What follows belongs to an exercise in optimizing a design on an open flow for small area, a short achievable clock period and few clock cycles; a production flow would make more cautious choices.
In this exercise RTL edits were held to simulation tests only and were not proved equivalent to the original.
Not every run is shown, and edits may drop behaviour that the tests do not exercise.
Treat power and IR drop as tool artefacts here; the default activity estimate runs too high for this design.

**Run 1: M4 wires**

Supply wires on this layer in gray.
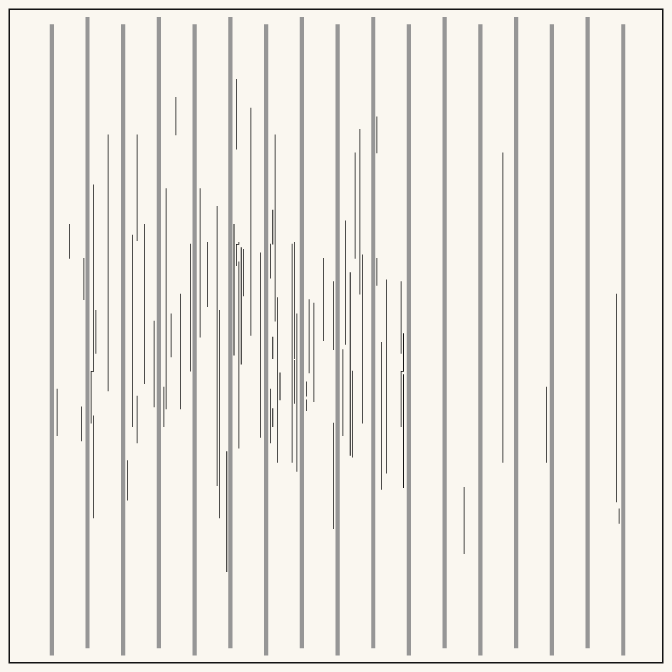
**Run 1: routing congestion**

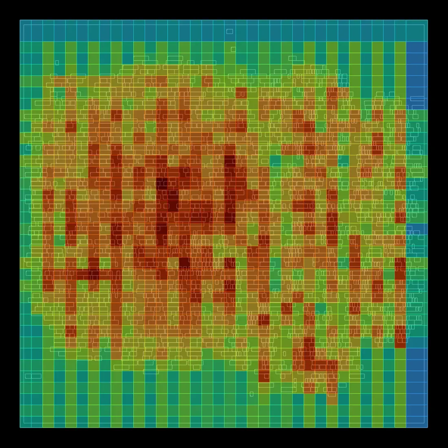
**Run 1: sequential cells grouped by signal name**

Other sequential cells in the stronger gray, the rest of the logic in the fainter gray.
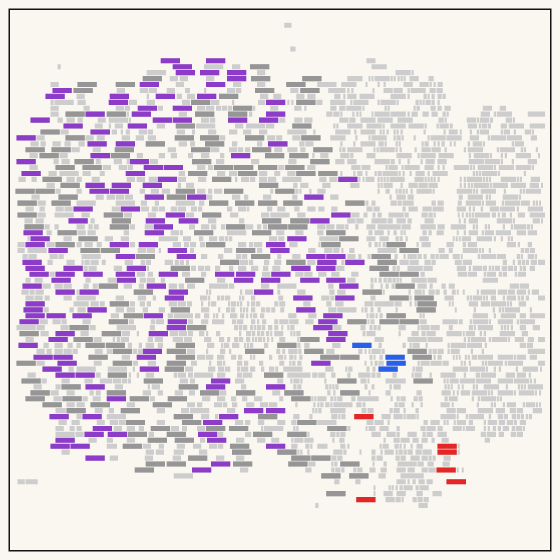
[flow/design.v]
module LASER (
input CLK,
input RST,
input [3:0] X,
input [3:0] Y,
output reg [3:0] C1X,
output reg [3:0] C1Y,
output reg [3:0] C2X,
output reg [3:0] C2Y,
output reg DONE
);
parameter           LOAD    = 0;
parameter           FIND_C1 = 1;
parameter           FIND_C2 = 2;
parameter           RE_C1   = 3;
parameter           RE_C2   = 4;
parameter           FINISH  = 5;
reg         [4:0]   state, next_state;
reg         [5:0]   cnt, next_cnt;
reg	    	[3:0]	pointX	[0:39], pointY	[0:39], next_pointX	[0:39], next_pointY	[0:39];
reg         [3:0]   next_C1X, next_C2X, next_C1Y, next_C2Y;
reg         [3:0]   ptr_x, ptr_y, next_ptr_x, next_ptr_y;
reg         [5:0]   inside_number, next_inside_number, max_number, next_max_number;
reg         [3:0]   tmp_C1X, tmp_C1Y, tmp_C2X, tmp_C2Y;
reg         [3:0]   times;
wire signed [10:0]  product, product_C1, product_C2;
wire                is_inside, is_inside_C1, is_inside_C2;
integer             i;
always @ (posedge CLK or posedge RST)
    if (RST)
        state <= LOAD;
    else
        state <= next_state;
always @ (*) begin
    next_state = state;
    case (state)
        LOAD:    next_state = (cnt == 39)? FIND_C1 : LOAD;
        FIND_C1: next_state = ((cnt == 39) && (ptr_x == 13) && (ptr_y == 13))? FIND_C2 : FIND_C1;
        FIND_C2: next_state = ((cnt == 39) && (ptr_x == 13) && (ptr_y == 13))? RE_C1   : FIND_C2;
        RE_C1:   next_state = ((cnt == 39) && (ptr_x == 13) && (ptr_y == 13))? RE_C2   : RE_C1;
        RE_C2:   next_state = ((cnt == 39) && (ptr_x == 13) && (ptr_y == 13))? ((times == 1)? FINISH : RE_C1)  : RE_C2;
        FINISH: next_state = LOAD;
    endcase
end
always @ (posedge CLK or posedge RST)
	if (RST)
		for (i=0; i<40; i=i+1) begin
			pointX[i] <= 4'd0;
            pointY[i] <= 4'd0;
        end
	else
		for (i=0; i<40; i=i+1) begin
			pointX[i] <= next_pointX[i];
            pointY[i] <= next_pointY[i];
        end
always @ (*) begin
    for (i=0; i<40; i=i+1) begin
        next_pointX[i] = pointX[i];
        next_pointY[i] = pointY[i];
    end
    if (state == LOAD) begin
        next_pointX[cnt] = X;
        next_pointY[cnt] = Y;
    end
end
always @ (posedge CLK or posedge RST)
    if (RST)
        cnt <= 1'b0;
    else
        cnt <= (DONE)? 0 : next_cnt;
always @ (*) begin
    next_cnt = cnt;
    case (state)
        LOAD:    next_cnt = (cnt == 39)? 0 : cnt + 1;
        FIND_C1: next_cnt = (cnt == 39)? 0 : cnt + 1;
        FIND_C2: next_cnt = (cnt == 39)? 0 : cnt + 1;
        RE_C1:   next_cnt = (cnt == 39)? 0 : cnt + 1;
        RE_C2:   next_cnt = (cnt == 39)? 0 : cnt + 1;
        FINISH:  next_cnt = 0;
    endcase
end
always @ (posedge CLK or posedge RST)
    if (RST) begin
        C1X <= 4'd0;
        C1Y <= 4'd0;
        C2X <= 4'd0;
        C2Y <= 4'd0;
        DONE <= 1'b0;
    end else begin
        C1X <= next_C1X;
        C1Y <= next_C1Y;
        C2X <= next_C2X;
        C2Y <= next_C2Y;
        DONE <= (state == FINISH);
    end
always @ (*) begin
    next_C1X = C1X;
    next_C1Y = C1Y;
    next_C2X = C2X;
    next_C2Y = C2Y;
    case (state)
        LOAD: begin
            next_C1X = 4'd0;
            next_C1Y = 4'd0;
            next_C2X = 4'd0;
            next_C2Y = 4'd0;
        end
        FIND_C1: begin
            next_C1X = (cnt == 39)? (((inside_number + is_inside) >= max_number)? ptr_x : C1X) : C1X;
            next_C1Y = (cnt == 39)? (((inside_number + is_inside) >= max_number)? ptr_y : C1Y) : C1Y;
        end
        FIND_C2: begin
            next_C2X = (cnt == 39)? (((inside_number + (is_inside || is_inside_C1)) >= max_number)? ptr_x : C2X) : C2X;
            next_C2Y = (cnt == 39)? (((inside_number + (is_inside || is_inside_C1)) >= max_number)? ptr_y : C2Y) : C2Y;
        end
        RE_C1: begin
            next_C1X = (cnt == 39)? (((inside_number + (is_inside || is_inside_C2)) >= max_number)? ptr_x : C1X) : C1X;
            next_C1Y = (cnt == 39)? (((inside_number + (is_inside || is_inside_C2)) >= max_number)? ptr_y : C1Y) : C1Y;
        end
        RE_C2: begin
            next_C2X = (cnt == 39)? (((inside_number + (is_inside || is_inside_C1)) >= max_number)? ptr_x : C2X) : C2X;
            next_C2Y = (cnt == 39)? (((inside_number + (is_inside || is_inside_C1)) >= max_number)? ptr_y : C2Y) : C2Y;
        end
    endcase
end
always @ (posedge CLK or posedge RST)
    if (RST) begin
        ptr_x <= 4'd0;
        ptr_y <= 4'd0;
        inside_number <= 6'd0;
        max_number <= 6'd0;
    end else begin
        ptr_x <= next_ptr_x;
        ptr_y <= next_ptr_y;
        inside_number <= next_inside_number;
        max_number <= next_max_number;
    end
always @ (*) begin
    next_ptr_x = ptr_x;
    next_ptr_y = ptr_y;
    next_inside_number = inside_number;
    next_max_number = max_number;
    case (state)
        LOAD, FINISH: begin
            next_ptr_x = 2;
            next_ptr_y = 2;
            next_inside_number = 0;
            next_max_number = 0;
        end
        FIND_C1: begin
            next_ptr_x = (cnt == 39)? ((ptr_x == 13)? 2 : ptr_x + 1) : ptr_x;
            next_ptr_y = (cnt == 39)? ((ptr_x == 13)? ((ptr_y == 13)? 2 : ptr_y + 1) : ptr_y) : ptr_y;
            next_inside_number = (cnt == 39)? 0 : ((is_inside)? inside_number + 1 : inside_number);
            next_max_number = ((cnt == 39) && (ptr_x == 13) && (ptr_y == 13))? 0 : ((cnt == 39)? (((inside_number + is_inside) > max_number)? inside_number + is_inside : max_number) : max_number);
        end
        FIND_C2: begin
            next_ptr_x = (cnt == 39)? ((ptr_x == 13)? 2 : ptr_x + 1) : ptr_x;
            next_ptr_y = (cnt == 39)? ((ptr_x == 13)? ((ptr_y == 13)? 2 : ptr_y + 1) : ptr_y) : ptr_y;
            next_inside_number = (cnt == 39)? 0 : ((is_inside || is_inside_C1)? inside_number + 1 : inside_number);
            next_max_number = ((cnt == 39) && (ptr_x == 13) && (ptr_y == 13))? 0 : ((cnt == 39)? (((inside_number + (is_inside || is_inside_C1)) > max_number)? inside_number + (is_inside || is_inside_C1) : max_number) : max_number);
        end
        RE_C1: begin
            next_ptr_x = (cnt == 39)? ((ptr_x == 13)? 2 : ptr_x + 1) : ptr_x;
            next_ptr_y = (cnt == 39)? ((ptr_x == 13)? ((ptr_y == 13)? 2 : ptr_y + 1) : ptr_y) : ptr_y;
            next_inside_number = (cnt == 39)? 0 : ((is_inside || is_inside_C2)? inside_number + 1 : inside_number);
            next_max_number = ((cnt == 39) && (ptr_x == 13) && (ptr_y == 13))? 0 : ((cnt == 39)? (((inside_number + (is_inside || is_inside_C2)) > max_number)? inside_number + (is_inside || is_inside_C2) : max_number) : max_number);
        end
        RE_C2: begin
            next_ptr_x = (cnt == 39)? ((ptr_x == 13)? 2 : ptr_x + 1) : ptr_x;
            next_ptr_y = (cnt == 39)? ((ptr_x == 13)? ((ptr_y == 13)? 2 : ptr_y + 1) : ptr_y) : ptr_y;
            next_inside_number = (cnt == 39)? 0 : ((is_inside || is_inside_C1)? inside_number + 1 : inside_number);
            next_max_number = ((cnt == 39) && (ptr_x == 13) && (ptr_y == 13))? 0 : ((cnt == 39)? (((inside_number + (is_inside || is_inside_C1)) > max_number)? inside_number + (is_inside || is_inside_C1) : max_number) : max_number);
        end
    endcase
end
assign product = $signed({1'b0, ptr_x} - {1'b0, pointX[cnt]}) * $signed({1'b0, ptr_x} - {1'b0, pointX[cnt]}) + $signed({1'b0, ptr_y} - {1'b0, pointY[cnt]}) * $signed({1'b0, ptr_y} - {1'b0, pointY[cnt]});
assign product_C1 = $signed({1'b0, C1X} - {1'b0, pointX[cnt]}) * $signed({1'b0, C1X} - {1'b0, pointX[cnt]}) + $signed({1'b0, C1Y} - {1'b0, pointY[cnt]}) * $signed({1'b0, C1Y} - {1'b0, pointY[cnt]});
assign product_C2 = $signed({1'b0, C2X} - {1'b0, pointX[cnt]}) * $signed({1'b0, C2X} - {1'b0, pointX[cnt]}) + $signed({1'b0, C2Y} - {1'b0, pointY[cnt]}) * $signed({1'b0, C2Y} - {1'b0, pointY[cnt]});
assign is_inside    = ~(product > 16);
assign is_inside_C1 = ~(product_C1 > 16);
assign is_inside_C2 = ~(product_C2 > 16);
always @ (posedge CLK or posedge RST)
    if (RST) begin
        tmp_C1X <= 4'd0;
        tmp_C1Y <= 4'd0;
        tmp_C2X <= 4'd0;
        tmp_C2Y <= 4'd0;
        times <= 0;
    end else begin
        tmp_C1X <= (state == FIND_C2)? C1X : tmp_C1X;
        tmp_C1Y <= (state == FIND_C2)? C1Y : tmp_C1Y;
        tmp_C2X <= (state == RE_C2)?   C2X : tmp_C2X;
        tmp_C2Y <= (state == RE_C2)?   C2Y : tmp_C2Y;
        times <= (DONE)? 0 : ((cnt == 39) && (ptr_x == 13) && (ptr_y == 13) && (state == RE_C2))? times + 1 : times;
    end
endmodule
[flow/run.sh]
#!/bin/bash
# synth_recipe.tcl (not shown) runs the flow's synth.tcl, then flattens the netlist and writes it again
# the make line also repeats each setting of config.mk as NAME=value (left out here)
make -C /OpenROAD-flow-scripts/flow DESIGN_CONFIG=/design/flow/config.mk WORK_HOME=/design/flow/orfs CLKGATE_MAP_FILE= SYNTH_SCRIPT=/design/flow/synth_recipe.tcl finish
[flow/constraint.sdc]
create_clock -name core_clock -period 13.0 [get_ports {CLK}]
set_input_delay 2.6000 -clock core_clock [delete_from_list [all_inputs] [get_ports {CLK}]]
set_output_delay 2.6000 -clock core_clock [all_outputs]
set_load 0.01 [all_outputs]
[flow/config.mk]
export PLATFORM = sky130hd
export DESIGN_NAME = LASER
export DESIGN_NICKNAME = LASER
export VERILOG_FILES = /design/flow/design.v
export SDC_FILE = /design/flow/constraint.sdc
export NUM_CORES = 4
export LEC_CHECK = 0
export CAP_MARGIN = 20
export CORE_MARGIN = 2
export CORE_UTILIZATION = 40
export SLEW_MARGIN = 20
==> reports/metrics.csv, run 1 <==
stage,metric,value,unit
status,status,timing/DRC/antenna clean,
setup_path,"most used cell, CP",fa_1,
timing,Worst-Margin Slew,1162,ps
synth,"area leader, netlist",dfrtp_1,
floorplanning,initial core utilization,40.33,%
global_routing,all-layer global routing usage,23.08,%
synth,part of the Yosys area used for sequential elements,38.97,%
setup_path,CP Class,reg -> reg,
timing,Tmin final,12090,ps
cells_and_area,final cell count without fillers,2983,
timing,Slew HR,22.14,%
flow_run,Max-Cap Viols,0,
synth,Post-synth EDFFs,0,
cells_and_area,final core utilization,44.85,%
clock_tree,total CTS buffers,42,
setup_path,CP max FO,14,
synth,Synth Instances,2144,
floorplanning,Die W,247.7,um
floorplanning,CORE AREA,58910,um^2
setup_path,Crit path required time,13470,ps
min_path,"Endpoint, Worst Hold",pointY[32][0],
routing,via density per instance,5.737,
synth,synth cell count leaders,"dfrtp_1, mux2_2, inv_1",
timing,count of pins over their slew limit,0,
setup_path,"CP delay by family, top",adder cells,
clock_tree,clk root buf,clkbuf_16,
timing,maximum clock rate,82.73,MHz
clock_tree,clk slew on worst S/H paths,60,ps
cells_and_area,ratio of cells with drive above 1 in the final layout,21.49,%
placed_design,GP Congestion,0.9681,
synth,synth top area cells,"dfrtp_1, mux2_2, fa_1",
clock_tree,clock sinks,370,
floorplanning,full die area,61360,um^2
synth,ys flop type,dfrtp_1,
synth,Mapped Nets,2426,
timing,Post-Route Setup TNS,0,ps
synth,Synth cell types,66,
setup_path,Critical path origin,cnt[5],
synth,post-synthesis average cell area,11.08,um^2
floorplanning,DIE HEIGHT,247.7,um
Testbench counts for the RTL of run 1, summed over its fixed seeds: cycles 4,429,056.
Back to the opening pictures, 'M4 wires':
The layer holds 4.2% of the routed length. The wires run mostly vertical. 52 nets have wire on it. The longest straight run is 118 um.

Back to the opening pictures, 'routing congestion':
busiest metal layer after global routing: met2
met1 GRT Util: 29.68%
met3 Usage GRT: 3.644%
routing usage on met2: 38.97%
routed len/inst: 23.20 um

Back to the opening pictures, 'sequential cells grouped by signal name':
`max_number`: shown in red, placed flops 6, where lower right. `ptr_x`: shown in blue, placed flops 4. `pointY`: shown in purple, placed flops 160.

==> run 1: metrics by stage <==
stage | instance area (um^2) | worst slack, ps | hold slack, ps
2_1_floorplan | 23760 | 126.1 | 478.3
3_3_place_gp | 25040 | 735.6 | 487.0
3_5_place_dp | 25050 | 571.8 | 493.1
4_1_cts | 26390 | 507.7 | 507.0
5_1_grt | 26420 | 90.27 | 512.7
6_report | 26420 | 912.9 | 502.8
==> run 1: flip-flops by register name (all words and copies together), names as in the netlist <==
| name | count |
|---|---|
| pointX | 160 |
| pointY | 160 |
| cnt | 6 |
| inside_number | 6 |
| max_number | 6 |
| C1X | 4 |
| C1Y | 4 |
| C2X | 4 |
| C2Y | 4 |
| ptr_x | 4 |
| ptr_y | 4 |
| times | 4 |
| state | 3 |
| DONE | 1 |
==> run 1: per-layer routing <==
layer / share of wire [%] / wire [um] / GRT usage [%]
met4: 4.2 / 2892 / 9.052
met5: 0 / 0 / 0
met3: 6.2 / 4271 / 3.644
met2: 48 / 33090 / 38.97
met1: 42 / 28970 / 29.68
==> run 1: layout make-up <==
| class | instances | area [um^2] | area share [%] |
|---|---|---|---|
| clock inverter | 15 | 180.2 | 0.6819 |
| inverter | 277 | 1052 | 3.983 |
| multi-input combinational | 1418 | 13180 | 49.89 |
| clock buffer | 56 | 1164 | 4.404 |
| tap | 773 | 967.2 | 3.661 |
| timing repair buffer | 74 | 618.1 | 2.339 |
| sequential | 370 | 9259 | 35.04 |
==> run 1: cell usage in the layout, fill, tap and decap left out, drive strengths merged, types with 51 or more instances in the layout <==
master  netlist  routed
mux2        323     323
nand2       123     123
a22oi       108     108
dfrtp       370     370
buf          22      51
clkbuf       57      56
nor2        102     102
inv         277     278
o21ai        65      65
ha          149     149
fa          123     123
==> run 1: cell families after synthesis <==
family | after synthesis | synth area share, %
adders and majority gates | 273 | 18.25
AOI/OAI and AO/OA | 322 | 9.696
buffers and inverters | 356 | 5.730
DFF | 370 | 38.97
and+or+nand+nor | 424 | 8.943
muxes | 339 | 15.98
xor gates and xnor gates | 60 | 2.417
**Run 1: M3 wires**

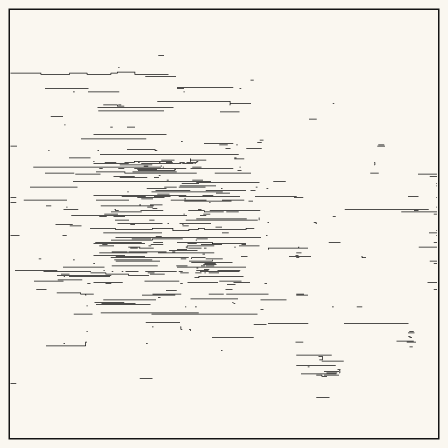

## Run 2: files that changed since run 1, shown whole
==> flow/design.v <==
module LASER (
input CLK,
input RST,
input [3:0] X,
input [3:0] Y,
output reg [3:0] C1X,
output reg [3:0] C1Y,
output reg [3:0] C2X,
output reg [3:0] C2Y,
output reg DONE
);
integer i;
genvar gi, gj;
reg         ld;          
reg  [5:0]  lcnt;
reg         run;         
reg         mcyc;        
reg  [2:0]  pass;        
reg  [3:0]  row;
reg  [3:0]  mgx;
reg  [159:0] RX, RY;
reg  [39:0]  MK;
wire [39:0]  cov;
always @ (posedge CLK) begin
    RX <= {RX[155:0], ld ? X : RX[159:156]};
    RY <= {RY[155:0], ld ? Y : RY[159:156]};
    MK <= mcyc ? {cov[38:0], cov[39]} : {MK[38:0], MK[39] & ~ld};
end
localparam NC = 12;
wire [NC-1:0] colsel;
assign colsel = 12'd1 << (mgx - 4'd2);
wire [NC*40-1:0] hit;     
generate
for (gi = 0; gi < 40; gi = gi + 1) begin : pt
    wire [3:0] px = RX[4*gi+3:4*gi];
    wire [3:0] py = RY[4*gi+3:4*gi];
    wire [4:0] dy = {1'b0, py} - {1'b0, row};
    wire r4 = (dy == 5'd0);
    wire r3 = (dy == 5'd1) | (dy == 5'd2) | (dy == 5'd31) | (dy == 5'd30);
    wire r2 = (dy == 5'd3) | (dy == 5'd29);
    wire r0 = (dy == 5'd4) | (dy == 5'd28);
    wire [NC-1:0] ind;
    for (gj = 0; gj < NC; gj = gj + 1) begin : col
        localparam integer CX = gj + 2;
        assign ind[gj] = (r4 & ({1'b0, px} + 5'd4 >= CX) & ({1'b0, px} <= CX + 4)) |
                         (r3 & ({1'b0, px} + 5'd3 >= CX) & ({1'b0, px} <= CX + 3)) |
                         (r2 & ({1'b0, px} + 5'd2 >= CX) & ({1'b0, px} <= CX + 2)) |
                         (r0 & (px == CX));
        assign hit[gj*40+gi] = ind[gj] & ~MK[gi];
    end
    assign cov[gi] = |(ind & colsel);
end
endgenerate
wire [5:0] cnt [0:NC-1];
generate
for (gj = 0; gj < NC; gj = gj + 1) begin : pc
    laser_pc40 u (.in(hit[gj*40+39:gj*40]), .cnt(cnt[gj]));
end
endgenerate
reg  [5:0]  CNT [0:NC-1];
reg  [3:0]  r1row;
reg         r1v, r1first, r1last, r1eq;
always @ (posedge CLK)
    for (i = 0; i < NC; i = i + 1)
        CNT[i] <= cnt[i];
wire [3:0] oldx = pass[0] ? C2X : C1X;
wire [3:0] oldy = pass[0] ? C2Y : C1Y;
always @ (posedge CLK) begin
    r1row <= row;
    r1eq  <= (row == oldy);
end
always @ (posedge CLK or posedge RST)
    if (RST) begin
        r1v <= 1'b0;
        r1first <= 1'b0;
        r1last <= 1'b0;
    end else begin
        r1v <= run;
        r1first <= run & (row == 4'd2);
        r1last <= run & (row == 4'd13);
    end
wire [5:0] m1c [0:5];
wire [3:0] m1x [0:5];
generate
for (gj = 0; gj < 6; gj = gj + 1) begin : t1
    wire hi = CNT[2*gj+1] >= CNT[2*gj];
    assign m1c[gj] = hi ? CNT[2*gj+1] : CNT[2*gj];
    assign m1x[gj] = hi ? (2*gj+3) : (2*gj+2);
end
endgenerate
wire [5:0] m2c [0:2];
wire [3:0] m2x [0:2];
generate
for (gj = 0; gj < 3; gj = gj + 1) begin : t2
    wire hi = m1c[2*gj+1] >= m1c[2*gj];
    assign m2c[gj] = hi ? m1c[2*gj+1] : m1c[2*gj];
    assign m2x[gj] = hi ? m1x[2*gj+1] : m1x[2*gj];
end
endgenerate
wire       h3 = m2c[1] >= m2c[0];
wire [5:0] m3c = h3 ? m2c[1] : m2c[0];
wire [3:0] m3x = h3 ? m2x[1] : m2x[0];
wire       h4 = m2c[2] >= m3c;
wire [5:0] bestc = h4 ? m2c[2] : m3c;
wire [3:0] bestx = h4 ? m2x[2] : m3x;
reg  [5:0]  gmax;
reg  [3:0]  gx, gy;
reg         geq;
wire        upd   = r1v & (r1first | (bestc >= gmax));
wire [3:0]  gx_n  = upd ? bestx : gx;
wire [3:0]  gy_n  = upd ? r1row : gy;
wire        geq_n = upd ? (r1eq & (bestx == oldx)) : geq;
always @ (posedge CLK) begin
    if (upd) gmax <= bestc;
    gx  <= gx_n;
    gy  <= gy_n;
    geq <= geq_n;
end
wire pend = mcyc & r1last;      
wire fin  = pend & ((pass == 3'd5) | (pass[2] | pass[1]) & geq_n);
always @ (posedge CLK) begin
    if (pend & ~pass[0]) begin
        C1X <= gx_n;
        C1Y <= gy_n;
    end
    if (pend & pass[0]) begin
        C2X <= gx_n;
        C2Y <= gy_n;
    end
end
always @ (posedge CLK or posedge RST)
    if (RST) begin
        ld   <= 1'b1;
        lcnt <= 6'd0;
        run  <= 1'b0;
        mcyc <= 1'b0;
        pass <= 3'd0;
        row  <= 4'd0;
        mgx  <= 4'd2;
        DONE <= 1'b0;
    end else begin
        DONE <= fin;
        if (DONE) begin
            ld   <= 1'b1;
            lcnt <= 6'd0;
        end else if (ld) begin
            lcnt <= lcnt + 6'd1;
            if (lcnt == 6'd39) begin
                ld   <= 1'b0;
                run  <= 1'b1;
                row  <= 4'd2;
                pass <= 3'd0;
            end
        end else if (run) begin
            if (row == 4'd13) begin
                run  <= 1'b0;
                mcyc <= 1'b1;
                row  <= gy_n;
                mgx  <= gx_n;
            end else
                row <= row + 4'd1;
        end else if (mcyc) begin
            if (fin) begin
                mcyc <= 1'b0;
            end else if (pend & upd) begin
                row  <= gy_n;
                mgx  <= gx_n;
                pass <= pass + 3'd1;
            end else begin
                mcyc <= 1'b0;
                run  <= 1'b1;
                row  <= 4'd2;
                if (pend) pass <= pass + 3'd1;
            end
        end
    end
endmodule
module laser_fa (input a, input b, input c, output s, output co);
    assign s  = a ^ b ^ c;
    assign co = (a & b) | (c & (a ^ b));
endmodule
module laser_ha (input a, input b, output s, output co);
    assign s  = a ^ b;
    assign co = a & b;
endmodule
module laser_pc40 (input [39:0] in, output [5:0] cnt);
  wire s0, c0; laser_fa u0 (.a(in[0]), .b(in[1]), .c(in[2]), .s(s0), .co(c0));
  wire s1, c1; laser_fa u1 (.a(in[3]), .b(in[4]), .c(in[5]), .s(s1), .co(c1));
  wire s2, c2; laser_fa u2 (.a(in[6]), .b(in[7]), .c(in[8]), .s(s2), .co(c2));
  wire s3, c3; laser_fa u3 (.a(in[9]), .b(in[10]), .c(in[11]), .s(s3), .co(c3));
  wire s4, c4; laser_fa u4 (.a(in[12]), .b(in[13]), .c(in[14]), .s(s4), .co(c4));
  wire s5, c5; laser_fa u5 (.a(in[15]), .b(in[16]), .c(in[17]), .s(s5), .co(c5));
  wire s6, c6; laser_fa u6 (.a(in[18]), .b(in[19]), .c(in[20]), .s(s6), .co(c6));
  wire s7, c7; laser_fa u7 (.a(in[21]), .b(in[22]), .c(in[23]), .s(s7), .co(c7));
  wire s8, c8; laser_fa u8 (.a(in[24]), .b(in[25]), .c(in[26]), .s(s8), .co(c8));
  wire s9, c9; laser_fa u9 (.a(in[27]), .b(in[28]), .c(in[29]), .s(s9), .co(c9));
  wire s10, c10; laser_fa u10 (.a(in[30]), .b(in[31]), .c(in[32]), .s(s10), .co(c10));
  wire s11, c11; laser_fa u11 (.a(in[33]), .b(in[34]), .c(in[35]), .s(s11), .co(c11));
  wire s12, c12; laser_fa u12 (.a(in[36]), .b(in[37]), .c(in[38]), .s(s12), .co(c12));
  wire s13, c13; laser_fa u13 (.a(s0), .b(s1), .c(s2), .s(s13), .co(c13));
  wire s14, c14; laser_fa u14 (.a(s3), .b(s4), .c(s5), .s(s14), .co(c14));
  wire s15, c15; laser_fa u15 (.a(s6), .b(s7), .c(s8), .s(s15), .co(c15));
  wire s16, c16; laser_fa u16 (.a(s9), .b(s10), .c(s11), .s(s16), .co(c16));
  wire s17, c17; laser_fa u17 (.a(c0), .b(c1), .c(c2), .s(s17), .co(c17));
  wire s18, c18; laser_fa u18 (.a(c3), .b(c4), .c(c5), .s(s18), .co(c18));
  wire s19, c19; laser_fa u19 (.a(c6), .b(c7), .c(c8), .s(s19), .co(c19));
  wire s20, c20; laser_fa u20 (.a(c9), .b(c10), .c(c11), .s(s20), .co(c20));
  wire s21, c21; laser_fa u21 (.a(s13), .b(s14), .c(s15), .s(s21), .co(c21));
  wire s22, c22; laser_fa u22 (.a(s16), .b(s12), .c(in[39]), .s(s22), .co(c22));
  wire s23, c23; laser_fa u23 (.a(c13), .b(c14), .c(c15), .s(s23), .co(c23));
  wire s24, c24; laser_fa u24 (.a(c16), .b(s17), .c(s18), .s(s24), .co(c24));
  wire s25, c25; laser_fa u25 (.a(s19), .b(s20), .c(c12), .s(s25), .co(c25));
  wire s26, c26; laser_fa u26 (.a(c17), .b(c18), .c(c19), .s(s26), .co(c26));
  wire s27, c27; laser_fa u27 (.a(c21), .b(c22), .c(s23), .s(s27), .co(c27));
  wire s28, c28; laser_fa u28 (.a(c23), .b(c24), .c(c25), .s(s28), .co(c28));
  wire s29, c29; laser_fa u29 (.a(s27), .b(s24), .c(s25), .s(s29), .co(c29));
  wire s30, c30; laser_fa u30 (.a(c27), .b(s28), .c(s26), .s(s30), .co(c30));
  wire s31, c31; laser_fa u31 (.a(c29), .b(s30), .c(c20), .s(s31), .co(c31));
  wire s32, c32; laser_fa u32 (.a(c30), .b(c28), .c(c26), .s(s32), .co(c32));
  wire s33, c33; laser_ha u33 (.a(s21), .b(s22), .s(s33), .co(c33));
  wire s34, c34; laser_ha u34 (.a(s29), .b(c33), .s(s34), .co(c34));
  wire s35, c35; laser_ha u35 (.a(s31), .b(c34), .s(s35), .co(c35));
  wire s36, c36; laser_fa u36 (.a(c31), .b(s32), .c(c35), .s(s36), .co(c36));
  wire s37, c37; laser_ha u37 (.a(c32), .b(c36), .s(s37), .co(c37));
  assign cnt[0] = s33;
  assign cnt[1] = s34;
  assign cnt[2] = s35;
  assign cnt[3] = s36;
  assign cnt[4] = s37;
  assign cnt[5] = c37;
endmodule
**Run 2: M3 wires**

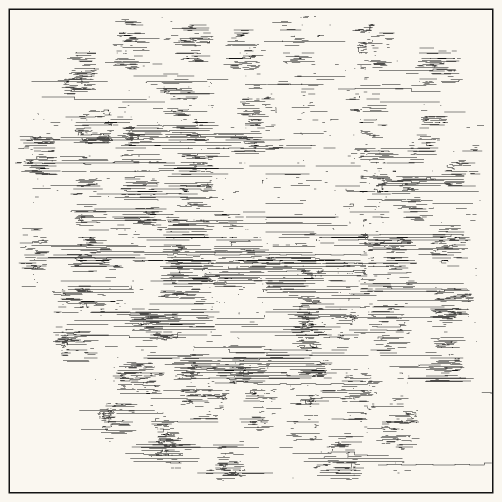
1951 nets have wire on it. The wires run mostly horizontal. The layer holds 11% of the routed length.

**Run 2: M4 wires**

Supply wires on this layer in gray.
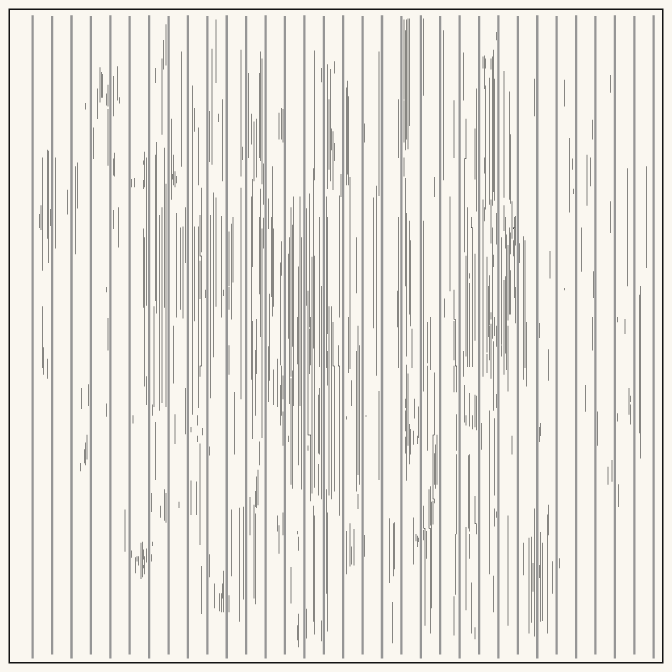
358 nets have wire on it. The wires run mostly vertical. The layer carries 20.1 mm of wire. The longest straight run is 230 um. The layer holds 5.9% of the routed length.

==> run 2 against run 1 <==
  * Clock-buffer cell count grew 37
  * Non-clock buffer count grew 48
  * Register-to-register slack gained 1400 ps
  * Final cell count grew to 4.5 times the previous value
  * Critical path depth grew 2
  * Setup slack gained 1400 ps
  * Utilization shrank 2.1 points
  * Hold slack lost 150 ps
  * Sequential share of layout area shrank 23 points
  * Global-route usage grew 8.3 points
==> reports/metrics.csv, run 2 <==
stage,metric,value,unit,change
floorplanning,full die area,207900,um^2,was 61360 um^2
cells_and_area,"most common cell after layout, fill and taps aside",a21oi_1,,was dfrtp_1
synth,ys flop type,dfxtp_1,,was dfrtp_1
clock_tree,clk root buf,clkbuf_16,,unchanged
timing,Worst-Margin Slew,1292,ps,was 1162 ps
synth,synth cell count leaders,"a21oi_1, nand2_1, ha_1",,"was dfrtp_1, mux2_2, inv_1"
timing,Slew HR,13.55,%,was 22.14%
setup_path,"most used cell, CP",a21oi_1,,was fa_1
cells_and_area,most frequent cells in the layout,"a21oi_1, nand2_1, ha_1",,"was dfrtp_1, mux2_2, inv_1"
timing,Tmin final,10650,ps,was 12090 ps
synth,Synth Instances,10928,,was 2144
timing,Post-Route Setup TNS,0,ps,unchanged
routing,via density per instance,6.533,,was 5.737
clock_tree,clock sinks,492,,was 370
synth,post-synthesis average cell area,7.476,um^2,was 11.08 um^2
cells_and_area,biggest regs,"RX (160), RY (160), CNT (72)",,"was pointX (160), pointY (160)"
global_routing,all-layer global routing usage,31.41,%,was 23.08%
floorplanning,initial core utilization,40.34,%,was 40.33%
synth,"area leader, netlist",ha_1,,was dfrtp_1
clock_tree,total CTS buffers,76,,was 42
setup_path,CP Class,reg -> reg,,unchanged
setup_path,Crit path required time,13630,ps,was 13470 ps
flow_run,Max-Cap Viols,0,,unchanged
setup_path,"CP delay by family, top",compound AO/OA/AOI/OAI gates,,was adder cells
routing,routed len/inst,25.89,um,was 23.20 um
synth,Post-synth EDFFs,22,,was 0
floorplanning,CORE AREA,202500,um^2,was 58910 um^2
timing,count of pins over their slew limit,0,,unchanged
cells_and_area,ratio of cells with drive above 1 in the final layout,6.707,%,was 21.49%
status,status,timing/DRC/antenna clean,,unchanged
clock_tree,clk slew on worst S/H paths,60,ps,about the same
setup_path,Critical path origin,CNT[2][2],,was cnt[5]
Testbench counts for the RTL of run 2, summed over its fixed seeds: cycles 10,880.
**Run 2: clock wires, drivers and flops**

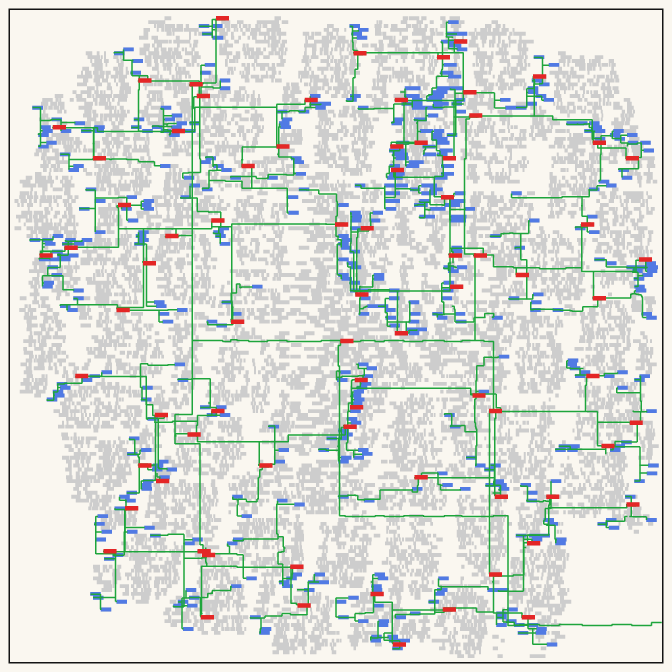
clock drivers: shown in red, count 76. clock wires: shown in green, length 10500 um. flip-flops: shown in blue, count 492.
Position of the flops: all over the die.

**Run 2: static IR drop**

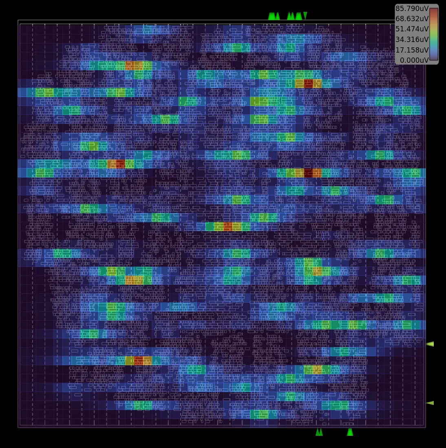

[run 2: kinds of logic (layout without fill, tap and decap cells)]
family	after synthesis	after routing	share of synthesized area (%)
AO/OA/AOI/OAI	3788	3788	30.03
XOR/XNOR	287	287	3.094
AND/OR/NAND/NOR	3643	3643	21.72
other	0	1	0
buffers and inverters	1202	890	5.527
adder cells (fa/ha/maj)	1436	1436	26.11
multiplexers	80	80	1.046
flip-flops	492	492	12.48
[run 2: path summary, 6_finish.rpt]
path	endpoint	depth (start not counted)
max in group asynchronous	ld	3
worst max-delay path	mgx[0]	46
worst max register to register	mgx[0]	46
worst min register to register	RY[68]	0
min in group asynchronous	lcnt[4]	2
worst min-delay path	RY[68]	0
[run 2: area by class of cell]
type,instances,area (um^2),area share [%]
flip-flops and latches,492,10200,11.77
repair buffers,122,1001,1.155
well taps,2672,3343,3.858
diodes,1,2.502,0.002888
clock inverters,46,508.0,0.5862
multi-input cells,9234,67140,77.48
inverters,629,2369,2.733
clock buffers,93,2096,2.418
[run 2: metrics by stage]
step / utilization [%] / hold slack (ps) / area (um^2) / worst slack (ps)
3_3_place_gp: 41.48 / 337.6 / 84010 / 2420
2_1_floorplan: - / 330.8 / 81690 / 3323
3_5_place_dp: 41.49 / 340.4 / 84030 / 2500
5_1_grt: 42.79 / 360.7 / 86660 / 1562
6_report: 42.79 / 353.4 / 86660 / 2350
4_1_cts: 42.78 / 355.0 / 86640 / 2403
[run 2: layer usage]
metal | vias up | wire length, um | part of all wire (%) | global-route usage, %
met3 | 962 | 36860 | 11 | 6.434
li1 | 38829 | - | - | -
met5 | - | 22 | 0.0064 | 0
met2 | 5671 | 148500 | 43 | 48.57
met4 | 4 | 20140 | 5.9 | 15.71
met1 | 41351 | 138600 | 40 | 41.39
**Run 2: sequential cells grouped by signal name**

Other sequential cells in the stronger gray, the rest of the logic in the fainter gray.
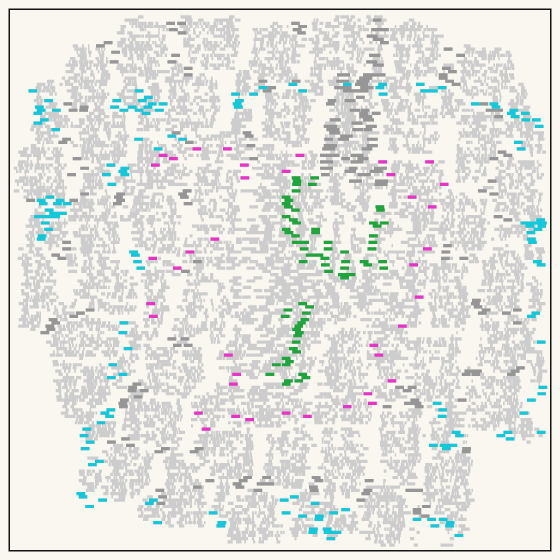

## Run 3: files that changed since run 2, shown whole
==> flow/design.v <==
module LASER (
input CLK,
input RST,
input [3:0] X,
input [3:0] Y,
output reg [3:0] C1X,
output reg [3:0] C1Y,
output reg [3:0] C2X,
output reg [3:0] C2Y,
output reg DONE
);
localparam NC = 12;
integer i;
genvar gj, gk;
reg         ld;          
reg  [5:0]  lcnt;
reg         run;         
reg         mcyc;        
reg         redo;        
reg  [2:0]  pass;        
reg  [3:0]  row;
reg  [3:0]  mgx;
reg  [3:0]  gx, gy;
reg  [159:0] RX, RY;
reg  [39:0]  MK;
reg  [119:0] CL;         
wire [39:0]  cov;
wire [39:0]  mk_n = mcyc ? {cov[38:0], cov[39]} : {MK[38:0], MK[39] & ~ld};
wire [3:0]   hx = ld ? X : RX[159:156];
wire [3:0]   hy = ld ? Y : RY[159:156];
wire [159:0] ry_n = {RY[155:0], hy};
always @ (posedge CLK) begin
    RX <= {RX[155:0], hx};
    RY <= ry_n;
    MK <= mk_n;
end
wire        s0mask = (run & (row == 4'd2)) | redo;
wire [3:0]  s0row  = s0mask ? gy : (run ? row - 4'd1 : 4'd13);
wire [119:0] cl_n;
generate
for (gj = 0; gj < 40; gj = gj + 1) begin : s0
    wire [2:0] c;
    laser_cls u (.py(ry_n[4*gj +: 4]), .row(s0row), .cl(c));
    assign cl_n[3*gj +: 3] = {c[2] & ~(mk_n[gj] & ~s0mask), c[1:0]};
end
endgenerate
always @ (posedge CLK)
    CL <= cl_n;
wire [NC-1:0] colsel = 12'd1 << (mgx - 4'd2);
wire [NC*40-1:0] hit;     
generate
for (gj = 0; gj < 40; gj = gj + 1) begin : s1
    wire [NC-1:0] ind;
    laser_ind u (.px(RX[4*gj +: 4]), .cl(CL[3*gj +: 3]), .ind(ind));
    for (gk = 0; gk < NC; gk = gk + 1) begin : h
        assign hit[gk*40+gj] = ind[gk];
    end
    assign cov[gj] = |(ind & colsel);
end
endgenerate
wire [5:0] cnt [0:NC-1];
generate
for (gj = 0; gj < NC; gj = gj + 1) begin : pc
    laser_pc40 u (.in(hit[gj*40+39:gj*40]), .cnt(cnt[gj]));
end
endgenerate
reg  [5:0]  CNT [0:NC-1];
reg  [3:0]  r1row;
reg         r1v, r1first, r1last, r1eq;
always @ (posedge CLK)
    for (i = 0; i < NC; i = i + 1)
        CNT[i] <= cnt[i];
wire [3:0] oldx = pass[0] ? C2X : C1X;
wire [3:0] oldy = pass[0] ? C2Y : C1Y;
always @ (posedge CLK) begin
    r1row <= row;
    r1eq  <= (row == oldy);
end
always @ (posedge CLK or posedge RST)
    if (RST) begin
        r1v <= 1'b0;
        r1first <= 1'b0;
        r1last <= 1'b0;
    end else begin
        r1v <= run;
        r1first <= run & (row == 4'd13);
        r1last <= run & (row == 4'd2);
    end
function ge6;        
    input [5:0] a, b;
    reg lt;
    integer k;
    begin
        lt = 1'b0;
        for (k = 0; k < 6; k = k + 1)
            lt = (~a[k] & b[k]) | (~(a[k] & ~b[k]) & lt);
        ge6 = ~lt;
    end
endfunction
wire [5:0] wc [0:5];
wire [3:0] wx [0:5];
generate
for (gj = 0; gj < 6; gj = gj + 1) begin : t1
    wire hi = ge6(CNT[2*gj+1], CNT[2*gj]);
    assign wc[gj] = hi ? CNT[2*gj+1] : CNT[2*gj];
    assign wx[gj] = hi ? (2*gj+3) : (2*gj+2);
end
endgenerate
reg  [5:0]  gmax;
reg         geq, u_prev;
reg  [5:0]  win;
reg  [5:0]  bestc;
reg  [3:0]  bestx;
reg         beat;
integer a, b;
always @ (*) begin
    for (a = 0; a < 6; a = a + 1) begin
        win[a] = 1'b1;
        for (b = 0; b < 6; b = b + 1)
            if (b < a) win[a] = win[a] & ge6(wc[a], wc[b]);
            else if (b > a) win[a] = win[a] & ~ge6(wc[b], wc[a]);
    end
    bestc = 6'd0;
    bestx = 4'd0;
    beat  = 1'b0;
    for (a = 0; a < 6; a = a + 1) begin
        bestc = bestc | ({6{win[a]}} & wc[a]);
        bestx = bestx | ({4{win[a]}} & wx[a]);
        beat  = beat  | (win[a] & ~ge6(gmax, wc[a]));
    end
end
wire        upd   = r1v & (r1first | beat);
wire [3:0]  gx_n  = upd ? bestx : gx;
wire [3:0]  gy_n  = upd ? r1row : gy;
wire        geq_n = upd ? (r1eq & (bestx == oldx)) : geq;
always @ (posedge CLK) begin
    if (upd) gmax <= bestc;
    gx  <= gx_n;
    gy  <= gy_n;
    geq <= geq_n;
    u_prev <= upd;
end
wire pend = mcyc & r1last;      
wire fin  = pend & ((pass == 3'd5) | (pass[2] | pass[1]) & geq_n);
wire miss = u_prev | upd;       
always @ (posedge CLK) begin
    if (pend & ~pass[0]) begin
        C1X <= gx_n;
        C1Y <= gy_n;
    end
    if (pend & pass[0]) begin
        C2X <= gx_n;
        C2Y <= gy_n;
    end
end
always @ (posedge CLK or posedge RST)
    if (RST) begin
        ld   <= 1'b1;
        lcnt <= 6'd0;
        run  <= 1'b0;
        mcyc <= 1'b0;
        redo <= 1'b0;
        pass <= 3'd0;
        row  <= 4'd0;
        mgx  <= 4'd2;
        DONE <= 1'b0;
    end else begin
        DONE <= fin;
        if (DONE) begin
            ld   <= 1'b1;
            lcnt <= 6'd0;
        end else if (ld) begin
            lcnt <= lcnt + 6'd1;
            if (lcnt == 6'd39) begin
                ld   <= 1'b0;
                run  <= 1'b1;
                row  <= 4'd13;
                pass <= 3'd0;
            end
        end else if (run) begin
            if (row == 4'd2) begin
                run  <= 1'b0;
                mcyc <= 1'b1;
                row  <= gy;
                mgx  <= gx;
            end else
                row <= row - 4'd1;
        end else if (redo) begin
            redo <= 1'b0;
            mcyc <= 1'b1;
            row  <= gy;
            mgx  <= gx;
        end else if (mcyc) begin
            mcyc <= 1'b0;
            if (pend)
                pass <= pass + 3'd1;
            if (pend & fin) begin
            end else if (pend & miss)
                redo <= 1'b1;
            else begin
                run <= 1'b1;
                row <= 4'd13;
            end
        end
    end
endmodule
module laser_fa (input a, input b, input c, output s, output co);
    assign s  = a ^ b ^ c;
    assign co = (a & b) | (c & (a ^ b));
endmodule
module laser_ha (input a, input b, output s, output co);
    assign s  = a ^ b;
    assign co = a & b;
endmodule
module laser_cls(py, row, cl);
input [3:0] py;
wire [3:0] py;
input [3:0] row;
wire [3:0] row;
output [2:0] cl;
wire [2:0] cl;
wire _00_;
wire _01_;
wire _02_;
wire _03_;
wire _04_;
wire _05_;
wire _06_;
wire _07_;
wire _08_;
wire _09_;
wire _10_;
wire _11_;
wire _12_;
wire _13_;
wire _14_;
wire _15_;
wire _16_;
wire _17_;
wire _18_;
wire _19_;
wire _20_;
wire _21_;
wire _22_;
wire _23_;
wire _24_;
wire _25_;
wire _26_;
wire _27_;
wire _28_;
wire _29_;
  assign _00_ = (~(py[2]));
  assign _01_ = (~(row[2])&~(_00_));
  assign _02_ = (~(_00_)) | (~(row[2]));
  assign _03_ = (~(_02_));
  assign _04_ = (~(py[3]));
  assign _05_ = (~(row[3])&~(_04_));
  assign _06_ = (~(_05_));
  assign _07_ = (~(_04_)) | (~(row[3]));
  assign _08_ = (~(py[0]));
  assign _09_ = (~(_01_)&~(_03_));
  assign _10_ = (~(row[1]));
  assign _11_ = (~(py[1])&~(_10_));
  assign _12_ = (~(_10_)) | (~(py[1]));
  assign _13_ = (~(_08_)&~(_11_)&~(_09_)) | (~(_12_)&~(_11_)&~(_09_));
  assign _14_ = (~(_02_)&~(_05_)) | (~(_07_)&~(_05_));
  assign _15_ = (~(row[0])&~(_08_));
  assign _16_ = (~(_08_)) | (~(row[0]));
  assign _17_ = (~(_16_));
  assign _18_ = (~(_15_)&~(_17_));
  assign _19_ = (~(py[1])&~(_10_)&~(_15_));
  assign _20_ = (~(py[1])&~(_19_)) | (~(_10_)&~(_19_)) | (~(_16_)&~(_19_));
  assign _21_ = (~(_18_)&~(_13_)) | (~(_18_)&~(_14_)) | (~(_20_)&~(_13_)) | (~(_20_)&~(_14_));
  assign _22_ = (~(_13_)&~(_14_)) | (~(_21_));
  assign _23_ = (~(_03_)&~(_06_)) | (~(_01_)&~(_07_)) | (~(_22_));
  assign _24_ = (~(_01_)&~(_03_)&~(_18_));
  assign _25_ = (~(_20_)) | (~(_09_));
  assign _26_ = (~(_20_)&~(_24_)) | (~(_25_));
  assign _27_ = (~(_26_));
  assign cl[1] = (~(_27_)&~(_23_));
  assign _28_ = (~(_20_)) | (~(_18_));
  assign _29_ = (~(_09_)&~(_28_));
  assign cl[0] = (~(_28_)&~(_29_)&~(_23_)) | (~(_26_)&~(_29_)&~(_23_));
  assign cl[2] = (~(_23_));
endmodule
module laser_ind(px, cl, ind);
input [3:0] px;
wire [3:0] px;
input [2:0] cl;
wire [2:0] cl;
output [11:0] ind;
wire [11:0] ind;
wire _000_;
wire _001_;
wire _002_;
wire _003_;
wire _004_;
wire _005_;
wire _006_;
wire _007_;
wire _008_;
wire _009_;
wire _010_;
wire _011_;
wire _012_;
wire _013_;
wire _014_;
wire _015_;
wire _016_;
wire _017_;
wire _018_;
wire _019_;
wire _020_;
wire _021_;
wire _022_;
wire _023_;
wire _024_;
wire _025_;
wire _026_;
wire _027_;
wire _028_;
wire _029_;
wire _030_;
wire _031_;
wire _032_;
wire _033_;
wire _034_;
wire _035_;
wire _036_;
wire _037_;
wire _038_;
wire _039_;
wire _040_;
wire _041_;
wire _042_;
wire _043_;
wire _044_;
wire _045_;
wire _046_;
wire _047_;
wire _048_;
wire _049_;
wire _050_;
wire [31:0] dx;
wire [31:0] j;
  assign _000_ = (~(px[3]));
  assign _001_ = (~(px[2]));
  assign _002_ = (~(cl[0]));
  assign _003_ = (~(cl[1]));
  assign _004_ = (~(px[0]));
  assign _005_ = (~(_002_)&~(_003_)) | (~(_004_)&~(_003_));
  assign _006_ = (~(px[1])&~(_005_));
  assign _007_ = (~(_006_)) | (~(_001_));
  assign _008_ = (~(px[1]));
  assign _009_ = (~(_008_)&~(_004_));
  assign _010_ = (~(_009_)) | (~(px[2]));
  assign _011_ = (~(cl[2]));
  assign _012_ = (~(px[1])&~(px[0]));
  assign _013_ = (~(_012_));
  assign _014_ = (~(cl[0])&~(cl[1]));
  assign _015_ = (~(_013_)&~(_011_)) | (~(_014_)&~(_011_));
  assign _016_ = (~(cl[1])&~(_010_)) | (~(_015_)) | (~(_007_));
  assign ind[10] = (~(_000_)&~(_016_));
  assign _017_ = (~(cl[1])&~(_013_));
  assign _018_ = (~(_017_));
  assign _019_ = (~(_009_));
  assign _020_ = (~(_019_)&~(_011_)) | (~(_014_)&~(_011_));
  assign _021_ = (~(_020_));
  assign _022_ = (~(_002_)&~(_003_)) | (~(px[0])&~(_003_));
  assign _023_ = (~(_008_)&~(_022_));
  assign _024_ = (~(_023_)&~(_021_)) | (~(px[2])&~(_021_));
  assign _025_ = (~(px[2])&~(_018_)) | (~(_024_));
  assign ind[9] = (~(_000_)&~(_025_)) | (~(_010_)&~(_025_));
  assign _026_ = (~(_005_));
  assign _027_ = (~(px[3])&~(_001_));
  assign _028_ = (~(_009_)&~(px[2])&~(_000_)) | (~(_009_)&~(_013_)&~(_000_)) | (~(_003_)&~(px[2])&~(_000_)) | (~(_003_)&~(_013_)&~(_000_));
  assign _029_ = (~(_027_)&~(_028_)) | (~(_015_));
  assign _030_ = (~(px[0])&~(_008_)) | (~(_014_));
  assign _031_ = (~(_002_)&~(px[0])&~(_023_));
  assign _032_ = (~(cl[1])&~(_031_)) | (~(_008_)&~(_031_));
  assign _033_ = (~(_001_)&(_032_)) | (~(_030_)&(_032_));
  assign _034_ = (~(_000_)&~(_011_));
  assign _035_ = (~(_034_));
  assign ind[8] = (~(_008_)&~(_026_)&~(_029_)) | (~(_035_)&~(_033_));
  assign _036_ = (~(_002_)&~(_004_)&~(_006_));
  assign _037_ = (~(cl[1])&~(_036_)) | (~(px[1])&~(_036_));
  assign _038_ = (~(_022_)) | (~(_008_));
  assign _039_ = (~(_038_)) | (~(px[2]));
  assign _040_ = (~(px[1])&~(_004_)) | (~(_014_));
  assign _041_ = (~(_039_)) | (~(_034_)) | (~(_040_));
  assign ind[7] = (~(_029_)&~(_037_)) | (~(_041_));
  assign ind[6] = (~(px[2])&~(_029_)) | (~(_006_)&~(_029_));
  assign _042_ = (~(_018_)) | (~(_027_));
  assign _043_ = (~(_008_)&~(_022_)) | (~(px[3])&~(_009_)) | (~(_001_));
  assign ind[5] = (~(_043_)&~(_021_)) | (~(_042_)&~(_021_));
  assign _044_ = (~(_034_)) | (~(_001_));
  assign _045_ = (~(_008_)&~(_026_)) | (~(_001_));
  assign _046_ = (~(px[3])&~(_011_));
  assign _047_ = (~(_045_)) | (~(_030_)) | (~(_046_));
  assign ind[4] = (~(_044_)&~(_032_)) | (~(_047_));
  assign _048_ = (~(_046_));
  assign _049_ = (~(px[2])&(_037_)) | (~(_040_)&(_037_));
  assign ind[3] = (~(_048_)&~(_049_)) | (~(_038_)&~(_044_));
  assign _050_ = (~(_012_)&~(_000_)) | (~(_001_)&~(_000_));
  assign ind[2] = (~(_050_)&~(_016_));
  assign ind[11] = (~(_035_)&~(_049_));
  assign ind[1] = (~(px[3])&~(_025_));
  assign ind[0] = (~(_048_)&~(_033_));
assign { dx[30:24], dx[22:16], dx[14:12], dx[10:8], dx[6] } = { dx[23], dx[23], dx[15], dx[23], dx[15], dx[15], dx[11], dx[15], dx[15], dx[11], dx[15], dx[11], dx[11], dx[7], dx[11], dx[11], dx[7], dx[7], dx[7], dx[5], dx[5] };
assign j = 32'd12;
endmodule
module laser_pc40 (input [39:0] in, output [5:0] cnt);
  wire s0, c0; laser_fa u0 (.a(in[0]), .b(in[1]), .c(in[2]), .s(s0), .co(c0));
  wire s1, c1; laser_fa u1 (.a(in[3]), .b(in[4]), .c(in[5]), .s(s1), .co(c1));
  wire s2, c2; laser_fa u2 (.a(in[6]), .b(in[7]), .c(in[8]), .s(s2), .co(c2));
  wire s3, c3; laser_fa u3 (.a(in[9]), .b(in[10]), .c(in[11]), .s(s3), .co(c3));
  wire s4, c4; laser_fa u4 (.a(in[12]), .b(in[13]), .c(in[14]), .s(s4), .co(c4));
  wire s5, c5; laser_fa u5 (.a(in[15]), .b(in[16]), .c(in[17]), .s(s5), .co(c5));
  wire s6, c6; laser_fa u6 (.a(in[18]), .b(in[19]), .c(in[20]), .s(s6), .co(c6));
  wire s7, c7; laser_fa u7 (.a(in[21]), .b(in[22]), .c(in[23]), .s(s7), .co(c7));
  wire s8, c8; laser_fa u8 (.a(in[24]), .b(in[25]), .c(in[26]), .s(s8), .co(c8));
  wire s9, c9; laser_fa u9 (.a(in[27]), .b(in[28]), .c(in[29]), .s(s9), .co(c9));
  wire s10, c10; laser_fa u10 (.a(in[30]), .b(in[31]), .c(in[32]), .s(s10), .co(c10));
  wire s11, c11; laser_fa u11 (.a(in[33]), .b(in[34]), .c(in[35]), .s(s11), .co(c11));
  wire s12, c12; laser_fa u12 (.a(in[36]), .b(in[37]), .c(in[38]), .s(s12), .co(c12));
  wire s13, c13; laser_fa u13 (.a(s0), .b(s1), .c(s2), .s(s13), .co(c13));
  wire s14, c14; laser_fa u14 (.a(s3), .b(s4), .c(s5), .s(s14), .co(c14));
  wire s15, c15; laser_fa u15 (.a(s6), .b(s7), .c(s8), .s(s15), .co(c15));
  wire s16, c16; laser_fa u16 (.a(s9), .b(s10), .c(s11), .s(s16), .co(c16));
  wire s17, c17; laser_fa u17 (.a(c0), .b(c1), .c(c2), .s(s17), .co(c17));
  wire s18, c18; laser_fa u18 (.a(c3), .b(c4), .c(c5), .s(s18), .co(c18));
  wire s19, c19; laser_fa u19 (.a(c6), .b(c7), .c(c8), .s(s19), .co(c19));
  wire s20, c20; laser_fa u20 (.a(c9), .b(c10), .c(c11), .s(s20), .co(c20));
  wire s21, c21; laser_fa u21 (.a(s13), .b(s14), .c(s15), .s(s21), .co(c21));
  wire s22, c22; laser_fa u22 (.a(s16), .b(s12), .c(in[39]), .s(s22), .co(c22));
  wire s23, c23; laser_fa u23 (.a(c13), .b(c14), .c(c15), .s(s23), .co(c23));
  wire s24, c24; laser_fa u24 (.a(c16), .b(s17), .c(s18), .s(s24), .co(c24));
  wire s25, c25; laser_fa u25 (.a(s19), .b(s20), .c(c12), .s(s25), .co(c25));
  wire s26, c26; laser_fa u26 (.a(c17), .b(c18), .c(c19), .s(s26), .co(c26));
  wire s27, c27; laser_fa u27 (.a(c21), .b(c22), .c(s23), .s(s27), .co(c27));
  wire s28, c28; laser_fa u28 (.a(c23), .b(c24), .c(c25), .s(s28), .co(c28));
  wire s29, c29; laser_fa u29 (.a(s27), .b(s24), .c(s25), .s(s29), .co(c29));
  wire s30, c30; laser_fa u30 (.a(c27), .b(s28), .c(s26), .s(s30), .co(c30));
  wire s31, c31; laser_fa u31 (.a(c29), .b(s30), .c(c20), .s(s31), .co(c31));
  wire s32, c32; laser_fa u32 (.a(c30), .b(c28), .c(c26), .s(s32), .co(c32));
  wire s33, c33; laser_ha u33 (.a(s21), .b(s22), .s(s33), .co(c33));
  wire s34, c34; laser_ha u34 (.a(s29), .b(c33), .s(s34), .co(c34));
  wire s35, c35; laser_ha u35 (.a(s31), .b(c34), .s(s35), .co(c35));
  wire s36, c36; laser_fa u36 (.a(c31), .b(s32), .c(c35), .s(s36), .co(c36));
  wire s37, c37; laser_ha u37 (.a(c32), .b(c36), .s(s37), .co(c37));
  assign cnt[0] = s33;
  assign cnt[1] = s34;
  assign cnt[2] = s35;
  assign cnt[3] = s36;
  assign cnt[4] = s37;
  assign cnt[5] = c37;
endmodule
**Run 3: sequential cells grouped by signal name**

Other sequential cells in the stronger gray, the rest of the logic in the fainter gray.
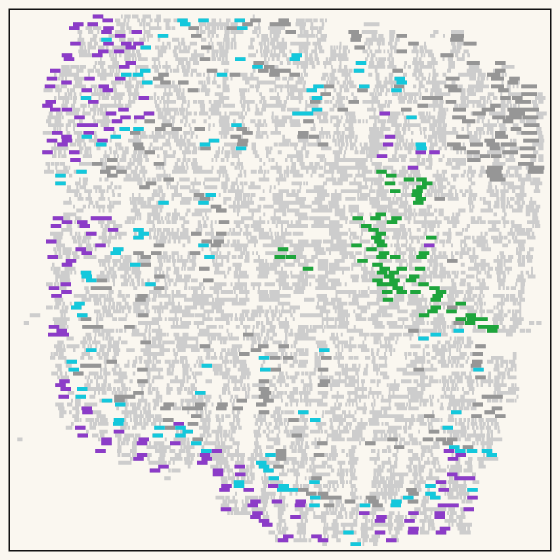
`RY`: shown in purple, placed flops 160, where all over the die. `CL`: shown in cyan, placed flops 120, where all over the die. `CNT`: shown in green, placed flops 72, where middle right.

**Run 3: M4 wires**

Supply wires on this layer in gray.
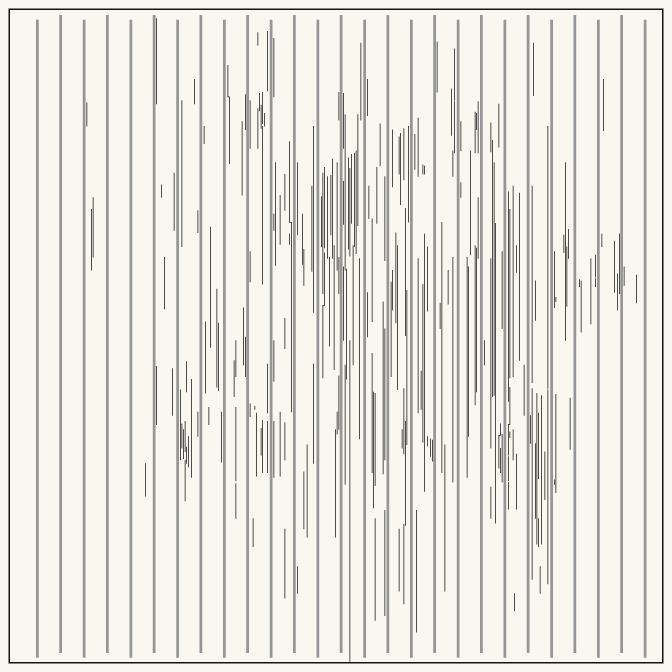
The longest straight run is 186 um. 161 nets have wire on it. The layer carries 10100 um of wire.

==> run 3 against run 2 <==
  * Synthesized cell count fell by 33%
  * Clock skew fell by 12 ps
  * Utilization rose by 0.15 points
  * Via count fell by 37%
  * Final area fell by 31%
  * Setup slack improved by 4400 ps
==> reports/metrics.csv, run 3 <==
stage,metric,value,unit,change
status,status,timing/DRC/antenna clean,,unchanged
timing,maximum clock rate,158.9,MHz,was 93.89 MHz
setup_path,CP Class,reg -> reg,,unchanged
timing,Worst-Margin Slew,1249,ps,was 1292 ps
synth,"area leader, netlist",dfxtp_1,,was ha_1
synth,Post-synth EDFFs,22,,unchanged
flow_run,Max-Cap Viols,0,,unchanged
clock_tree,clock sinks,614,,was 492
timing,count of pins over their slew limit,0,,unchanged
cells_and_area,biggest regs,"RX (160), RY (160), CL (120)",,"was RX (160), RY (160), CNT (72)"
synth,synth top area cells,"dfxtp_1, fa_1, o21ai_0",,"was ha_1, fa_1, dfxtp_1"
setup_path,"most used cell, CP",fa_1,,was a21oi_1
setup_path,"CP delay by family, top",adder cells,,was compound AO/OA/AOI/OAI gates
routing,via density per instance,6.144,,was 6.533
synth,Synth cell types,116,,was 98
timing,Slew HR,16.74,%,was 13.55%
synth,part of the Yosys area used for sequential elements,22.52,%,was 12.48%
clock_tree,clk root buf,clkbuf_16,,unchanged
floorplanning,CORE AREA,139400,um^2,was 202500 um^2
synth,Synth Instances,7342,,was 10.93k
clock_tree,clk slew on worst S/H paths,60,ps,about the same
global_routing,all-layer global routing usage,28.94,%,was 31.41%
setup_path,Crit path required time,13580,ps,was 13630 ps
floorplanning,DIE HEIGHT,378.5,um,was 455.9 um
routing,routed len/inst,24.01,um,was 25.89 um
cells_and_area,ANT cells,0,,was 1
floorplanning,initial core utilization,40.27,%,was 40.34%
timing,Tmin final,6294,ps,was 10650 ps
Testbench counts for the RTL of run 3, summed over its fixed seeds: cycles 10,951.
**Run 3: clock wires, drivers and flops**

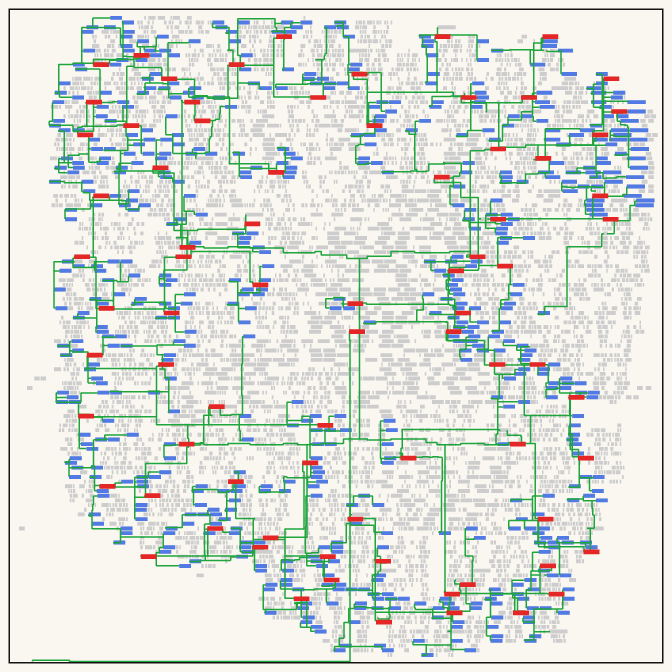
clock drivers: shown in red, count 77. clock wires: shown in green, length 10100 um. flip-flops: shown in blue, count 614.
There are 78 routed clock nets.

**Run 3: routing congestion**

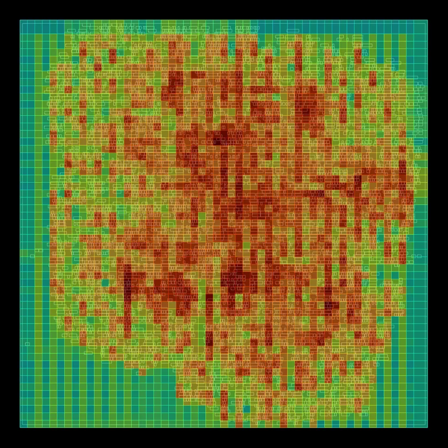
routing usage on met2: 43.14%
final core utilization: 42.94%
met1 GRT Util: 39.54%

run 3: final timing paths:
kind	start	endpoint	slack (ps)	cells past startpoint
min in group asynchronous	RST	redo	2300	2
setup / recovery	CL[16]	CNT[6][4]	6710	19
max in group asynchronous	RST	mcyc	10230	2
setup reg to reg	CL[16]	CNT[6][4]	6710	19
hold reg to reg	RY[118]	RY[122]	370	0
hold / removal	RY[118]	RY[122]	370	0
run 3: final cells by class:
type | count | area (um^2)
clock buffer | 104 | 2180
clock inverter | 32 | 580.6
fill | 13956 | 79520
inverter | 583 | 2190
multi-input combinational | 5629 | 39340
sequential | 614 | 12640
tap | 1876 | 2347
timing repair buffer | 64 | 570.5
run 3: routing by layer:
metal	track usage (%)	routed length [um]
met1	39.54	90440
met2	43.14	91310
met3	7.158	21860
met4	12.41	10140
met5	0	13
run 3: stage by stage:
step                      hold WS [ps]  std cells  cell area (um^2)  worst slack, ps
after global placement           361.1       8766             57080             6805
final                            371.0       8902             59840             6706
after floorplan                  329.0       7342             56110             7667
after global routing             379.0       8902             59840             6510
after CTS                        372.3       8902             59840             6824
after detailed placement         363.7       8766             57080             6843
run 3: kinds of logic (layout without fill, tap and decap cells):
| kind of cell | Yosys count | after routing | synth area share, % |
|---|---|---|---|
| mux | 48 | 48 | 0.8830 |
| xor+xnor | 96 | 96 | 1.498 |
| flops | 614 | 614 | 22.52 |
| buf+inv | 1099 | 783 | 7.570 |
| fa+ha+maj | 689 | 689 | 20.55 |
| simple gates | 2303 | 2303 | 18.66 |
| compound gates | 2493 | 2493 | 28.32 |
**Run 3: static IR drop**

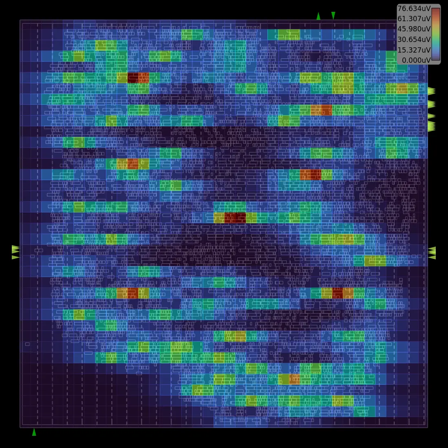

==> run 4, diff against run 3 <==
--- a/flow/config.mk
+++ b/flow/config.mk
@@ -5,6 +5,7 @@
 export SDC_FILE = /design/flow/constraint.sdc
 export NUM_CORES = 4
 export LEC_CHECK = 0
+export ABC_AREA = 1
 export CAP_MARGIN = 20
 export CORE_MARGIN = 2
 export CORE_UTILIZATION = 40
**Run 4: static IR drop**

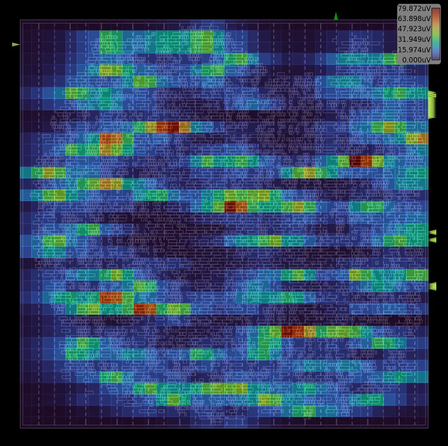

**Run 4: clock wires, drivers and flops**

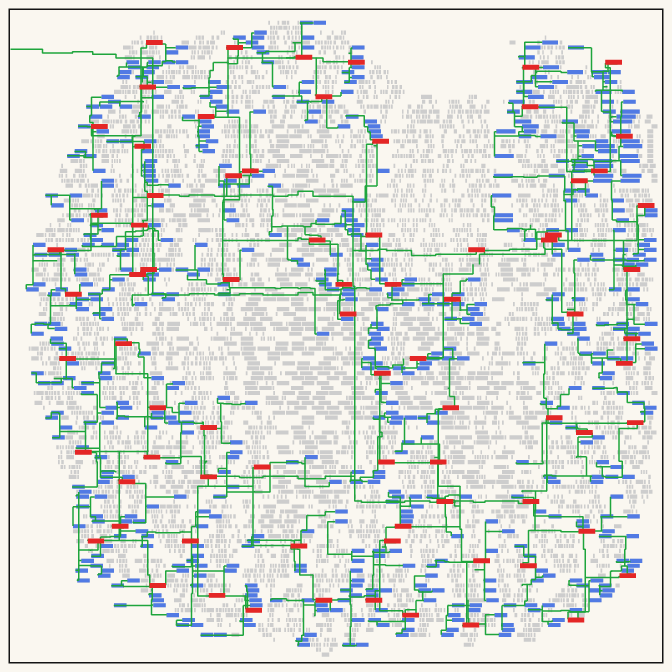
clock wires: shown in green, length 9840 um. clock drivers: shown in red, count 77. flip-flops: shown in blue, count 614.
Position of the flops: all over the die. There are 78 routed clock nets.

==> run 4 against run 3 <==
  * Largest cell class unchanged
  * Final area shrank 7.9%
  * Still clean
  * Synthesized cell count shrank 3.2%
  * Routed wire length shrank 14%
  * Hold slack lost 9.5 ps
  * Maximum frequency grew 5.8%
  * Global-route usage shrank 1.2 points
  * Sequential share of layout area grew 1.8 points
  * Register-to-register slack gained 340 ps
==> reports/metrics.csv, run 4 <==
stage,metric,value,unit,change
status,status,timing/DRC/antenna clean,,unchanged
cells_and_area,final core utilization,43.94,%,was 42.94%
setup_path,reg2reg path depth,20,,was 19
setup_path,FF-to-FF Start,RX[36],,was CL[16]
floorplanning,DIE HEIGHT,359.3,um,was 378.5 um
synth,"area leader, netlist",dfxtp_1,,unchanged
setup_path,"most used cell, CP",fa_1,,unchanged
synth,synth cell count leaders,"inv_1, nand2_1, nor2_1",,"was nand2_1, nor2_1, o21ai_0"
placed_design,GP Congestion,1.028,,was 1.053
min_path,hold path start,RY[63],,was RY[118]
clock_tree,clk slew on worst S/H paths,60,ps,about the same
synth,synth top area cells,"dfxtp_1, fa_1, inv_1",,"was dfxtp_1, fa_1, o21ai_0"
timing,unrepaired setup endpoints after global routing,false,,unchanged
floorplanning,full die area,129100,um^2,was 143300 um^2
setup_path,Critical path origin,RX[36],,was CL[16]
cells_and_area,Area growth syn-to-layout,9.137,%,was 6.649%
clock_tree,clock sinks,614,,unchanged
cells_and_area,Register Area,12640,um^2,unchanged
setup_path,CP endpoint,CNT[8][4],,was CNT[6][4]
min_path,Hold Path Depth,0,,unchanged
clock_tree,total CTS buffers,77,,unchanged
timing,Post-Route Setup TNS,0,ps,unchanged
clock_tree,clk root buf,clkbuf_16,,unchanged
synth,Post-synth EDFFs,22,,unchanged
setup_path,CP Class,reg -> reg,,unchanged
setup_path,CP Depth,20,,was 19
timing,maximum clock rate,168.1,MHz,was 158.9 MHz
global_routing,initial antenna violation count,5,,was 10
synth,ys flop type,dfxtp_1,,unchanged
flow_run,Max-Cap Viols,0,,unchanged
setup_path,Crit path required time,13550,ps,was 13580 ps
timing,Tmin final,5950,ps,was 6294 ps
floorplanning,initial core utilization,40.26,%,was 40.27%
cells_and_area,Fillers,12780,,was 13.96k
synth,Synth cell types,72,,was 116
setup_path,CP max FO,7,,was 17
global_routing,all-layer global routing usage,27.76,%,was 28.94%
synth,Mapped Nets,7742,,was 7975
floorplanning,Die W,359.3,um,was 378.5 um
cells_and_area,most frequent cells in the layout,"inv_1, nand2_1, nor2_1",,"was nand2_1, nor2_1, o21ai_0"
cells_and_area,biggest regs,"RX (160), RY (160), CL (120)",,unchanged
routing,via density per instance,5.460,,was 6.144
timing,Worst-Margin Slew,1028,ps,was 1249 ps
setup_path,"CP delay by family, top",adder cells,,unchanged
setup_path,reg2reg setup slack,7050,ps,was 6710 ps
timing,count of pins over their slew limit,0,,unchanged
min_path,"Endpoint, Worst Hold",RY[67],,was RY[122]
cells_and_area,ratio of cells with drive above 1 in the final layout,4.662,%,was 4.227%
floorplanning,CORE AREA,125400,um^2,was 139400 um^2
timing,Slew HR,31.03,%,was 16.74%
cells_and_area,"most common cell after layout, fill and taps aside",inv_1,,was nand2_1
cells_and_area,multi-input logic area,31580,um^2,was 39340 um^2
**Run 4: M3 wires**

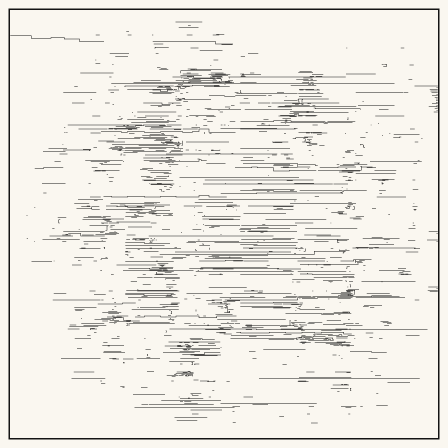
The layer holds 8.3% of the routed length. 710 nets have wire on it. The wires run mostly horizontal.

**Run 4: routing congestion**

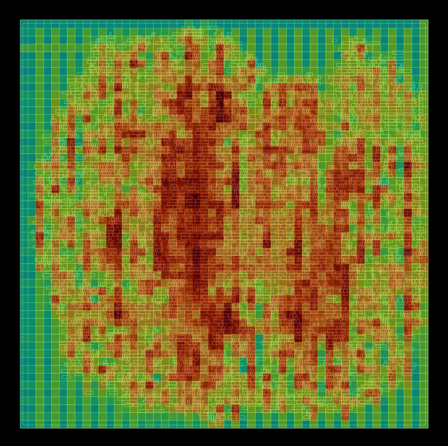
met1 GRT Util: 36.45%
routed len/inst: 20.83 um

run 4: per-layer routing:
layer / track usage [%] / part of all wire, % / vias to the layer above
met3: 4.902 / 8.3 / 519
met4: 12.24 / 5.0 / 0
met2: 44.65 / 44 / 2164
li1: - / - / 22799
met5: 0 / 0 / -
met1: 36.45 / 42 / 22551
run 4: cells by family (layout without fill, tap and decap cells):
| group | count (synthesis) | after routing | share of synthesized area, % |
|---|---|---|---|
| muxes | 2 | 2 | 0.04213 |
| adders and majority gates | 623 | 623 | 21.51 |
| xor gates and xnor gates | 35 | 35 | 0.6072 |
| other | 0 | 4 | 0 |
| AOI/OAI and AO/OA | 1615 | 1615 | 19.55 |
| and+or+nand+nor | 2535 | 2535 | 20.66 |
| DFF | 614 | 614 | 25.03 |
| buffers and inverters | 1685 | 1719 | 12.59 |
run 4: through the flow:
stage               cell area, um^2  hold slack (ps)  instances  worst slack [ps]
floorplan                     50490            329.0       7109              7235
global placement              52500            358.4       8651              7083
detailed placement            52500            359.6       8651              7147
CTS                           55050            367.2       8791              7112
global route                  55090            370.1       8793              6736
finish                        55100            361.5       8797              7050
run 4: cell type report:
type / count / share of cell area [%]
Inverter: 1519 / 10.36
Tap cell: 1650 / 3.747
Sequential cell: 614 / 22.94
Antenna cell: 4 / 0.01817
Clock buffer: 106 / 3.987
Clock inverter: 34 / 0.6403
Timing Repair Buffer: 60 / 0.9946
Multi-Input combinational cell: 4810 / 57.31
run 4: worst reg2reg max path, cell delays in order, from the launching register on:
cell,delay (ps)
dfxtp_1,450
inv_1,120
o21ai_0,230
nand2_1,130
nand3_1,90
o21ai_0,110
or2_2,310
o2bb2ai_1,160
fa_1,570
inv_1,80
fa_1,550
fa_1,690
fa_1,490
fa_1,460
fa_1,480
inv_1,70
ha_1,150
inv_1,60
fa_1,350
inv_1,60
ha_1,220
**Run 4: sequential cells grouped by signal name**

Other sequential cells in the stronger gray, the rest of the logic in the fainter gray.
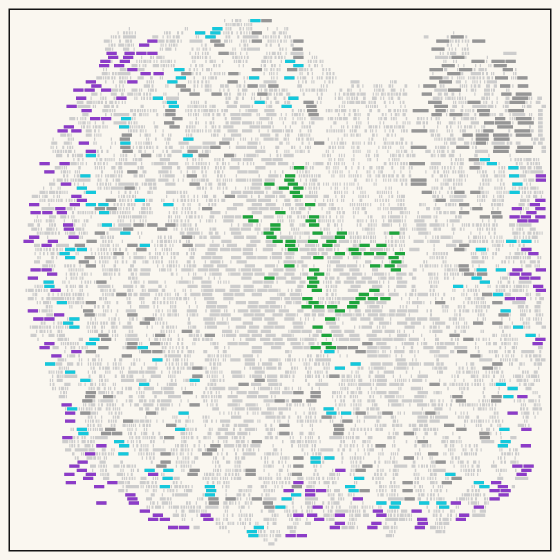

==> run 5: a larger rewrite; changed files in full <==
==> flow/design.v <==
module LASER (
input CLK,
input RST,
input [3:0] X,
input [3:0] Y,
output reg [3:0] C1X,
output reg [3:0] C1Y,
output reg [3:0] C2X,
output reg [3:0] C2Y,
output reg DONE
);
localparam NC = 12;
localparam PW = 11;    
localparam [3:0] LASTROW = 4'd5;
integer i;
genvar gj, gk;
function [3:0] nextrow;
    input [3:0] r;
    case (r)
        4'd13: nextrow = 4'd12;
        4'd12: nextrow = 4'd11;
        4'd11: nextrow = 4'd2;
        4'd2:  nextrow = 4'd3;
        4'd3:  nextrow = 4'd4;
        4'd4:  nextrow = 4'd9;
        4'd9:  nextrow = 4'd8;
        4'd8:  nextrow = 4'd7;
        4'd7:  nextrow = 4'd10;
        4'd10: nextrow = 4'd6;
        4'd6:  nextrow = 4'd5;
        default: nextrow = 4'd13;
    endcase
endfunction
reg         ld;          
reg  [5:0]  lcnt;
reg         srun;        
reg         smask;       
reg  [3:0]  row0;
reg         run;         
reg         mcyc;        
reg  [3:0]  row;
reg  [NC-1:0] colsel;
reg  [2:0]  pass;        
reg  [3:0]  gx, gy;
reg  [159:0] RX, RY;
reg  [39:0]  MK;
reg  [119:0] CL;         
wire [39:0]  cov;
wire [39:0]  mk_n = mcyc ? {cov[38:0], cov[39]} : {MK[38:0], MK[39] & ~ld};
wire [3:0]   hx = ld ? X : RX[159:156];
wire [3:0]   hy = ld ? Y : RY[159:156];
wire [159:0] ry_n = {RY[155:0], hy};
always @ (posedge CLK) begin
    RX <= {RX[155:0], hx};
    RY <= ry_n;
    MK <= mk_n;
end
wire [119:0] cl_n;
generate
for (gj = 0; gj < 40; gj = gj + 1) begin : s0
    wire [2:0] c;
    laser_cls u (.py(ry_n[4*gj +: 4]), .row(row0), .cl(c));
    assign cl_n[3*gj +: 3] = {c[2] & ~(mk_n[gj] & ~smask), c[1:0]};
end
endgenerate
always @ (posedge CLK)
    CL <= cl_n;
wire [NC*40-1:0] hit;     
generate
for (gj = 0; gj < 40; gj = gj + 1) begin : s1
    wire [NC-1:0] ind;
    laser_ind u (.px(RX[4*gj +: 4]), .cl(CL[3*gj +: 3]), .ind(ind));
    for (gk = 0; gk < NC; gk = gk + 1) begin : h
        assign hit[gk*40+gj] = ind[gk];
    end
    assign cov[gj] = |(ind & colsel);
end
endgenerate
reg  [PW-1:0] P [0:NC-1];
reg  [3:0]  p1row;
reg         p1v, p1first, p1last;
wire        squash;
generate
for (gj = 0; gj < NC; gj = gj + 1) begin : pa
    wire [PW-1:0] part;
    laser_pc40a u (.in(hit[gj*40+39:gj*40]), .out(part));
    always @ (posedge CLK)
        P[gj] <= part;
end
endgenerate
always @ (posedge CLK)
    p1row <= row;
always @ (posedge CLK or posedge RST)
    if (RST) begin
        p1v <= 1'b0;
        p1first <= 1'b0;
        p1last <= 1'b0;
    end else begin
        p1v <= run & ~squash;
        p1first <= run & (row == 4'd13);
        p1last <= run & (row == LASTROW);
    end
reg  [5:0]  CNT [0:NC-1];
reg  [3:0]  r1row;
reg         r1v, r1first, r1last, r1eq;
generate
for (gj = 0; gj < NC; gj = gj + 1) begin : pb
    wire [5:0] c;
    laser_pc40b u (.in(P[gj]), .cnt(c));
    always @ (posedge CLK)
        CNT[gj] <= c;
end
endgenerate
wire [3:0] oldx = pass[0] ? C2X : C1X;
wire [3:0] oldy = pass[0] ? C2Y : C1Y;
always @ (posedge CLK) begin
    r1row <= p1row;
    r1eq  <= (p1row == oldy);
end
always @ (posedge CLK or posedge RST)
    if (RST) begin
        r1v <= 1'b0;
        r1first <= 1'b0;
        r1last <= 1'b0;
    end else begin
        r1v <= p1v;
        r1first <= p1v & p1first;
        r1last <= p1v & p1last;
    end
function gt6;        
    input [5:0] a, b;
    reg gt;
    integer k;
    begin
        gt = 1'b0;
        for (k = 0; k < 6; k = k + 1)
            gt = (a[k] & ~b[k]) | (~(~a[k] & b[k]) & gt);
        gt6 = gt;
    end
endfunction
wire [5:0] wc [0:5];
wire [3:0] wx [0:5];
generate
for (gj = 0; gj < 6; gj = gj + 1) begin : t1
    wire lo = gt6(CNT[2*gj], CNT[2*gj+1]);
    assign wc[gj] = lo ? CNT[2*gj] : CNT[2*gj+1];
    assign wx[gj] = lo ? (2*gj+2) : (2*gj+3);
end
endgenerate
reg  [5:0]  gmax;
reg         geq, usnap;
reg  [5:0]  win;
reg  [5:0]  bestc;
reg  [3:0]  bestx;
reg         beat;
wire        rowgt = r1row > gy;
integer a, b;
always @ (*) begin
    for (a = 0; a < 6; a = a + 1) begin
        win[a] = 1'b1;
        for (b = 0; b < 6; b = b + 1)
            if (b < a) win[a] = win[a] & ~gt6(wc[b], wc[a]);
            else if (b > a) win[a] = win[a] & gt6(wc[a], wc[b]);
    end
    bestc = 6'd0;
    bestx = 4'd0;
    beat  = 1'b0;
    for (a = 0; a < 6; a = a + 1) begin
        bestc = bestc | ({6{win[a]}} & wc[a]);
        bestx = bestx | ({4{win[a]}} & wx[a]);
        beat  = beat  | (win[a] & (gt6(wc[a], gmax) | rowgt & ~gt6(gmax, wc[a])));
    end
end
wire        upd   = r1v & (r1first | beat);
wire [3:0]  gx_n  = upd ? bestx : gx;
wire [3:0]  gy_n  = upd ? r1row : gy;
wire        geq_n = upd ? (r1eq & (bestx == oldx)) : geq;
always @ (posedge CLK) begin
    if (upd) gmax <= bestc;
    gx  <= gx_n;
    gy  <= gy_n;
    geq <= geq_n;
end
wire pend   = r1v & r1last;     
wire fin    = pend & ((pass == 3'd5) | (pass[2] | pass[1]) & geq_n);
wire miss   = pend & (usnap | upd);   
wire snap   = srun & (row0 == LASTROW);
assign squash = fin | miss;
always @ (posedge CLK) begin
    if (pend & ~pass[0]) begin
        C1X <= gx_n;
        C1Y <= gy_n;
    end
    if (pend & pass[0]) begin
        C2X <= gx_n;
        C2Y <= gy_n;
    end
    if (snap | miss)
        colsel <= 12'd1 << (gx_n - 4'd2);
    usnap <= ~snap & (usnap | upd);
end
always @ (posedge CLK or posedge RST)
    if (RST) begin
        ld    <= 1'b1;
        lcnt  <= 6'd0;
        srun  <= 1'b0;
        smask <= 1'b0;
        row0  <= 4'd13;
        run   <= 1'b0;
        mcyc  <= 1'b0;
        row   <= 4'd13;
        pass  <= 3'd0;
        DONE  <= 1'b0;
    end else begin
        DONE <= fin;
        run  <= (ld & (lcnt == 6'd39)) | (srun & ~squash);
        mcyc <= smask & ~squash;
        row  <= row0;
        if (pend)
            pass <= pass + 3'd1;
        if (DONE) begin
            ld   <= 1'b1;
            lcnt <= 6'd0;
        end else if (ld) begin
            lcnt <= lcnt + 6'd1;
            if (lcnt == 6'd39) begin
                ld   <= 1'b0;
                srun <= 1'b1;
                row0 <= nextrow(4'd13);
                pass <= 3'd0;
            end
        end else if (fin) begin
            srun  <= 1'b0;
            smask <= 1'b0;
            row0  <= 4'd13;
        end else if (miss | snap) begin
            srun  <= 1'b0;
            smask <= 1'b1;
            row0  <= gy_n;
        end else if (smask) begin
            smask <= 1'b0;
            srun  <= 1'b1;
            row0  <= 4'd13;
        end else if (srun)
            row0 <= nextrow(row0);
    end
endmodule
module laser_fa (input a, input b, input c, output s, output co);
    assign s  = a ^ b ^ c;
    assign co = (a & b) | (c & (a ^ b));
endmodule
module laser_ha (input a, input b, output s, output co);
    assign s  = a ^ b;
    assign co = a & b;
endmodule
module laser_cls(py, row, cl);
input [3:0] py;
wire [3:0] py;
input [3:0] row;
wire [3:0] row;
output [2:0] cl;
wire [2:0] cl;
wire _00_;
wire _01_;
wire _02_;
wire _03_;
wire _04_;
wire _05_;
wire _06_;
wire _07_;
wire _08_;
wire _09_;
wire _10_;
wire _11_;
wire _12_;
wire _13_;
wire _14_;
wire _15_;
wire _16_;
wire _17_;
wire _18_;
wire _19_;
wire _20_;
wire _21_;
wire _22_;
wire _23_;
wire _24_;
wire _25_;
wire _26_;
wire _27_;
wire _28_;
wire _29_;
  assign _00_ = (~(py[2]));
  assign _01_ = (~(row[2])&~(_00_));
  assign _02_ = (~(_00_)) | (~(row[2]));
  assign _03_ = (~(_02_));
  assign _04_ = (~(py[3]));
  assign _05_ = (~(row[3])&~(_04_));
  assign _06_ = (~(_05_));
  assign _07_ = (~(_04_)) | (~(row[3]));
  assign _08_ = (~(py[0]));
  assign _09_ = (~(_01_)&~(_03_));
  assign _10_ = (~(row[1]));
  assign _11_ = (~(py[1])&~(_10_));
  assign _12_ = (~(_10_)) | (~(py[1]));
  assign _13_ = (~(_08_)&~(_11_)&~(_09_)) | (~(_12_)&~(_11_)&~(_09_));
  assign _14_ = (~(_02_)&~(_05_)) | (~(_07_)&~(_05_));
  assign _15_ = (~(row[0])&~(_08_));
  assign _16_ = (~(_08_)) | (~(row[0]));
  assign _17_ = (~(_16_));
  assign _18_ = (~(_15_)&~(_17_));
  assign _19_ = (~(py[1])&~(_10_)&~(_15_));
  assign _20_ = (~(py[1])&~(_19_)) | (~(_10_)&~(_19_)) | (~(_16_)&~(_19_));
  assign _21_ = (~(_18_)&~(_13_)) | (~(_18_)&~(_14_)) | (~(_20_)&~(_13_)) | (~(_20_)&~(_14_));
  assign _22_ = (~(_13_)&~(_14_)) | (~(_21_));
  assign _23_ = (~(_03_)&~(_06_)) | (~(_01_)&~(_07_)) | (~(_22_));
  assign _24_ = (~(_01_)&~(_03_)&~(_18_));
  assign _25_ = (~(_20_)) | (~(_09_));
  assign _26_ = (~(_20_)&~(_24_)) | (~(_25_));
  assign _27_ = (~(_26_));
  assign cl[1] = (~(_27_)&~(_23_));
  assign _28_ = (~(_20_)) | (~(_18_));
  assign _29_ = (~(_09_)&~(_28_));
  assign cl[0] = (~(_28_)&~(_29_)&~(_23_)) | (~(_26_)&~(_29_)&~(_23_));
  assign cl[2] = (~(_23_));
endmodule
module laser_ind(px, cl, ind);
input [3:0] px;
wire [3:0] px;
input [2:0] cl;
wire [2:0] cl;
output [11:0] ind;
wire [11:0] ind;
wire _000_;
wire _001_;
wire _002_;
wire _003_;
wire _004_;
wire _005_;
wire _006_;
wire _007_;
wire _008_;
wire _009_;
wire _010_;
wire _011_;
wire _012_;
wire _013_;
wire _014_;
wire _015_;
wire _016_;
wire _017_;
wire _018_;
wire _019_;
wire _020_;
wire _021_;
wire _022_;
wire _023_;
wire _024_;
wire _025_;
wire _026_;
wire _027_;
wire _028_;
wire _029_;
wire _030_;
wire _031_;
wire _032_;
wire _033_;
wire _034_;
wire _035_;
wire _036_;
wire _037_;
wire _038_;
wire _039_;
wire _040_;
wire _041_;
wire _042_;
wire _043_;
wire _044_;
wire _045_;
wire _046_;
wire _047_;
wire _048_;
wire _049_;
wire _050_;
wire [31:0] dx;
wire [31:0] j;
  assign _000_ = (~(px[3]));
  assign _001_ = (~(px[2]));
  assign _002_ = (~(cl[0]));
  assign _003_ = (~(cl[1]));
  assign _004_ = (~(px[0]));
  assign _005_ = (~(_002_)&~(_003_)) | (~(_004_)&~(_003_));
  assign _006_ = (~(px[1])&~(_005_));
  assign _007_ = (~(_006_)) | (~(_001_));
  assign _008_ = (~(px[1]));
  assign _009_ = (~(_008_)&~(_004_));
  assign _010_ = (~(_009_)) | (~(px[2]));
  assign _011_ = (~(cl[2]));
  assign _012_ = (~(px[1])&~(px[0]));
  assign _013_ = (~(_012_));
  assign _014_ = (~(cl[0])&~(cl[1]));
  assign _015_ = (~(_013_)&~(_011_)) | (~(_014_)&~(_011_));
  assign _016_ = (~(cl[1])&~(_010_)) | (~(_015_)) | (~(_007_));
  assign ind[10] = (~(_000_)&~(_016_));
  assign _017_ = (~(cl[1])&~(_013_));
  assign _018_ = (~(_017_));
  assign _019_ = (~(_009_));
  assign _020_ = (~(_019_)&~(_011_)) | (~(_014_)&~(_011_));
  assign _021_ = (~(_020_));
  assign _022_ = (~(_002_)&~(_003_)) | (~(px[0])&~(_003_));
  assign _023_ = (~(_008_)&~(_022_));
  assign _024_ = (~(_023_)&~(_021_)) | (~(px[2])&~(_021_));
  assign _025_ = (~(px[2])&~(_018_)) | (~(_024_));
  assign ind[9] = (~(_000_)&~(_025_)) | (~(_010_)&~(_025_));
  assign _026_ = (~(_005_));
  assign _027_ = (~(px[3])&~(_001_));
  assign _028_ = (~(_009_)&~(px[2])&~(_000_)) | (~(_009_)&~(_013_)&~(_000_)) | (~(_003_)&~(px[2])&~(_000_)) | (~(_003_)&~(_013_)&~(_000_));
  assign _029_ = (~(_027_)&~(_028_)) | (~(_015_));
  assign _030_ = (~(px[0])&~(_008_)) | (~(_014_));
  assign _031_ = (~(_002_)&~(px[0])&~(_023_));
  assign _032_ = (~(cl[1])&~(_031_)) | (~(_008_)&~(_031_));
  assign _033_ = (~(_001_)&(_032_)) | (~(_030_)&(_032_));
  assign _034_ = (~(_000_)&~(_011_));
  assign _035_ = (~(_034_));
  assign ind[8] = (~(_008_)&~(_026_)&~(_029_)) | (~(_035_)&~(_033_));
  assign _036_ = (~(_002_)&~(_004_)&~(_006_));
  assign _037_ = (~(cl[1])&~(_036_)) | (~(px[1])&~(_036_));
  assign _038_ = (~(_022_)) | (~(_008_));
  assign _039_ = (~(_038_)) | (~(px[2]));
  assign _040_ = (~(px[1])&~(_004_)) | (~(_014_));
  assign _041_ = (~(_039_)) | (~(_034_)) | (~(_040_));
  assign ind[7] = (~(_029_)&~(_037_)) | (~(_041_));
  assign ind[6] = (~(px[2])&~(_029_)) | (~(_006_)&~(_029_));
  assign _042_ = (~(_018_)) | (~(_027_));
  assign _043_ = (~(_008_)&~(_022_)) | (~(px[3])&~(_009_)) | (~(_001_));
  assign ind[5] = (~(_043_)&~(_021_)) | (~(_042_)&~(_021_));
  assign _044_ = (~(_034_)) | (~(_001_));
  assign _045_ = (~(_008_)&~(_026_)) | (~(_001_));
  assign _046_ = (~(px[3])&~(_011_));
  assign _047_ = (~(_045_)) | (~(_030_)) | (~(_046_));
  assign ind[4] = (~(_044_)&~(_032_)) | (~(_047_));
  assign _048_ = (~(_046_));
  assign _049_ = (~(px[2])&(_037_)) | (~(_040_)&(_037_));
  assign ind[3] = (~(_048_)&~(_049_)) | (~(_038_)&~(_044_));
  assign _050_ = (~(_012_)&~(_000_)) | (~(_001_)&~(_000_));
  assign ind[2] = (~(_050_)&~(_016_));
  assign ind[11] = (~(_035_)&~(_049_));
  assign ind[1] = (~(px[3])&~(_025_));
  assign ind[0] = (~(_048_)&~(_033_));
assign { dx[30:24], dx[22:16], dx[14:12], dx[10:8], dx[6] } = { dx[23], dx[23], dx[15], dx[23], dx[15], dx[15], dx[11], dx[15], dx[15], dx[11], dx[15], dx[11], dx[11], dx[7], dx[11], dx[11], dx[7], dx[7], dx[7], dx[5], dx[5] };
assign j = 32'd12;
endmodule
module laser_pc40a (input [39:0] in, output [10:0] out);
  wire s0, c0; laser_fa u0 (.a(in[0]), .b(in[1]), .c(in[2]), .s(s0), .co(c0));
  wire s1, c1; laser_fa u1 (.a(in[3]), .b(in[4]), .c(in[5]), .s(s1), .co(c1));
  wire s2, c2; laser_fa u2 (.a(in[6]), .b(in[7]), .c(in[8]), .s(s2), .co(c2));
  wire s3, c3; laser_fa u3 (.a(in[9]), .b(in[10]), .c(in[11]), .s(s3), .co(c3));
  wire s4, c4; laser_fa u4 (.a(in[12]), .b(in[13]), .c(in[14]), .s(s4), .co(c4));
  wire s5, c5; laser_fa u5 (.a(in[15]), .b(in[16]), .c(in[17]), .s(s5), .co(c5));
  wire s6, c6; laser_fa u6 (.a(in[18]), .b(in[19]), .c(in[20]), .s(s6), .co(c6));
  wire s7, c7; laser_fa u7 (.a(in[21]), .b(in[22]), .c(in[23]), .s(s7), .co(c7));
  wire s8, c8; laser_fa u8 (.a(in[24]), .b(in[25]), .c(in[26]), .s(s8), .co(c8));
  wire s9, c9; laser_fa u9 (.a(in[27]), .b(in[28]), .c(in[29]), .s(s9), .co(c9));
  wire s10, c10; laser_fa u10 (.a(in[30]), .b(in[31]), .c(in[32]), .s(s10), .co(c10));
  wire s11, c11; laser_fa u11 (.a(in[33]), .b(in[34]), .c(in[35]), .s(s11), .co(c11));
  wire s12, c12; laser_fa u12 (.a(in[36]), .b(in[37]), .c(in[38]), .s(s12), .co(c12));
  wire s13, c13; laser_fa u13 (.a(s0), .b(s1), .c(s2), .s(s13), .co(c13));
  wire s14, c14; laser_fa u14 (.a(s3), .b(s4), .c(s5), .s(s14), .co(c14));
  wire s15, c15; laser_fa u15 (.a(s6), .b(s7), .c(s8), .s(s15), .co(c15));
  wire s16, c16; laser_fa u16 (.a(s9), .b(s10), .c(s11), .s(s16), .co(c16));
  wire s17, c17; laser_fa u17 (.a(c0), .b(c1), .c(c2), .s(s17), .co(c17));
  wire s18, c18; laser_fa u18 (.a(c3), .b(c4), .c(c5), .s(s18), .co(c18));
  wire s19, c19; laser_fa u19 (.a(c6), .b(c7), .c(c8), .s(s19), .co(c19));
  wire s20, c20; laser_fa u20 (.a(c9), .b(c10), .c(c11), .s(s20), .co(c20));
  wire s21, c21; laser_fa u21 (.a(s13), .b(s14), .c(s15), .s(s21), .co(c21));
  wire s22, c22; laser_fa u22 (.a(s16), .b(s12), .c(in[39]), .s(s22), .co(c22));
  wire s23, c23; laser_fa u23 (.a(c13), .b(c14), .c(c15), .s(s23), .co(c23));
  wire s24, c24; laser_fa u24 (.a(c16), .b(s17), .c(s18), .s(s24), .co(c24));
  wire s25, c25; laser_fa u25 (.a(s19), .b(s20), .c(c12), .s(s25), .co(c25));
  wire s26, c26; laser_fa u26 (.a(c17), .b(c18), .c(c19), .s(s26), .co(c26));
  wire s27, c27; laser_fa u27 (.a(c21), .b(c22), .c(s23), .s(s27), .co(c27));
  wire s28, c28; laser_fa u28 (.a(c23), .b(c24), .c(c25), .s(s28), .co(c28));
  assign out[0] = s21;    
  assign out[1] = s22;    
  assign out[2] = s27;    
  assign out[3] = s24;    
  assign out[4] = s25;    
  assign out[5] = c27;    
  assign out[6] = s28;    
  assign out[7] = s26;    
  assign out[8] = c20;    
  assign out[9] = c28;    
  assign out[10] = c26;    
endmodule
module laser_pc40b (input [10:0] in, output [5:0] cnt);
  wire s0, c0; laser_fa u0 (.a(in[2]), .b(in[3]), .c(in[4]), .s(s0), .co(c0));
  wire s1, c1; laser_fa u1 (.a(in[5]), .b(in[6]), .c(in[7]), .s(s1), .co(c1));
  wire s2, c2; laser_fa u2 (.a(c0), .b(s1), .c(in[8]), .s(s2), .co(c2));
  wire s3, c3; laser_fa u3 (.a(c1), .b(in[9]), .c(in[10]), .s(s3), .co(c3));
  wire s4, c4; laser_ha u4 (.a(in[0]), .b(in[1]), .s(s4), .co(c4));
  wire s5, c5; laser_ha u5 (.a(s0), .b(c4), .s(s5), .co(c5));
  wire s6, c6; laser_ha u6 (.a(s2), .b(c5), .s(s6), .co(c6));
  wire s7, c7; laser_fa u7 (.a(c2), .b(s3), .c(c6), .s(s7), .co(c7));
  wire s8, c8; laser_ha u8 (.a(c3), .b(c7), .s(s8), .co(c8));
  assign cnt[0] = s4;
  assign cnt[1] = s5;
  assign cnt[2] = s6;
  assign cnt[3] = s7;
  assign cnt[4] = s8;
  assign cnt[5] = c8;
endmodule
**Run 5: sequential cells grouped by signal name**

Other sequential cells in the stronger gray, the rest of the logic in the fainter gray.
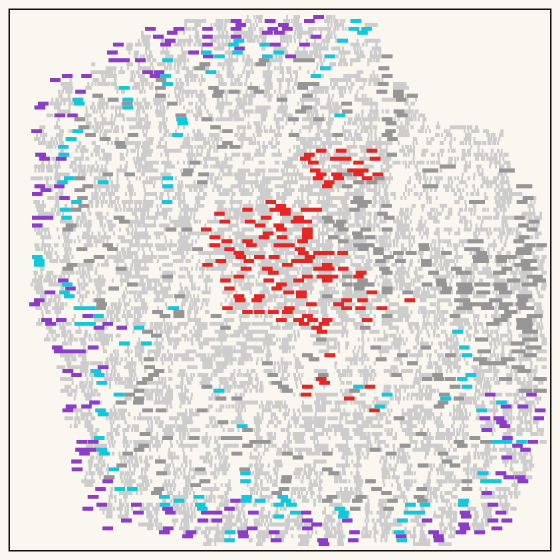
`RY`: shown in purple, placed flops 160, where all over the die. `P`: shown in red, placed flops 132, where center. `CL`: shown in cyan, placed flops 120, where all over the die.

**Run 5: clock wires, drivers and flops**

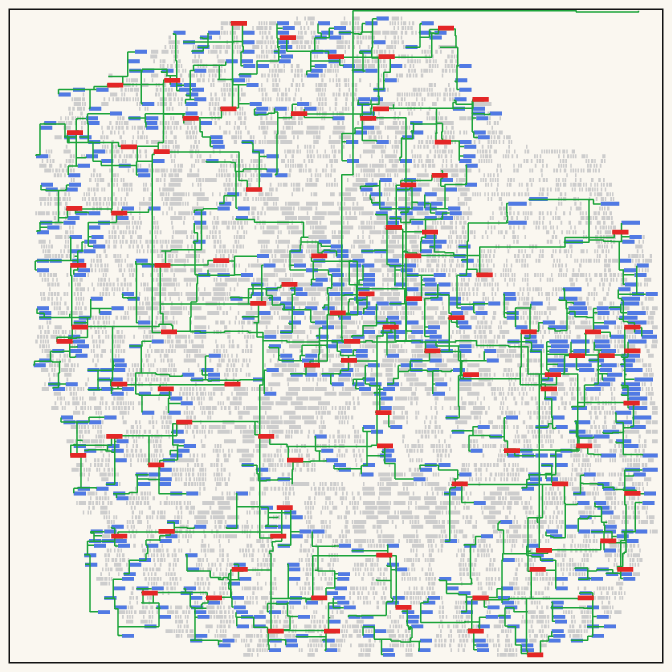
clock wires: shown in green, length 11700 um. clock drivers: shown in red, count 91. flip-flops: shown in blue, count 766.
There are 92 routed clock nets. Position of the flops: all over the die.

==> run 5 against run 4 <==
  * Still clean
  * Sequential share of layout area increased by 3.4 points
  * Hold slack improved by 3.8 ps
  * Critical path depth increased by 14
  * First-iteration DRC count increased by 7.5%
  * Critical path type unchanged
  * Highest routed layer unchanged
==> reports/metrics.csv, run 5 <==
stage,metric,value,unit,change
synth,synth cell count leaders,"nand2_1, inv_1, dfxtp_1",,"was inv_1, nand2_1, nor2_1"
timing,Tmin final,4563,ps,was 5950 ps
routing,via density per instance,5.330,,was 5.460
global_routing,all-layer global routing usage,27.84,%,was 27.76%
synth,Synth Instances,7606,,was 7109
status,status,timing/DRC/antenna clean,,unchanged
timing,count of pins over their slew limit,0,,unchanged
cells_and_area,Fillers,13807,,was 12.78k
floorplanning,CORE AREA,135500,um^2,was 125400 um^2
placed_design,DP Worst Slack,8302,ps,was 7147 ps
floorplanning,Die W,373.5,um,was 359.3 um
placed_design,Cell Count Post-Placement,9288,,was 8651
synth,part of the Yosys area used for sequential elements,28.99,%,was 25.03%
clock_tree,clock sinks,766,,was 614
cells_and_area,cell area after layout,60060,um^2,was 55100 um^2
cells_and_area,"most common cell after layout, fill and taps aside",nand2_1,,was inv_1
floorplanning,full die area,139500,um^2,was 129100 um^2
placed_design,GP Congestion,1.006,,was 1.028
synth,Adder-Cell Fraction of Synth Area,20.05,%,was 21.51%
cells_and_area,final cell count without fillers,9459,,was 8797
timing,Worst-Margin Slew,1141,ps,was 1028 ps
clock_tree,total CTS buffers,91,,was 77
timing,post-route setup slack,8437,ps,was 7050 ps
timing,Slew HR,23.87,%,was 31.03%
synth,synth top area cells,"dfxtp_1, fa_1, nand2_1",,"was dfxtp_1, fa_1, inv_1"
setup_path,reg2reg path depth,34,,was 20
setup_path,Crit path required time,13550,ps,about the same
synth,xor/xnor share of the synthesized area,0.4515,%,was 0.6071%
cells_and_area,ratio of cells with drive above 1 in the final layout,4.690,%,was 4.662%
routing,routed len/inst,20.89,um,was 20.83 um
cells_and_area,most frequent cells in the layout,"nand2_1, inv_1, dfxtp_1",,"was inv_1, nand2_1, nor2_1"
synth,post-synthesis average cell area,7.178,um^2,was 7.102 um^2
setup_path,Startpoint Class,register,,unchanged
floorplanning,DIE HEIGHT,373.5,um,was 359.3 um
clock_tree,clk slew on worst S/H paths,70,ps,was 60 ps
setup_path,FF-to-FF Start,CNT[5][1],,was RX[36]
setup_path,reg2reg setup slack,8440,ps,was 7050 ps
cells_and_area,biggest regs,"RX (160), RY (160), P (132)",,"was RX (160), RY (160), CL (120)"
setup_path,Critical path origin,CNT[5][1],,was RX[36]
setup_path,CP endpoint,colsel[6],,was CNT[8][4]
clock_tree,clk root buf,clkbuf_16,,unchanged
cells_and_area,Area growth syn-to-layout,9.998,%,was 9.137%
synth,post-synthesis mux area share,0,%,was 0.04213%
global_routing,initial antenna violation count,0,,was 5
timing,Post-Route Setup TNS,0,ps,unchanged
synth,largest family of logic cells by synthesized area,simple AND/OR/NAND/NOR gates,,was adder cells
timing,unrepaired setup endpoints after global routing,false,,unchanged
flow_run,Max-Cap Viols,0,,unchanged
setup_path,CP Class,reg -> reg,,unchanged
timing,maximum clock rate,219.2,MHz,was 168.1 MHz
synth,Synth cell types,67,,was 72
Testbench counts for the RTL of run 5, summed over its fixed seeds: cycles 11,210.
**Run 5: static IR drop**

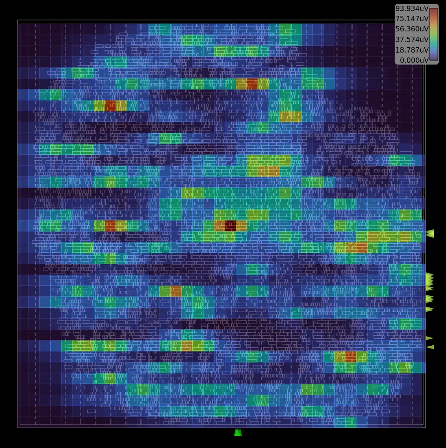

**Run 5: M4 wires**

Supply wires on this layer in gray.
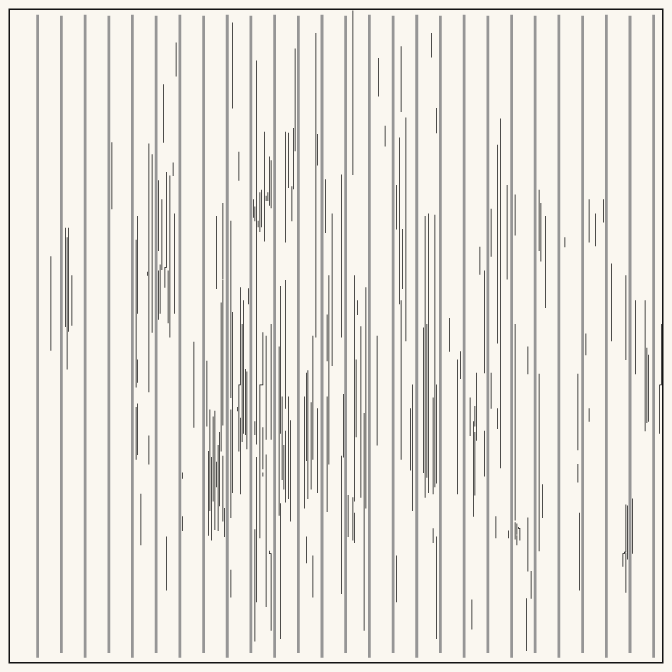
132 nets have wire on it. The layer carries 9810 um of wire. The wires run mostly vertical. The longest straight run is 220 um. The layer holds 5.0% of the routed length.

[run 5: changes by cell type in the layout (fill, tap and decap cells not counted), sizes merged, moves of 19 or more]
cell    before   now
inv       1505  1598
a211oi      36     3
nor3        61    84
clkbuf     106   125
a21oi      528   585
o211ai      41    19
o21ai      484   511
nand2     1434  1627
nor2       678   704
o31ai       13    46
dfxtp      567   703
[run 5: per-layer routing]
| metal | vias up | wire [um] | track usage (%) |
|---|---|---|---|
| met5 | - | 0 | 0 |
| met4 | 0 | 9809 | 13.39 |
| met3 | 444 | 16430 | 5.330 |
| met2 | 2143 | 87210 | 44.05 |
| met1 | 23679 | 84160 | 36.52 |
| li1 | 24154 | - | - |
[run 5: through the flow]
stage | hold WS, ps
floorplan | 329.0
global placement | 354.2
detailed placement | 352.7
CTS | 368.6
global route | 378.6
finish | 365.4
[run 5: cells by family (layout without fill, tap and decap cells)]
family | after synthesis | in the layout
other cells | 0 | 2
simple gates | 2794 | 2794
xor+xnor | 26 | 26
compound gates | 1600 | 1600
buf+inv | 1790 | 1860
fa+ha+maj | 630 | 630
flops | 766 | 766
[run 5: worst min path at each step]
stage | from | endpoint | slack, ps | cells after the start
floorplan | RX[97] | RX[101] | 330 | 0
global placement | row[1] | p1row[1] | 350 | 0
detailed placement | row[1] | p1row[1] | 350 | 0
CTS | RY[51] | RY[55] | 370 | 0
global route | RY[87] | RY[91] | 380 | 0
finish | RY[51] | RY[55] | 370 | 0
[run 5: area by class of cell]
class                   count  area (um^2)  share of cell area [%]
multi-input cells        5050        32000                   53.28
flip-flops and latches    766        15830                   26.36
inverters                1627         6111                   10.17
clock buffers             125         2638                   4.392
well taps                1781         2228                   3.710
clock inverters            44        698.2                   1.163
repair buffers             64        545.5                  0.9083
diodes                      2        5.005                0.008333
[run 5: worst max-delay path: cells and delay by family, from the launching register on]
| kind | cells | cell delay, ps |
|---|---|---|
| xor gates and xnor gates | 1 | 170 |
| and+or+nand+nor | 23 | 2740 |
| adders and majority gates | 1 | 310 |
| AOI/OAI and AO/OA | 3 | 270 |
| buffers and inverters | 6 | 520 |
| DFF | 1 | 370 |
**Run 5: routing congestion**

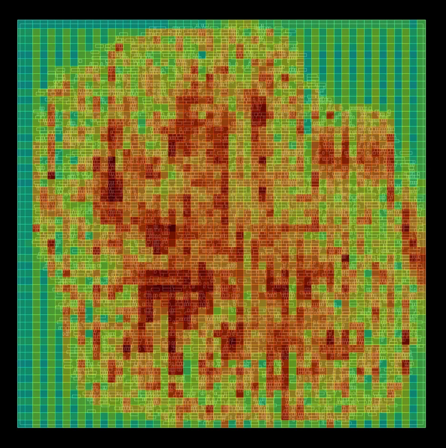

--- run 6: outline of the changes from run 5 ---
flow/design.v: 511 -> 493 lines; modules unchanged: 4
  LASER: edited, 247 -> 245 lines
  laser_cls: edited, 71 -> 73 lines
  laser_ind: edited, 126 -> 108 lines
==> module laser_ind as of run 6 <==
module laser_ind(px, cl, ind);
input [3:0] px;
wire [3:0] px;
input [2:0] cl;
wire [2:0] cl;
output [11:0] ind;
wire [11:0] ind;
wire _00_;
wire _01_;
wire _02_;
wire _03_;
wire _04_;
wire _05_;
wire _06_;
wire _07_;
wire _08_;
wire _09_;
wire _10_;
wire _11_;
wire _12_;
wire _13_;
wire _14_;
wire _15_;
wire _16_;
wire _17_;
wire _18_;
wire _19_;
wire _20_;
wire _21_;
wire _22_;
wire _23_;
wire _24_;
wire _25_;
wire _26_;
wire _27_;
wire _28_;
wire _29_;
wire _30_;
wire _31_;
wire _32_;
wire _33_;
wire _34_;
wire _35_;
wire _36_;
wire _37_;
wire _38_;
wire _39_;
wire _40_;
wire _41_;
wire [31:0] dx;
wire [31:0] j;
  assign _00_ = (~(cl[0]));
  assign _01_ = (~(cl[1]));
  assign _02_ = (~(px[0]));
  assign _03_ = (~(_00_)&~(_01_)) | (~(_02_)&~(_01_));
  assign _04_ = (~(px[2])&~(px[1]));
  assign _05_ = (~(cl[0])&~(cl[1]));
  assign _06_ = (~(_05_)&~(_04_)) | (~(px[1])&~(_04_));
  assign _07_ = ((_03_)) | ((_06_));
  assign _08_ = (~(px[2]));
  assign _09_ = (~(_05_));
  assign _10_ = (~(px[0])&~(_09_)) | (~(cl[2])&~(_09_));
  assign _11_ = (~(_01_)&~(_10_)) | (~(_08_)&~(_10_)) | (~(_02_)&~(_10_));
  assign _12_ = (~(_00_)&~(_01_)) | (~(px[0])&~(_01_));
  assign _13_ = (~(px[1]));
  assign _14_ = (~(_08_)&~(_13_));
  assign _15_ = (~(_13_)&~(_14_)) | (~(_05_)&~(_14_));
  assign _16_ = ((_12_)) | ((_15_));
  assign _17_ = (~(_07_)&~(_11_)) | (~(_16_));
  assign _18_ = (~(px[3])&~(_14_));
  assign _19_ = (~(px[3])&~(px[0]));
  assign ind[9] = (~(_18_)&~(_19_)&~(_17_));
  assign _20_ = (~(_02_)&~(_09_)) | (~(cl[2])&~(_09_));
  assign _21_ = (~(_01_)&~(_20_)) | (~(px[2])&~(_20_)) | (~(px[0])&~(_20_));
  assign _22_ = (~(_03_)&~(_15_)) | (~(_21_));
  assign _23_ = (~(px[3]));
  assign _24_ = (~(_23_)&~(_02_));
  assign ind[8] = (~(_14_)&~(_18_)&~(_22_)) | (~(_24_)&~(_18_)&~(_22_));
  assign _25_ = (~(px[2])&~(_18_)) | (~(px[3])&~(_18_));
  assign _26_ = (~(cl[1])&~(_25_)) | (~(px[2])&~(_25_)) | (~(_13_)&~(_25_));
  assign _27_ = (~(_00_)&~(_19_)) | (~(px[0])&~(_19_));
  assign _28_ = (~(_01_)&~(_13_)) | ((_04_));
  assign _29_ = (~(_27_)&~(_28_));
  assign ind[7] = (~(_10_)&~(_29_)&~(_26_));
  assign _30_ = (~(_00_)&~(_24_)) | (~(_02_)&~(_24_));
  assign _31_ = (~(_28_)&~(_30_));
  assign ind[6] = (~(_20_)&~(_31_)&~(_26_));
  assign _32_ = (~(_23_)&~(_04_));
  assign _33_ = (~(_08_)&~(_32_)) | (~(_23_)&~(_32_));
  assign _34_ = (~(cl[1])&~(_33_)) | (~(_08_)&~(_33_)) | (~(px[1])&~(_33_));
  assign _35_ = (~(_01_)&~(px[1])) | ((_14_));
  assign _36_ = (~(_27_)&~(_35_));
  assign ind[5] = (~(_10_)&~(_36_)&~(_34_));
  assign _37_ = (~(_30_)&~(_35_));
  assign ind[4] = (~(_20_)&~(_37_)&~(_34_));
  assign _38_ = (~(_06_)&~(_12_)) | (~(_11_));
  assign ind[3] = (~(_04_)&~(_32_)&~(_38_)) | (~(_19_)&~(_32_)&~(_38_));
  assign _39_ = (~(_21_)&~(_16_)) | (~(_07_));
  assign ind[2] = (~(_24_)&~(_32_)&~(_39_));
  assign ind[10] = (~(_23_)&~(_39_));
  assign ind[1] = (~(px[3])&~(_17_));
  assign _40_ = (~(_19_)&~(_18_));
  assign ind[0] = (~(_40_)&~(_22_));
  assign _41_ = (~(_24_)&~(_32_));
  assign ind[11] = (~(_41_)&~(_38_));
assign { dx[30:24], dx[22:16], dx[14:12], dx[10:8], dx[6] } = { dx[23], dx[23], dx[15], dx[23], dx[15], dx[15], dx[11], dx[15], dx[15], dx[11], dx[15], dx[11], dx[11], dx[7], dx[11], dx[11], dx[7], dx[7], dx[7], dx[5], dx[5] };
assign j = 32'd12;
endmodule
==> flow/flow/run.sh (new file) <==
#!/bin/bash
# The standard layout (standard.sh), except that synthesis swaps in
# cell netlists for the per-point blocks and the adders (swap.tcl).
set -euo pipefail
here=$(cd "$(dirname "$0")" && pwd)
work=$(dirname "$here")
cd "$work"
sed "s#^make -C #make SYNTH_CANONICALIZE_TCL=$here/swap.tcl -C #" standard.sh > swapped_standard.sh
grep -q "SYNTH_CANONICALIZE_TCL=" swapped_standard.sh
bash swapped_standard.sh > make.log 2>&1
==> flow/flow/gates.v (new file) <==
// Cell netlists of the per-point blocks and the adders, swapped in for the
// RTL modules of the same names (made by gen/premap.sh from gen/blocks.v).
module laser_fa (input a, input b, input c, output s, output co);
    sky130_fd_sc_hd__fa_1 u (.A(a), .B(b), .CIN(c), .SUM(s), .COUT(co));
endmodule

module laser_ha (input a, input b, output s, output co);
    sky130_fd_sc_hd__ha_1 u (.A(a), .B(b), .SUM(s), .COUT(co));
endmodule

module laser_cls(py, row, g, cl);
  input [3:0] py;
  wire [3:0] py;
  input [3:0] row;
  wire [3:0] row;
  input g;
  wire g;
  output [2:0] cl;
  wire [2:0] cl;
  wire _00_;
  wire _01_;
  wire _02_;
  wire _03_;
  wire _04_;
  wire _05_;
  wire _06_;
  wire _07_;
  wire _08_;
  wire _09_;
  wire _10_;
  wire _11_;
  wire _12_;
  wire _13_;
  wire _14_;
  wire _15_;
  wire _16_;
  wire _17_;
  wire _18_;
  wire _19_;
  wire _20_;
  wire _21_;
  wire _22_;
  wire _23_;
  wire _24_;
  wire _25_;
  wire _26_;
  wire _27_;
  wire _28_;
  wire _29_;
  sky130_fd_sc_hd__clkinv_1 _30_ (
    .A(py[3]),
    .Y(_00_)
  );
  sky130_fd_sc_hd__nand2_1 _31_ (
    .A(_00_),
    .B(row[3]),
    .Y(_01_)
  );
  sky130_fd_sc_hd__clkinv_1 _32_ (
    .A(py[2]),
    .Y(_02_)
  );
  sky130_fd_sc_hd__nor2_1 _33_ (
    .A(row[2]),
    .B(_02_),
    .Y(_03_)
  );
  sky130_fd_sc_hd__nor2_1 _34_ (
    .A(row[3]),
    .B(_00_),
    .Y(_04_)
  );
  sky130_fd_sc_hd__o21ai_0 _35_ (
    .A1(_03_),
    .A2(_04_),
    .B1(_01_),
    .Y(_05_)
  );
  sky130_fd_sc_hd__clkinv_1 _36_ (
    .A(py[1]),
    .Y(_06_)
  );
  sky130_fd_sc_hd__clkinv_1 _37_ (
    .A(row[0]),
    .Y(_07_)
  );
  sky130_fd_sc_hd__nand2_1 _38_ (
    .A(_07_),
    .B(py[0]),
    .Y(_08_)
  );
  sky130_fd_sc_hd__maj3_1 _39_ (
    .A(_06_),
    .B(_08_),
    .C(row[1]),
    .X(_09_)
  );
  sky130_fd_sc_hd__nor2_1 _40_ (
    .A(py[0]),
    .B(_07_),
    .Y(_10_)
  );
  sky130_fd_sc_hd__nor3_1 _41_ (
    .A(_06_),
    .B(row[1]),
    .C(_10_),
    .Y(_11_)
  );
  sky130_fd_sc_hd__a31oi_1 _42_ (
    .A1(_06_),
    .A2(row[1]),
    .A3(_08_),
    .B1(_11_),
    .Y(_12_)
  );
  sky130_fd_sc_hd__clkinv_1 _43_ (
    .A(_12_),
    .Y(_13_)
  );
  sky130_fd_sc_hd__clkinv_1 _44_ (
    .A(_08_),
    .Y(_14_)
  );
  sky130_fd_sc_hd__nor2_1 _45_ (
    .A(_10_),
    .B(_14_),
    .Y(_15_)
  );
  sky130_fd_sc_hd__clkinv_1 _46_ (
    .A(_15_),
    .Y(_16_)
  );
  sky130_fd_sc_hd__nor2_1 _47_ (
    .A(_16_),
    .B(_13_),
    .Y(_17_)
  );
  sky130_fd_sc_hd__clkinv_1 _48_ (
    .A(_17_),
    .Y(_18_)
  );
  sky130_fd_sc_hd__nand2_1 _49_ (
    .A(_02_),
    .B(row[2]),
    .Y(_19_)
  );
  sky130_fd_sc_hd__clkinv_1 _50_ (
    .A(_19_),
    .Y(_20_)
  );
  sky130_fd_sc_hd__o2111ai_1 _51_ (
    .A1(_03_),
    .A2(_20_),
    .B1(_05_),
    .C1(_09_),
    .D1(_18_),
    .Y(_21_)
  );
  sky130_fd_sc_hd__o21ai_0 _52_ (
    .A1(_01_),
    .A2(_03_),
    .B1(g),
    .Y(_22_)
  );
  sky130_fd_sc_hd__a21oi_1 _53_ (
    .A1(_04_),
    .A2(_19_),
    .B1(_22_),
    .Y(_23_)
  );
  sky130_fd_sc_hd__o211ai_1 _54_ (
    .A1(_05_),
    .A2(_09_),
    .B1(_23_),
    .C1(_21_),
    .Y(_24_)
  );
  sky130_fd_sc_hd__nor2_1 _55_ (
    .A(_03_),
    .B(_20_),
    .Y(_25_)
  );
  sky130_fd_sc_hd__nand3_1 _56_ (
    .A(_13_),
    .B(_16_),
    .C(_25_),
    .Y(_26_)
  );
  sky130_fd_sc_hd__o21ai_0 _57_ (
    .A1(_13_),
    .A2(_25_),
    .B1(_26_),
    .Y(_27_)
  );
  sky130_fd_sc_hd__nor2_1 _58_ (
    .A(_27_),
    .B(_24_),
    .Y(cl[1])
  );
  sky130_fd_sc_hd__nand2_1 _59_ (
    .A(_17_),
    .B(_25_),
    .Y(_28_)
  );
  sky130_fd_sc_hd__nand2_1 _60_ (
    .A(_18_),
    .B(_27_),
    .Y(_29_)
  );
  sky130_fd_sc_hd__a21oi_1 _61_ (
    .A1(_28_),
    .A2(_29_),
    .B1(_24_),
    .Y(cl[0])
  );
  sky130_fd_sc_hd__clkinv_1 _62_ (
    .A(_24_),
    .Y(cl[2])
  );
endmodule

module laser_ind(px, cl, ind);
  input [3:0] px;
  wire [3:0] px;
  input [2:0] cl;
  wire [2:0] cl;
  output [11:0] ind;
  wire [11:0] ind;
  wire _00_;
  wire _01_;
  wire _02_;
  wire _03_;
  wire _04_;
  wire _05_;
  wire _06_;
  wire _07_;
  wire _08_;
  wire _09_;
  wire _10_;
  wire _11_;
  wire _12_;
  wire _13_;
  wire _14_;
  wire _15_;
  wire _16_;
  wire _17_;
  wire _18_;
  wire _19_;
  wire _20_;
  wire _21_;
  wire _22_;
  wire _23_;
  wire _24_;
  wire _25_;
  wire _26_;
  wire _27_;
  wire _28_;
  wire _29_;
  wire _30_;
  wire _31_;
  wire _32_;
  wire _33_;
  wire _34_;
  wire _35_;
  wire _36_;
  wire _37_;
  wire _38_;
  wire _39_;
  wire _40_;
  wire _41_;
  wire [31:0] dx;
  wire [31:0] j;
  sky130_fd_sc_hd__clkinv_1 _42_ (
    .A(cl[0]),
    .Y(_00_)
  );
  sky130_fd_sc_hd__clkinv_1 _43_ (
    .A(cl[1]),
    .Y(_01_)
  );
  sky130_fd_sc_hd__clkinv_1 _44_ (
    .A(px[0]),
    .Y(_02_)
  );
  sky130_fd_sc_hd__a21oi_1 _45_ (
    .A1(_00_),
    .A2(_02_),
    .B1(_01_),
    .Y(_03_)
  );
  sky130_fd_sc_hd__nor2_1 _46_ (
    .A(px[2]),
    .B(px[1]),
    .Y(_04_)
  );
  sky130_fd_sc_hd__nor2_1 _47_ (
    .A(cl[0]),
    .B(cl[1]),
    .Y(_05_)
  );
  sky130_fd_sc_hd__a21oi_1 _48_ (
    .A1(_05_),
    .A2(px[1]),
    .B1(_04_),
    .Y(_06_)
  );
  sky130_fd_sc_hd__or2_2 _49_ (
    .A(_03_),
    .B(_06_),
    .X(_07_)
  );
  sky130_fd_sc_hd__clkinv_1 _50_ (
    .A(px[2]),
    .Y(_08_)
  );
  sky130_fd_sc_hd__clkinv_1 _51_ (
    .A(_05_),
    .Y(_09_)
  );
  sky130_fd_sc_hd__a21oi_1 _52_ (
    .A1(px[0]),
    .A2(cl[2]),
    .B1(_09_),
    .Y(_10_)
  );
  sky130_fd_sc_hd__a31oi_1 _53_ (
    .A1(_01_),
    .A2(_08_),
    .A3(_02_),
    .B1(_10_),
    .Y(_11_)
  );
  sky130_fd_sc_hd__a21oi_1 _54_ (
    .A1(_00_),
    .A2(px[0]),
    .B1(_01_),
    .Y(_12_)
  );
  sky130_fd_sc_hd__clkinv_1 _55_ (
    .A(px[1]),
    .Y(_13_)
  );
  sky130_fd_sc_hd__nor2_1 _56_ (
    .A(_08_),
    .B(_13_),
    .Y(_14_)
  );
  sky130_fd_sc_hd__a21oi_1 _57_ (
    .A1(_13_),
    .A2(_05_),
    .B1(_14_),
    .Y(_15_)
  );
  sky130_fd_sc_hd__or2_2 _58_ (
    .A(_12_),
    .B(_15_),
    .X(_16_)
  );
  sky130_fd_sc_hd__o21ai_0 _59_ (
    .A1(_07_),
    .A2(_11_),
    .B1(_16_),
    .Y(_17_)
  );
  sky130_fd_sc_hd__nor2_1 _60_ (
    .A(px[3]),
    .B(_14_),
    .Y(_18_)
  );
  sky130_fd_sc_hd__nor2_1 _61_ (
    .A(px[3]),
    .B(px[0]),
    .Y(_19_)
  );
  sky130_fd_sc_hd__nor3_1 _62_ (
    .A(_18_),
    .B(_19_),
    .C(_17_),
    .Y(ind[9])
  );
  sky130_fd_sc_hd__a21oi_1 _63_ (
    .A1(_02_),
    .A2(cl[2]),
    .B1(_09_),
    .Y(_20_)
  );
  sky130_fd_sc_hd__a31oi_1 _64_ (
    .A1(_01_),
    .A2(px[2]),
    .A3(px[0]),
    .B1(_20_),
    .Y(_21_)
  );
  sky130_fd_sc_hd__o21ai_0 _65_ (
    .A1(_03_),
    .A2(_15_),
    .B1(_21_),
    .Y(_22_)
  );
  sky130_fd_sc_hd__clkinv_1 _66_ (
    .A(px[3]),
    .Y(_23_)
  );
  sky130_fd_sc_hd__nor2_1 _67_ (
    .A(_23_),
    .B(_02_),
    .Y(_24_)
  );
  sky130_fd_sc_hd__a211oi_1 _68_ (
    .A1(_14_),
    .A2(_24_),
    .B1(_18_),
    .C1(_22_),
    .Y(ind[8])
  );
  sky130_fd_sc_hd__a21oi_1 _69_ (
    .A1(px[2]),
    .A2(px[3]),
    .B1(_18_),
    .Y(_25_)
  );
  sky130_fd_sc_hd__a31oi_1 _70_ (
    .A1(cl[1]),
    .A2(px[2]),
    .A3(_13_),
    .B1(_25_),
    .Y(_26_)
  );
  sky130_fd_sc_hd__a21oi_1 _71_ (
    .A1(_00_),
    .A2(px[0]),
    .B1(_19_),
    .Y(_27_)
  );
  sky130_fd_sc_hd__o21bai_1 _72_ (
    .A1(_01_),
    .A2(_13_),
    .B1_N(_04_),
    .Y(_28_)
  );
  sky130_fd_sc_hd__nor2_1 _73_ (
    .A(_27_),
    .B(_28_),
    .Y(_29_)
  );
  sky130_fd_sc_hd__nor3_1 _74_ (
    .A(_10_),
    .B(_29_),
    .C(_26_),
    .Y(ind[7])
  );
  sky130_fd_sc_hd__a21oi_1 _75_ (
    .A1(_00_),
    .A2(_02_),
    .B1(_24_),
    .Y(_30_)
  );
  sky130_fd_sc_hd__nor2_1 _76_ (
    .A(_28_),
    .B(_30_),
    .Y(_31_)
  );
  sky130_fd_sc_hd__nor3_1 _77_ (
    .A(_20_),
    .B(_31_),
    .C(_26_),
    .Y(ind[6])
  );
  sky130_fd_sc_hd__nor2_1 _78_ (
    .A(_23_),
    .B(_04_),
    .Y(_32_)
  );
  sky130_fd_sc_hd__a21oi_1 _79_ (
    .A1(_08_),
    .A2(_23_),
    .B1(_32_),
    .Y(_33_)
  );
  sky130_fd_sc_hd__a31oi_1 _80_ (
    .A1(cl[1]),
    .A2(_08_),
    .A3(px[1]),
    .B1(_33_),
    .Y(_34_)
  );
  sky130_fd_sc_hd__o21bai_1 _81_ (
    .A1(_01_),
    .A2(px[1]),
    .B1_N(_14_),
    .Y(_35_)
  );
  sky130_fd_sc_hd__nor2_1 _82_ (
    .A(_27_),
    .B(_35_),
    .Y(_36_)
  );
  sky130_fd_sc_hd__nor3_1 _83_ (
    .A(_10_),
    .B(_36_),
    .C(_34_),
    .Y(ind[5])
  );
  sky130_fd_sc_hd__nor2_1 _84_ (
    .A(_30_),
    .B(_35_),
    .Y(_37_)
  );
  sky130_fd_sc_hd__nor3_1 _85_ (
    .A(_20_),
    .B(_37_),
    .C(_34_),
    .Y(ind[4])
  );
  sky130_fd_sc_hd__o21ai_0 _86_ (
    .A1(_06_),
    .A2(_12_),
    .B1(_11_),
    .Y(_38_)
  );
  sky130_fd_sc_hd__a211oi_1 _87_ (
    .A1(_04_),
    .A2(_19_),
    .B1(_32_),
    .C1(_38_),
    .Y(ind[3])
  );
  sky130_fd_sc_hd__o21ai_0 _88_ (
    .A1(_21_),
    .A2(_16_),
    .B1(_07_),
    .Y(_39_)
  );
  sky130_fd_sc_hd__nor3_1 _89_ (
    .A(_24_),
    .B(_32_),
    .C(_39_),
    .Y(ind[2])
  );
  sky130_fd_sc_hd__nor2_1 _90_ (
    .A(_23_),
    .B(_39_),
    .Y(ind[10])
  );
  sky130_fd_sc_hd__nor2_1 _91_ (
    .A(px[3]),
    .B(_17_),
    .Y(ind[1])
  );
  sky130_fd_sc_hd__nor2_1 _92_ (
    .A(_19_),
    .B(_18_),
    .Y(_40_)
  );
  sky130_fd_sc_hd__nor2_1 _93_ (
    .A(_40_),
    .B(_22_),
    .Y(ind[0])
  );
  sky130_fd_sc_hd__nor2_1 _94_ (
    .A(_24_),
    .B(_32_),
    .Y(_41_)
  );
  sky130_fd_sc_hd__nor2_1 _95_ (
    .A(_41_),
    .B(_38_),
    .Y(ind[11])
  );
  assign { dx[30:24], dx[22:16], dx[14:12], dx[10:8], dx[6] } = { dx[23], dx[23], dx[15], dx[23], dx[15], dx[15], dx[11], dx[15], dx[15], dx[11], dx[15], dx[11], dx[11], dx[7], dx[11], dx[11], dx[7], dx[7], dx[7], dx[5], dx[5] };
  assign j = 32'd12;
endmodule
==> flow/flow/swap.tcl (new file) <==
# Sourced by ORFS's synthesis (SYNTH_CANONICALIZE_TCL), after reading the
# design: replaces the RTL of the per-point blocks and of the adders with
# their cell netlists in gates.v (the same logic, mapped by gen/premap.sh),
# so that synthesis keeps those cells as they are.  The top module, and so
# every register, is untouched.
foreach m {laser_fa laser_ha laser_cls laser_ind} {
    delete $m
}
read_verilog [file join [file dirname [info script]] gates.v]
hierarchy -check -top $::env(DESIGN_NAME)
==> flow/standard.sh (new file) <==
#!/bin/bash
# synth_recipe.tcl (not shown) runs the flow's synth.tcl, then flattens the netlist and writes it again
# the make line also repeats each setting of config.mk as NAME=value (left out here)
make -C /OpenROAD-flow-scripts/flow DESIGN_CONFIG=/design/flow/config.mk WORK_HOME=/design/flow/orfs CLKGATE_MAP_FILE= SYNTH_SCRIPT=/design/flow/synth_recipe.tcl "${@:-finish}"
removed: flow/run.sh
**Run 6: routing congestion**

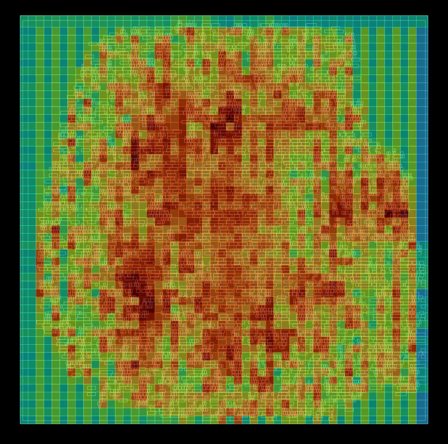
routed len/inst: 21.29 um
met3 Usage GRT: 4.908%
met1 GRT Util: 36.26%
all-layer global routing usage: 27.19%
routing usage on met2: 43.04%

**Run 6: sequential cells grouped by signal name**

Other sequential cells in the stronger gray, the rest of the logic in the fainter gray.
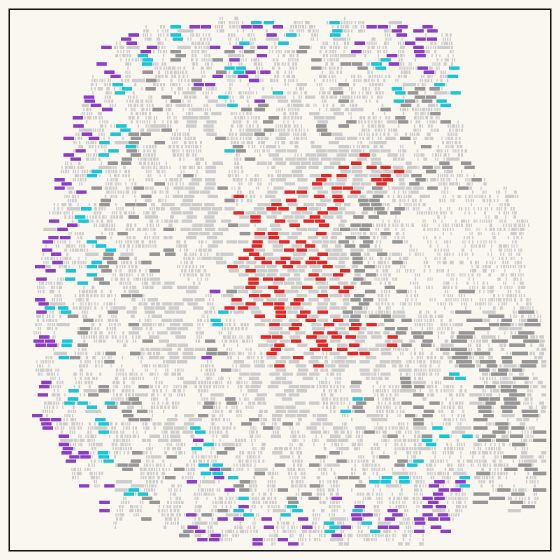
`CL`: shown in cyan, placed flops 120, where all over the die. `P`: shown in red, placed flops 132, where center. `RY`: shown in purple, placed flops 160, where all over the die.
Another 354 sequential cells are not colored.

**Run 6: M4 wires**

Supply wires on this layer in gray.
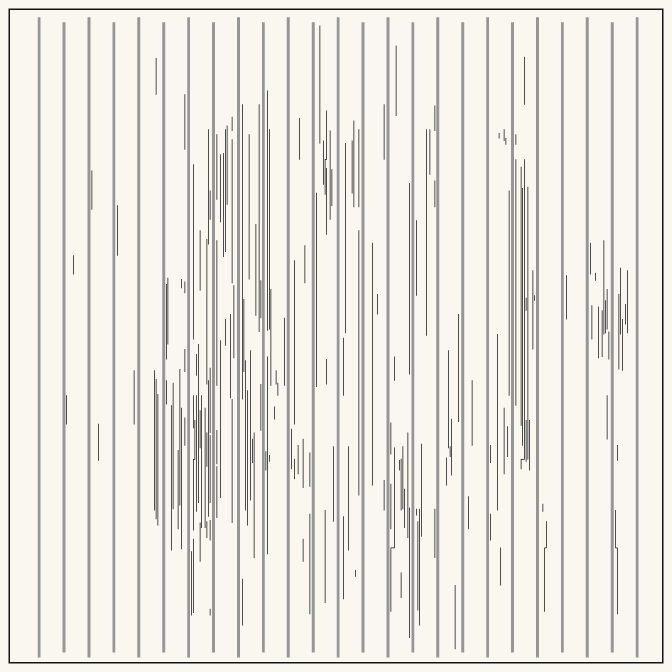
The layer carries 8140 um of wire. The longest straight run is 163 um. 139 nets have wire on it. The wires run mostly vertical. The layer holds 4.7% of the routed length.

**Run 6: static IR drop**

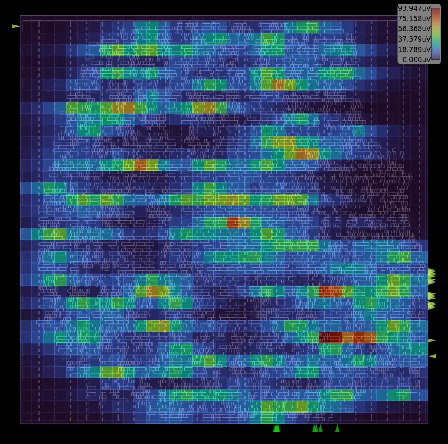

==> run 6 against run 5 <==
  * Die area decreased by 9.6%
  * Hold slack lost 14 ps
  * Register-to-register slack improved by 70 ps
  * Sequential share of layout area up 2.7 points
  * Clock-buffer cell count is 5 lower
  * Setup slack better by 66 ps
  * Area after synthesis shrank 9.7%
  * Flip-flop and latch count did not move
  * Global-route usage shrank 0.65 points
  * Via count decreased by 8.7%
  * Critical path type unchanged
  * Still clean
==> reports/metrics.csv, run 6 <==
stage,metric,value,unit,change
setup_path,"CP delay by family, top",simple AND/OR/NAND/NOR gates,,unchanged
clock_tree,total CTS buffers,88,,was 91
synth,Synth cell types,64,,was 67
status,status,timing/DRC/antenna clean,,unchanged
timing,Tmin final,4497,ps,was 4563 ps
routing,via density per instance,5.624,,was 5.330
synth,Mapped Nets,6902,,was 8246
placed_design,GP Congestion,0.9963,,was 1.006
global_routing,busiest metal layer after global routing,met2,,unchanged
setup_path,Crit path required time,13520,ps,was 13550 ps
Testbench counts for the RTL of run 6, summed over its fixed seeds: cycles 11,210.
==> run 6: logic make-up (layout without fill, tap and decap cells) <==
| group | Yosys count | after routing | synth area share [%] |
|---|---|---|---|
| other | 0 | 1 | 0 |
| muxes | 1 | 1 | 0.02030 |
| and+or+nand+nor | 2645 | 2645 | 22.40 |
| DFF | 766 | 766 | 32.10 |
| buffers and inverters | 958 | 1093 | 7.352 |
| AOI/OAI and AO/OA | 1536 | 1536 | 19.03 |
| xor gates and xnor gates | 6 | 6 | 0.1447 |
| adders and majority gates | 510 | 510 | 18.95 |
==> run 6: final cells by class <==
cell class | count | area (um^2)
Clock inverter | 38 | 575.6
Fill cell | 12055 | 67440
Multi-Input combinational cell | 4698 | 29850
Timing Repair Buffer | 51 | 447.9
Sequential cell | 766 | 15840
Clock buffer | 120 | 2525
Antenna cell | 1 | 2.502
Tap cell | 1625 | 2033
Inverter | 884 | 3319
==> run 6: worst max-delay path by stage <==
| stage | from | end | cells past startpoint |
|---|---|---|---|
| 2_1_floorplan | row0[1] | row0[1] | 11 |
| 3_3_place_gp | CNT[9][1] | colsel[6] | 33 |
| 3_5_place_dp | CNT[9][1] | colsel[6] | 34 |
| 4_1_cts | CNT[9][1] | colsel[4] | 34 |
| 5_1_grt | CNT[9][1] | colsel[4] | 34 |
| 6_report | CNT[9][1] | colsel[4] | 34 |

==> afterwards: timing with drivers on the ports <==
The results above use ideal ports. As a check the final layouts listed here were re-extracted and re-timed, cells and wires unchanged.
Step 1: set_driving_cell puts a clkbuf_16 on CLK and a buf_2 on each other input, an assumption about the parent block.
Step 2 times the ports against the registers' clock, not the clock port: input delays grow and output delays shrink by t, the midpoint of the rising clock arrivals with the driver on.
Three values: ideal ports, drivers, drivers and shift; two values: the first two.
run | t (ns) | setup slack, ns | slew at the worst register clock pin (ns) | worst data-port slew with drivers (ns) | cell pins on the clock port's net
run 1 | 0.625 | 0.913 / 0.913 / 0.913 | 0.06 / 0.06 | 0.10 | 1
run 2 | 0.833 | 2.350 / 2.350 / 2.350 | 0.06 / 0.06 | 0.04 | 1
run 3 | 0.774 | 6.706 / 6.706 / 6.706 | 0.06 / 0.06 | 0.06 | 1
run 4 | 0.738 | 7.050 / 7.050 / 7.050 | 0.07 / 0.07 | 0.04 | 1
run 5 | 0.784 | 8.437 / 8.437 / 8.289 | 0.07 / 0.07 | 0.07 | 1
run 6 | 0.747 | 8.503 / 8.503 / 8.503 | 0.07 / 0.07 | 0.04 | 1
After both steps setup and hold are still met in every run listed. The setup slack of run 5, which loses most, moves by 0.000 ns with the drivers and by -0.148 ns with both steps.
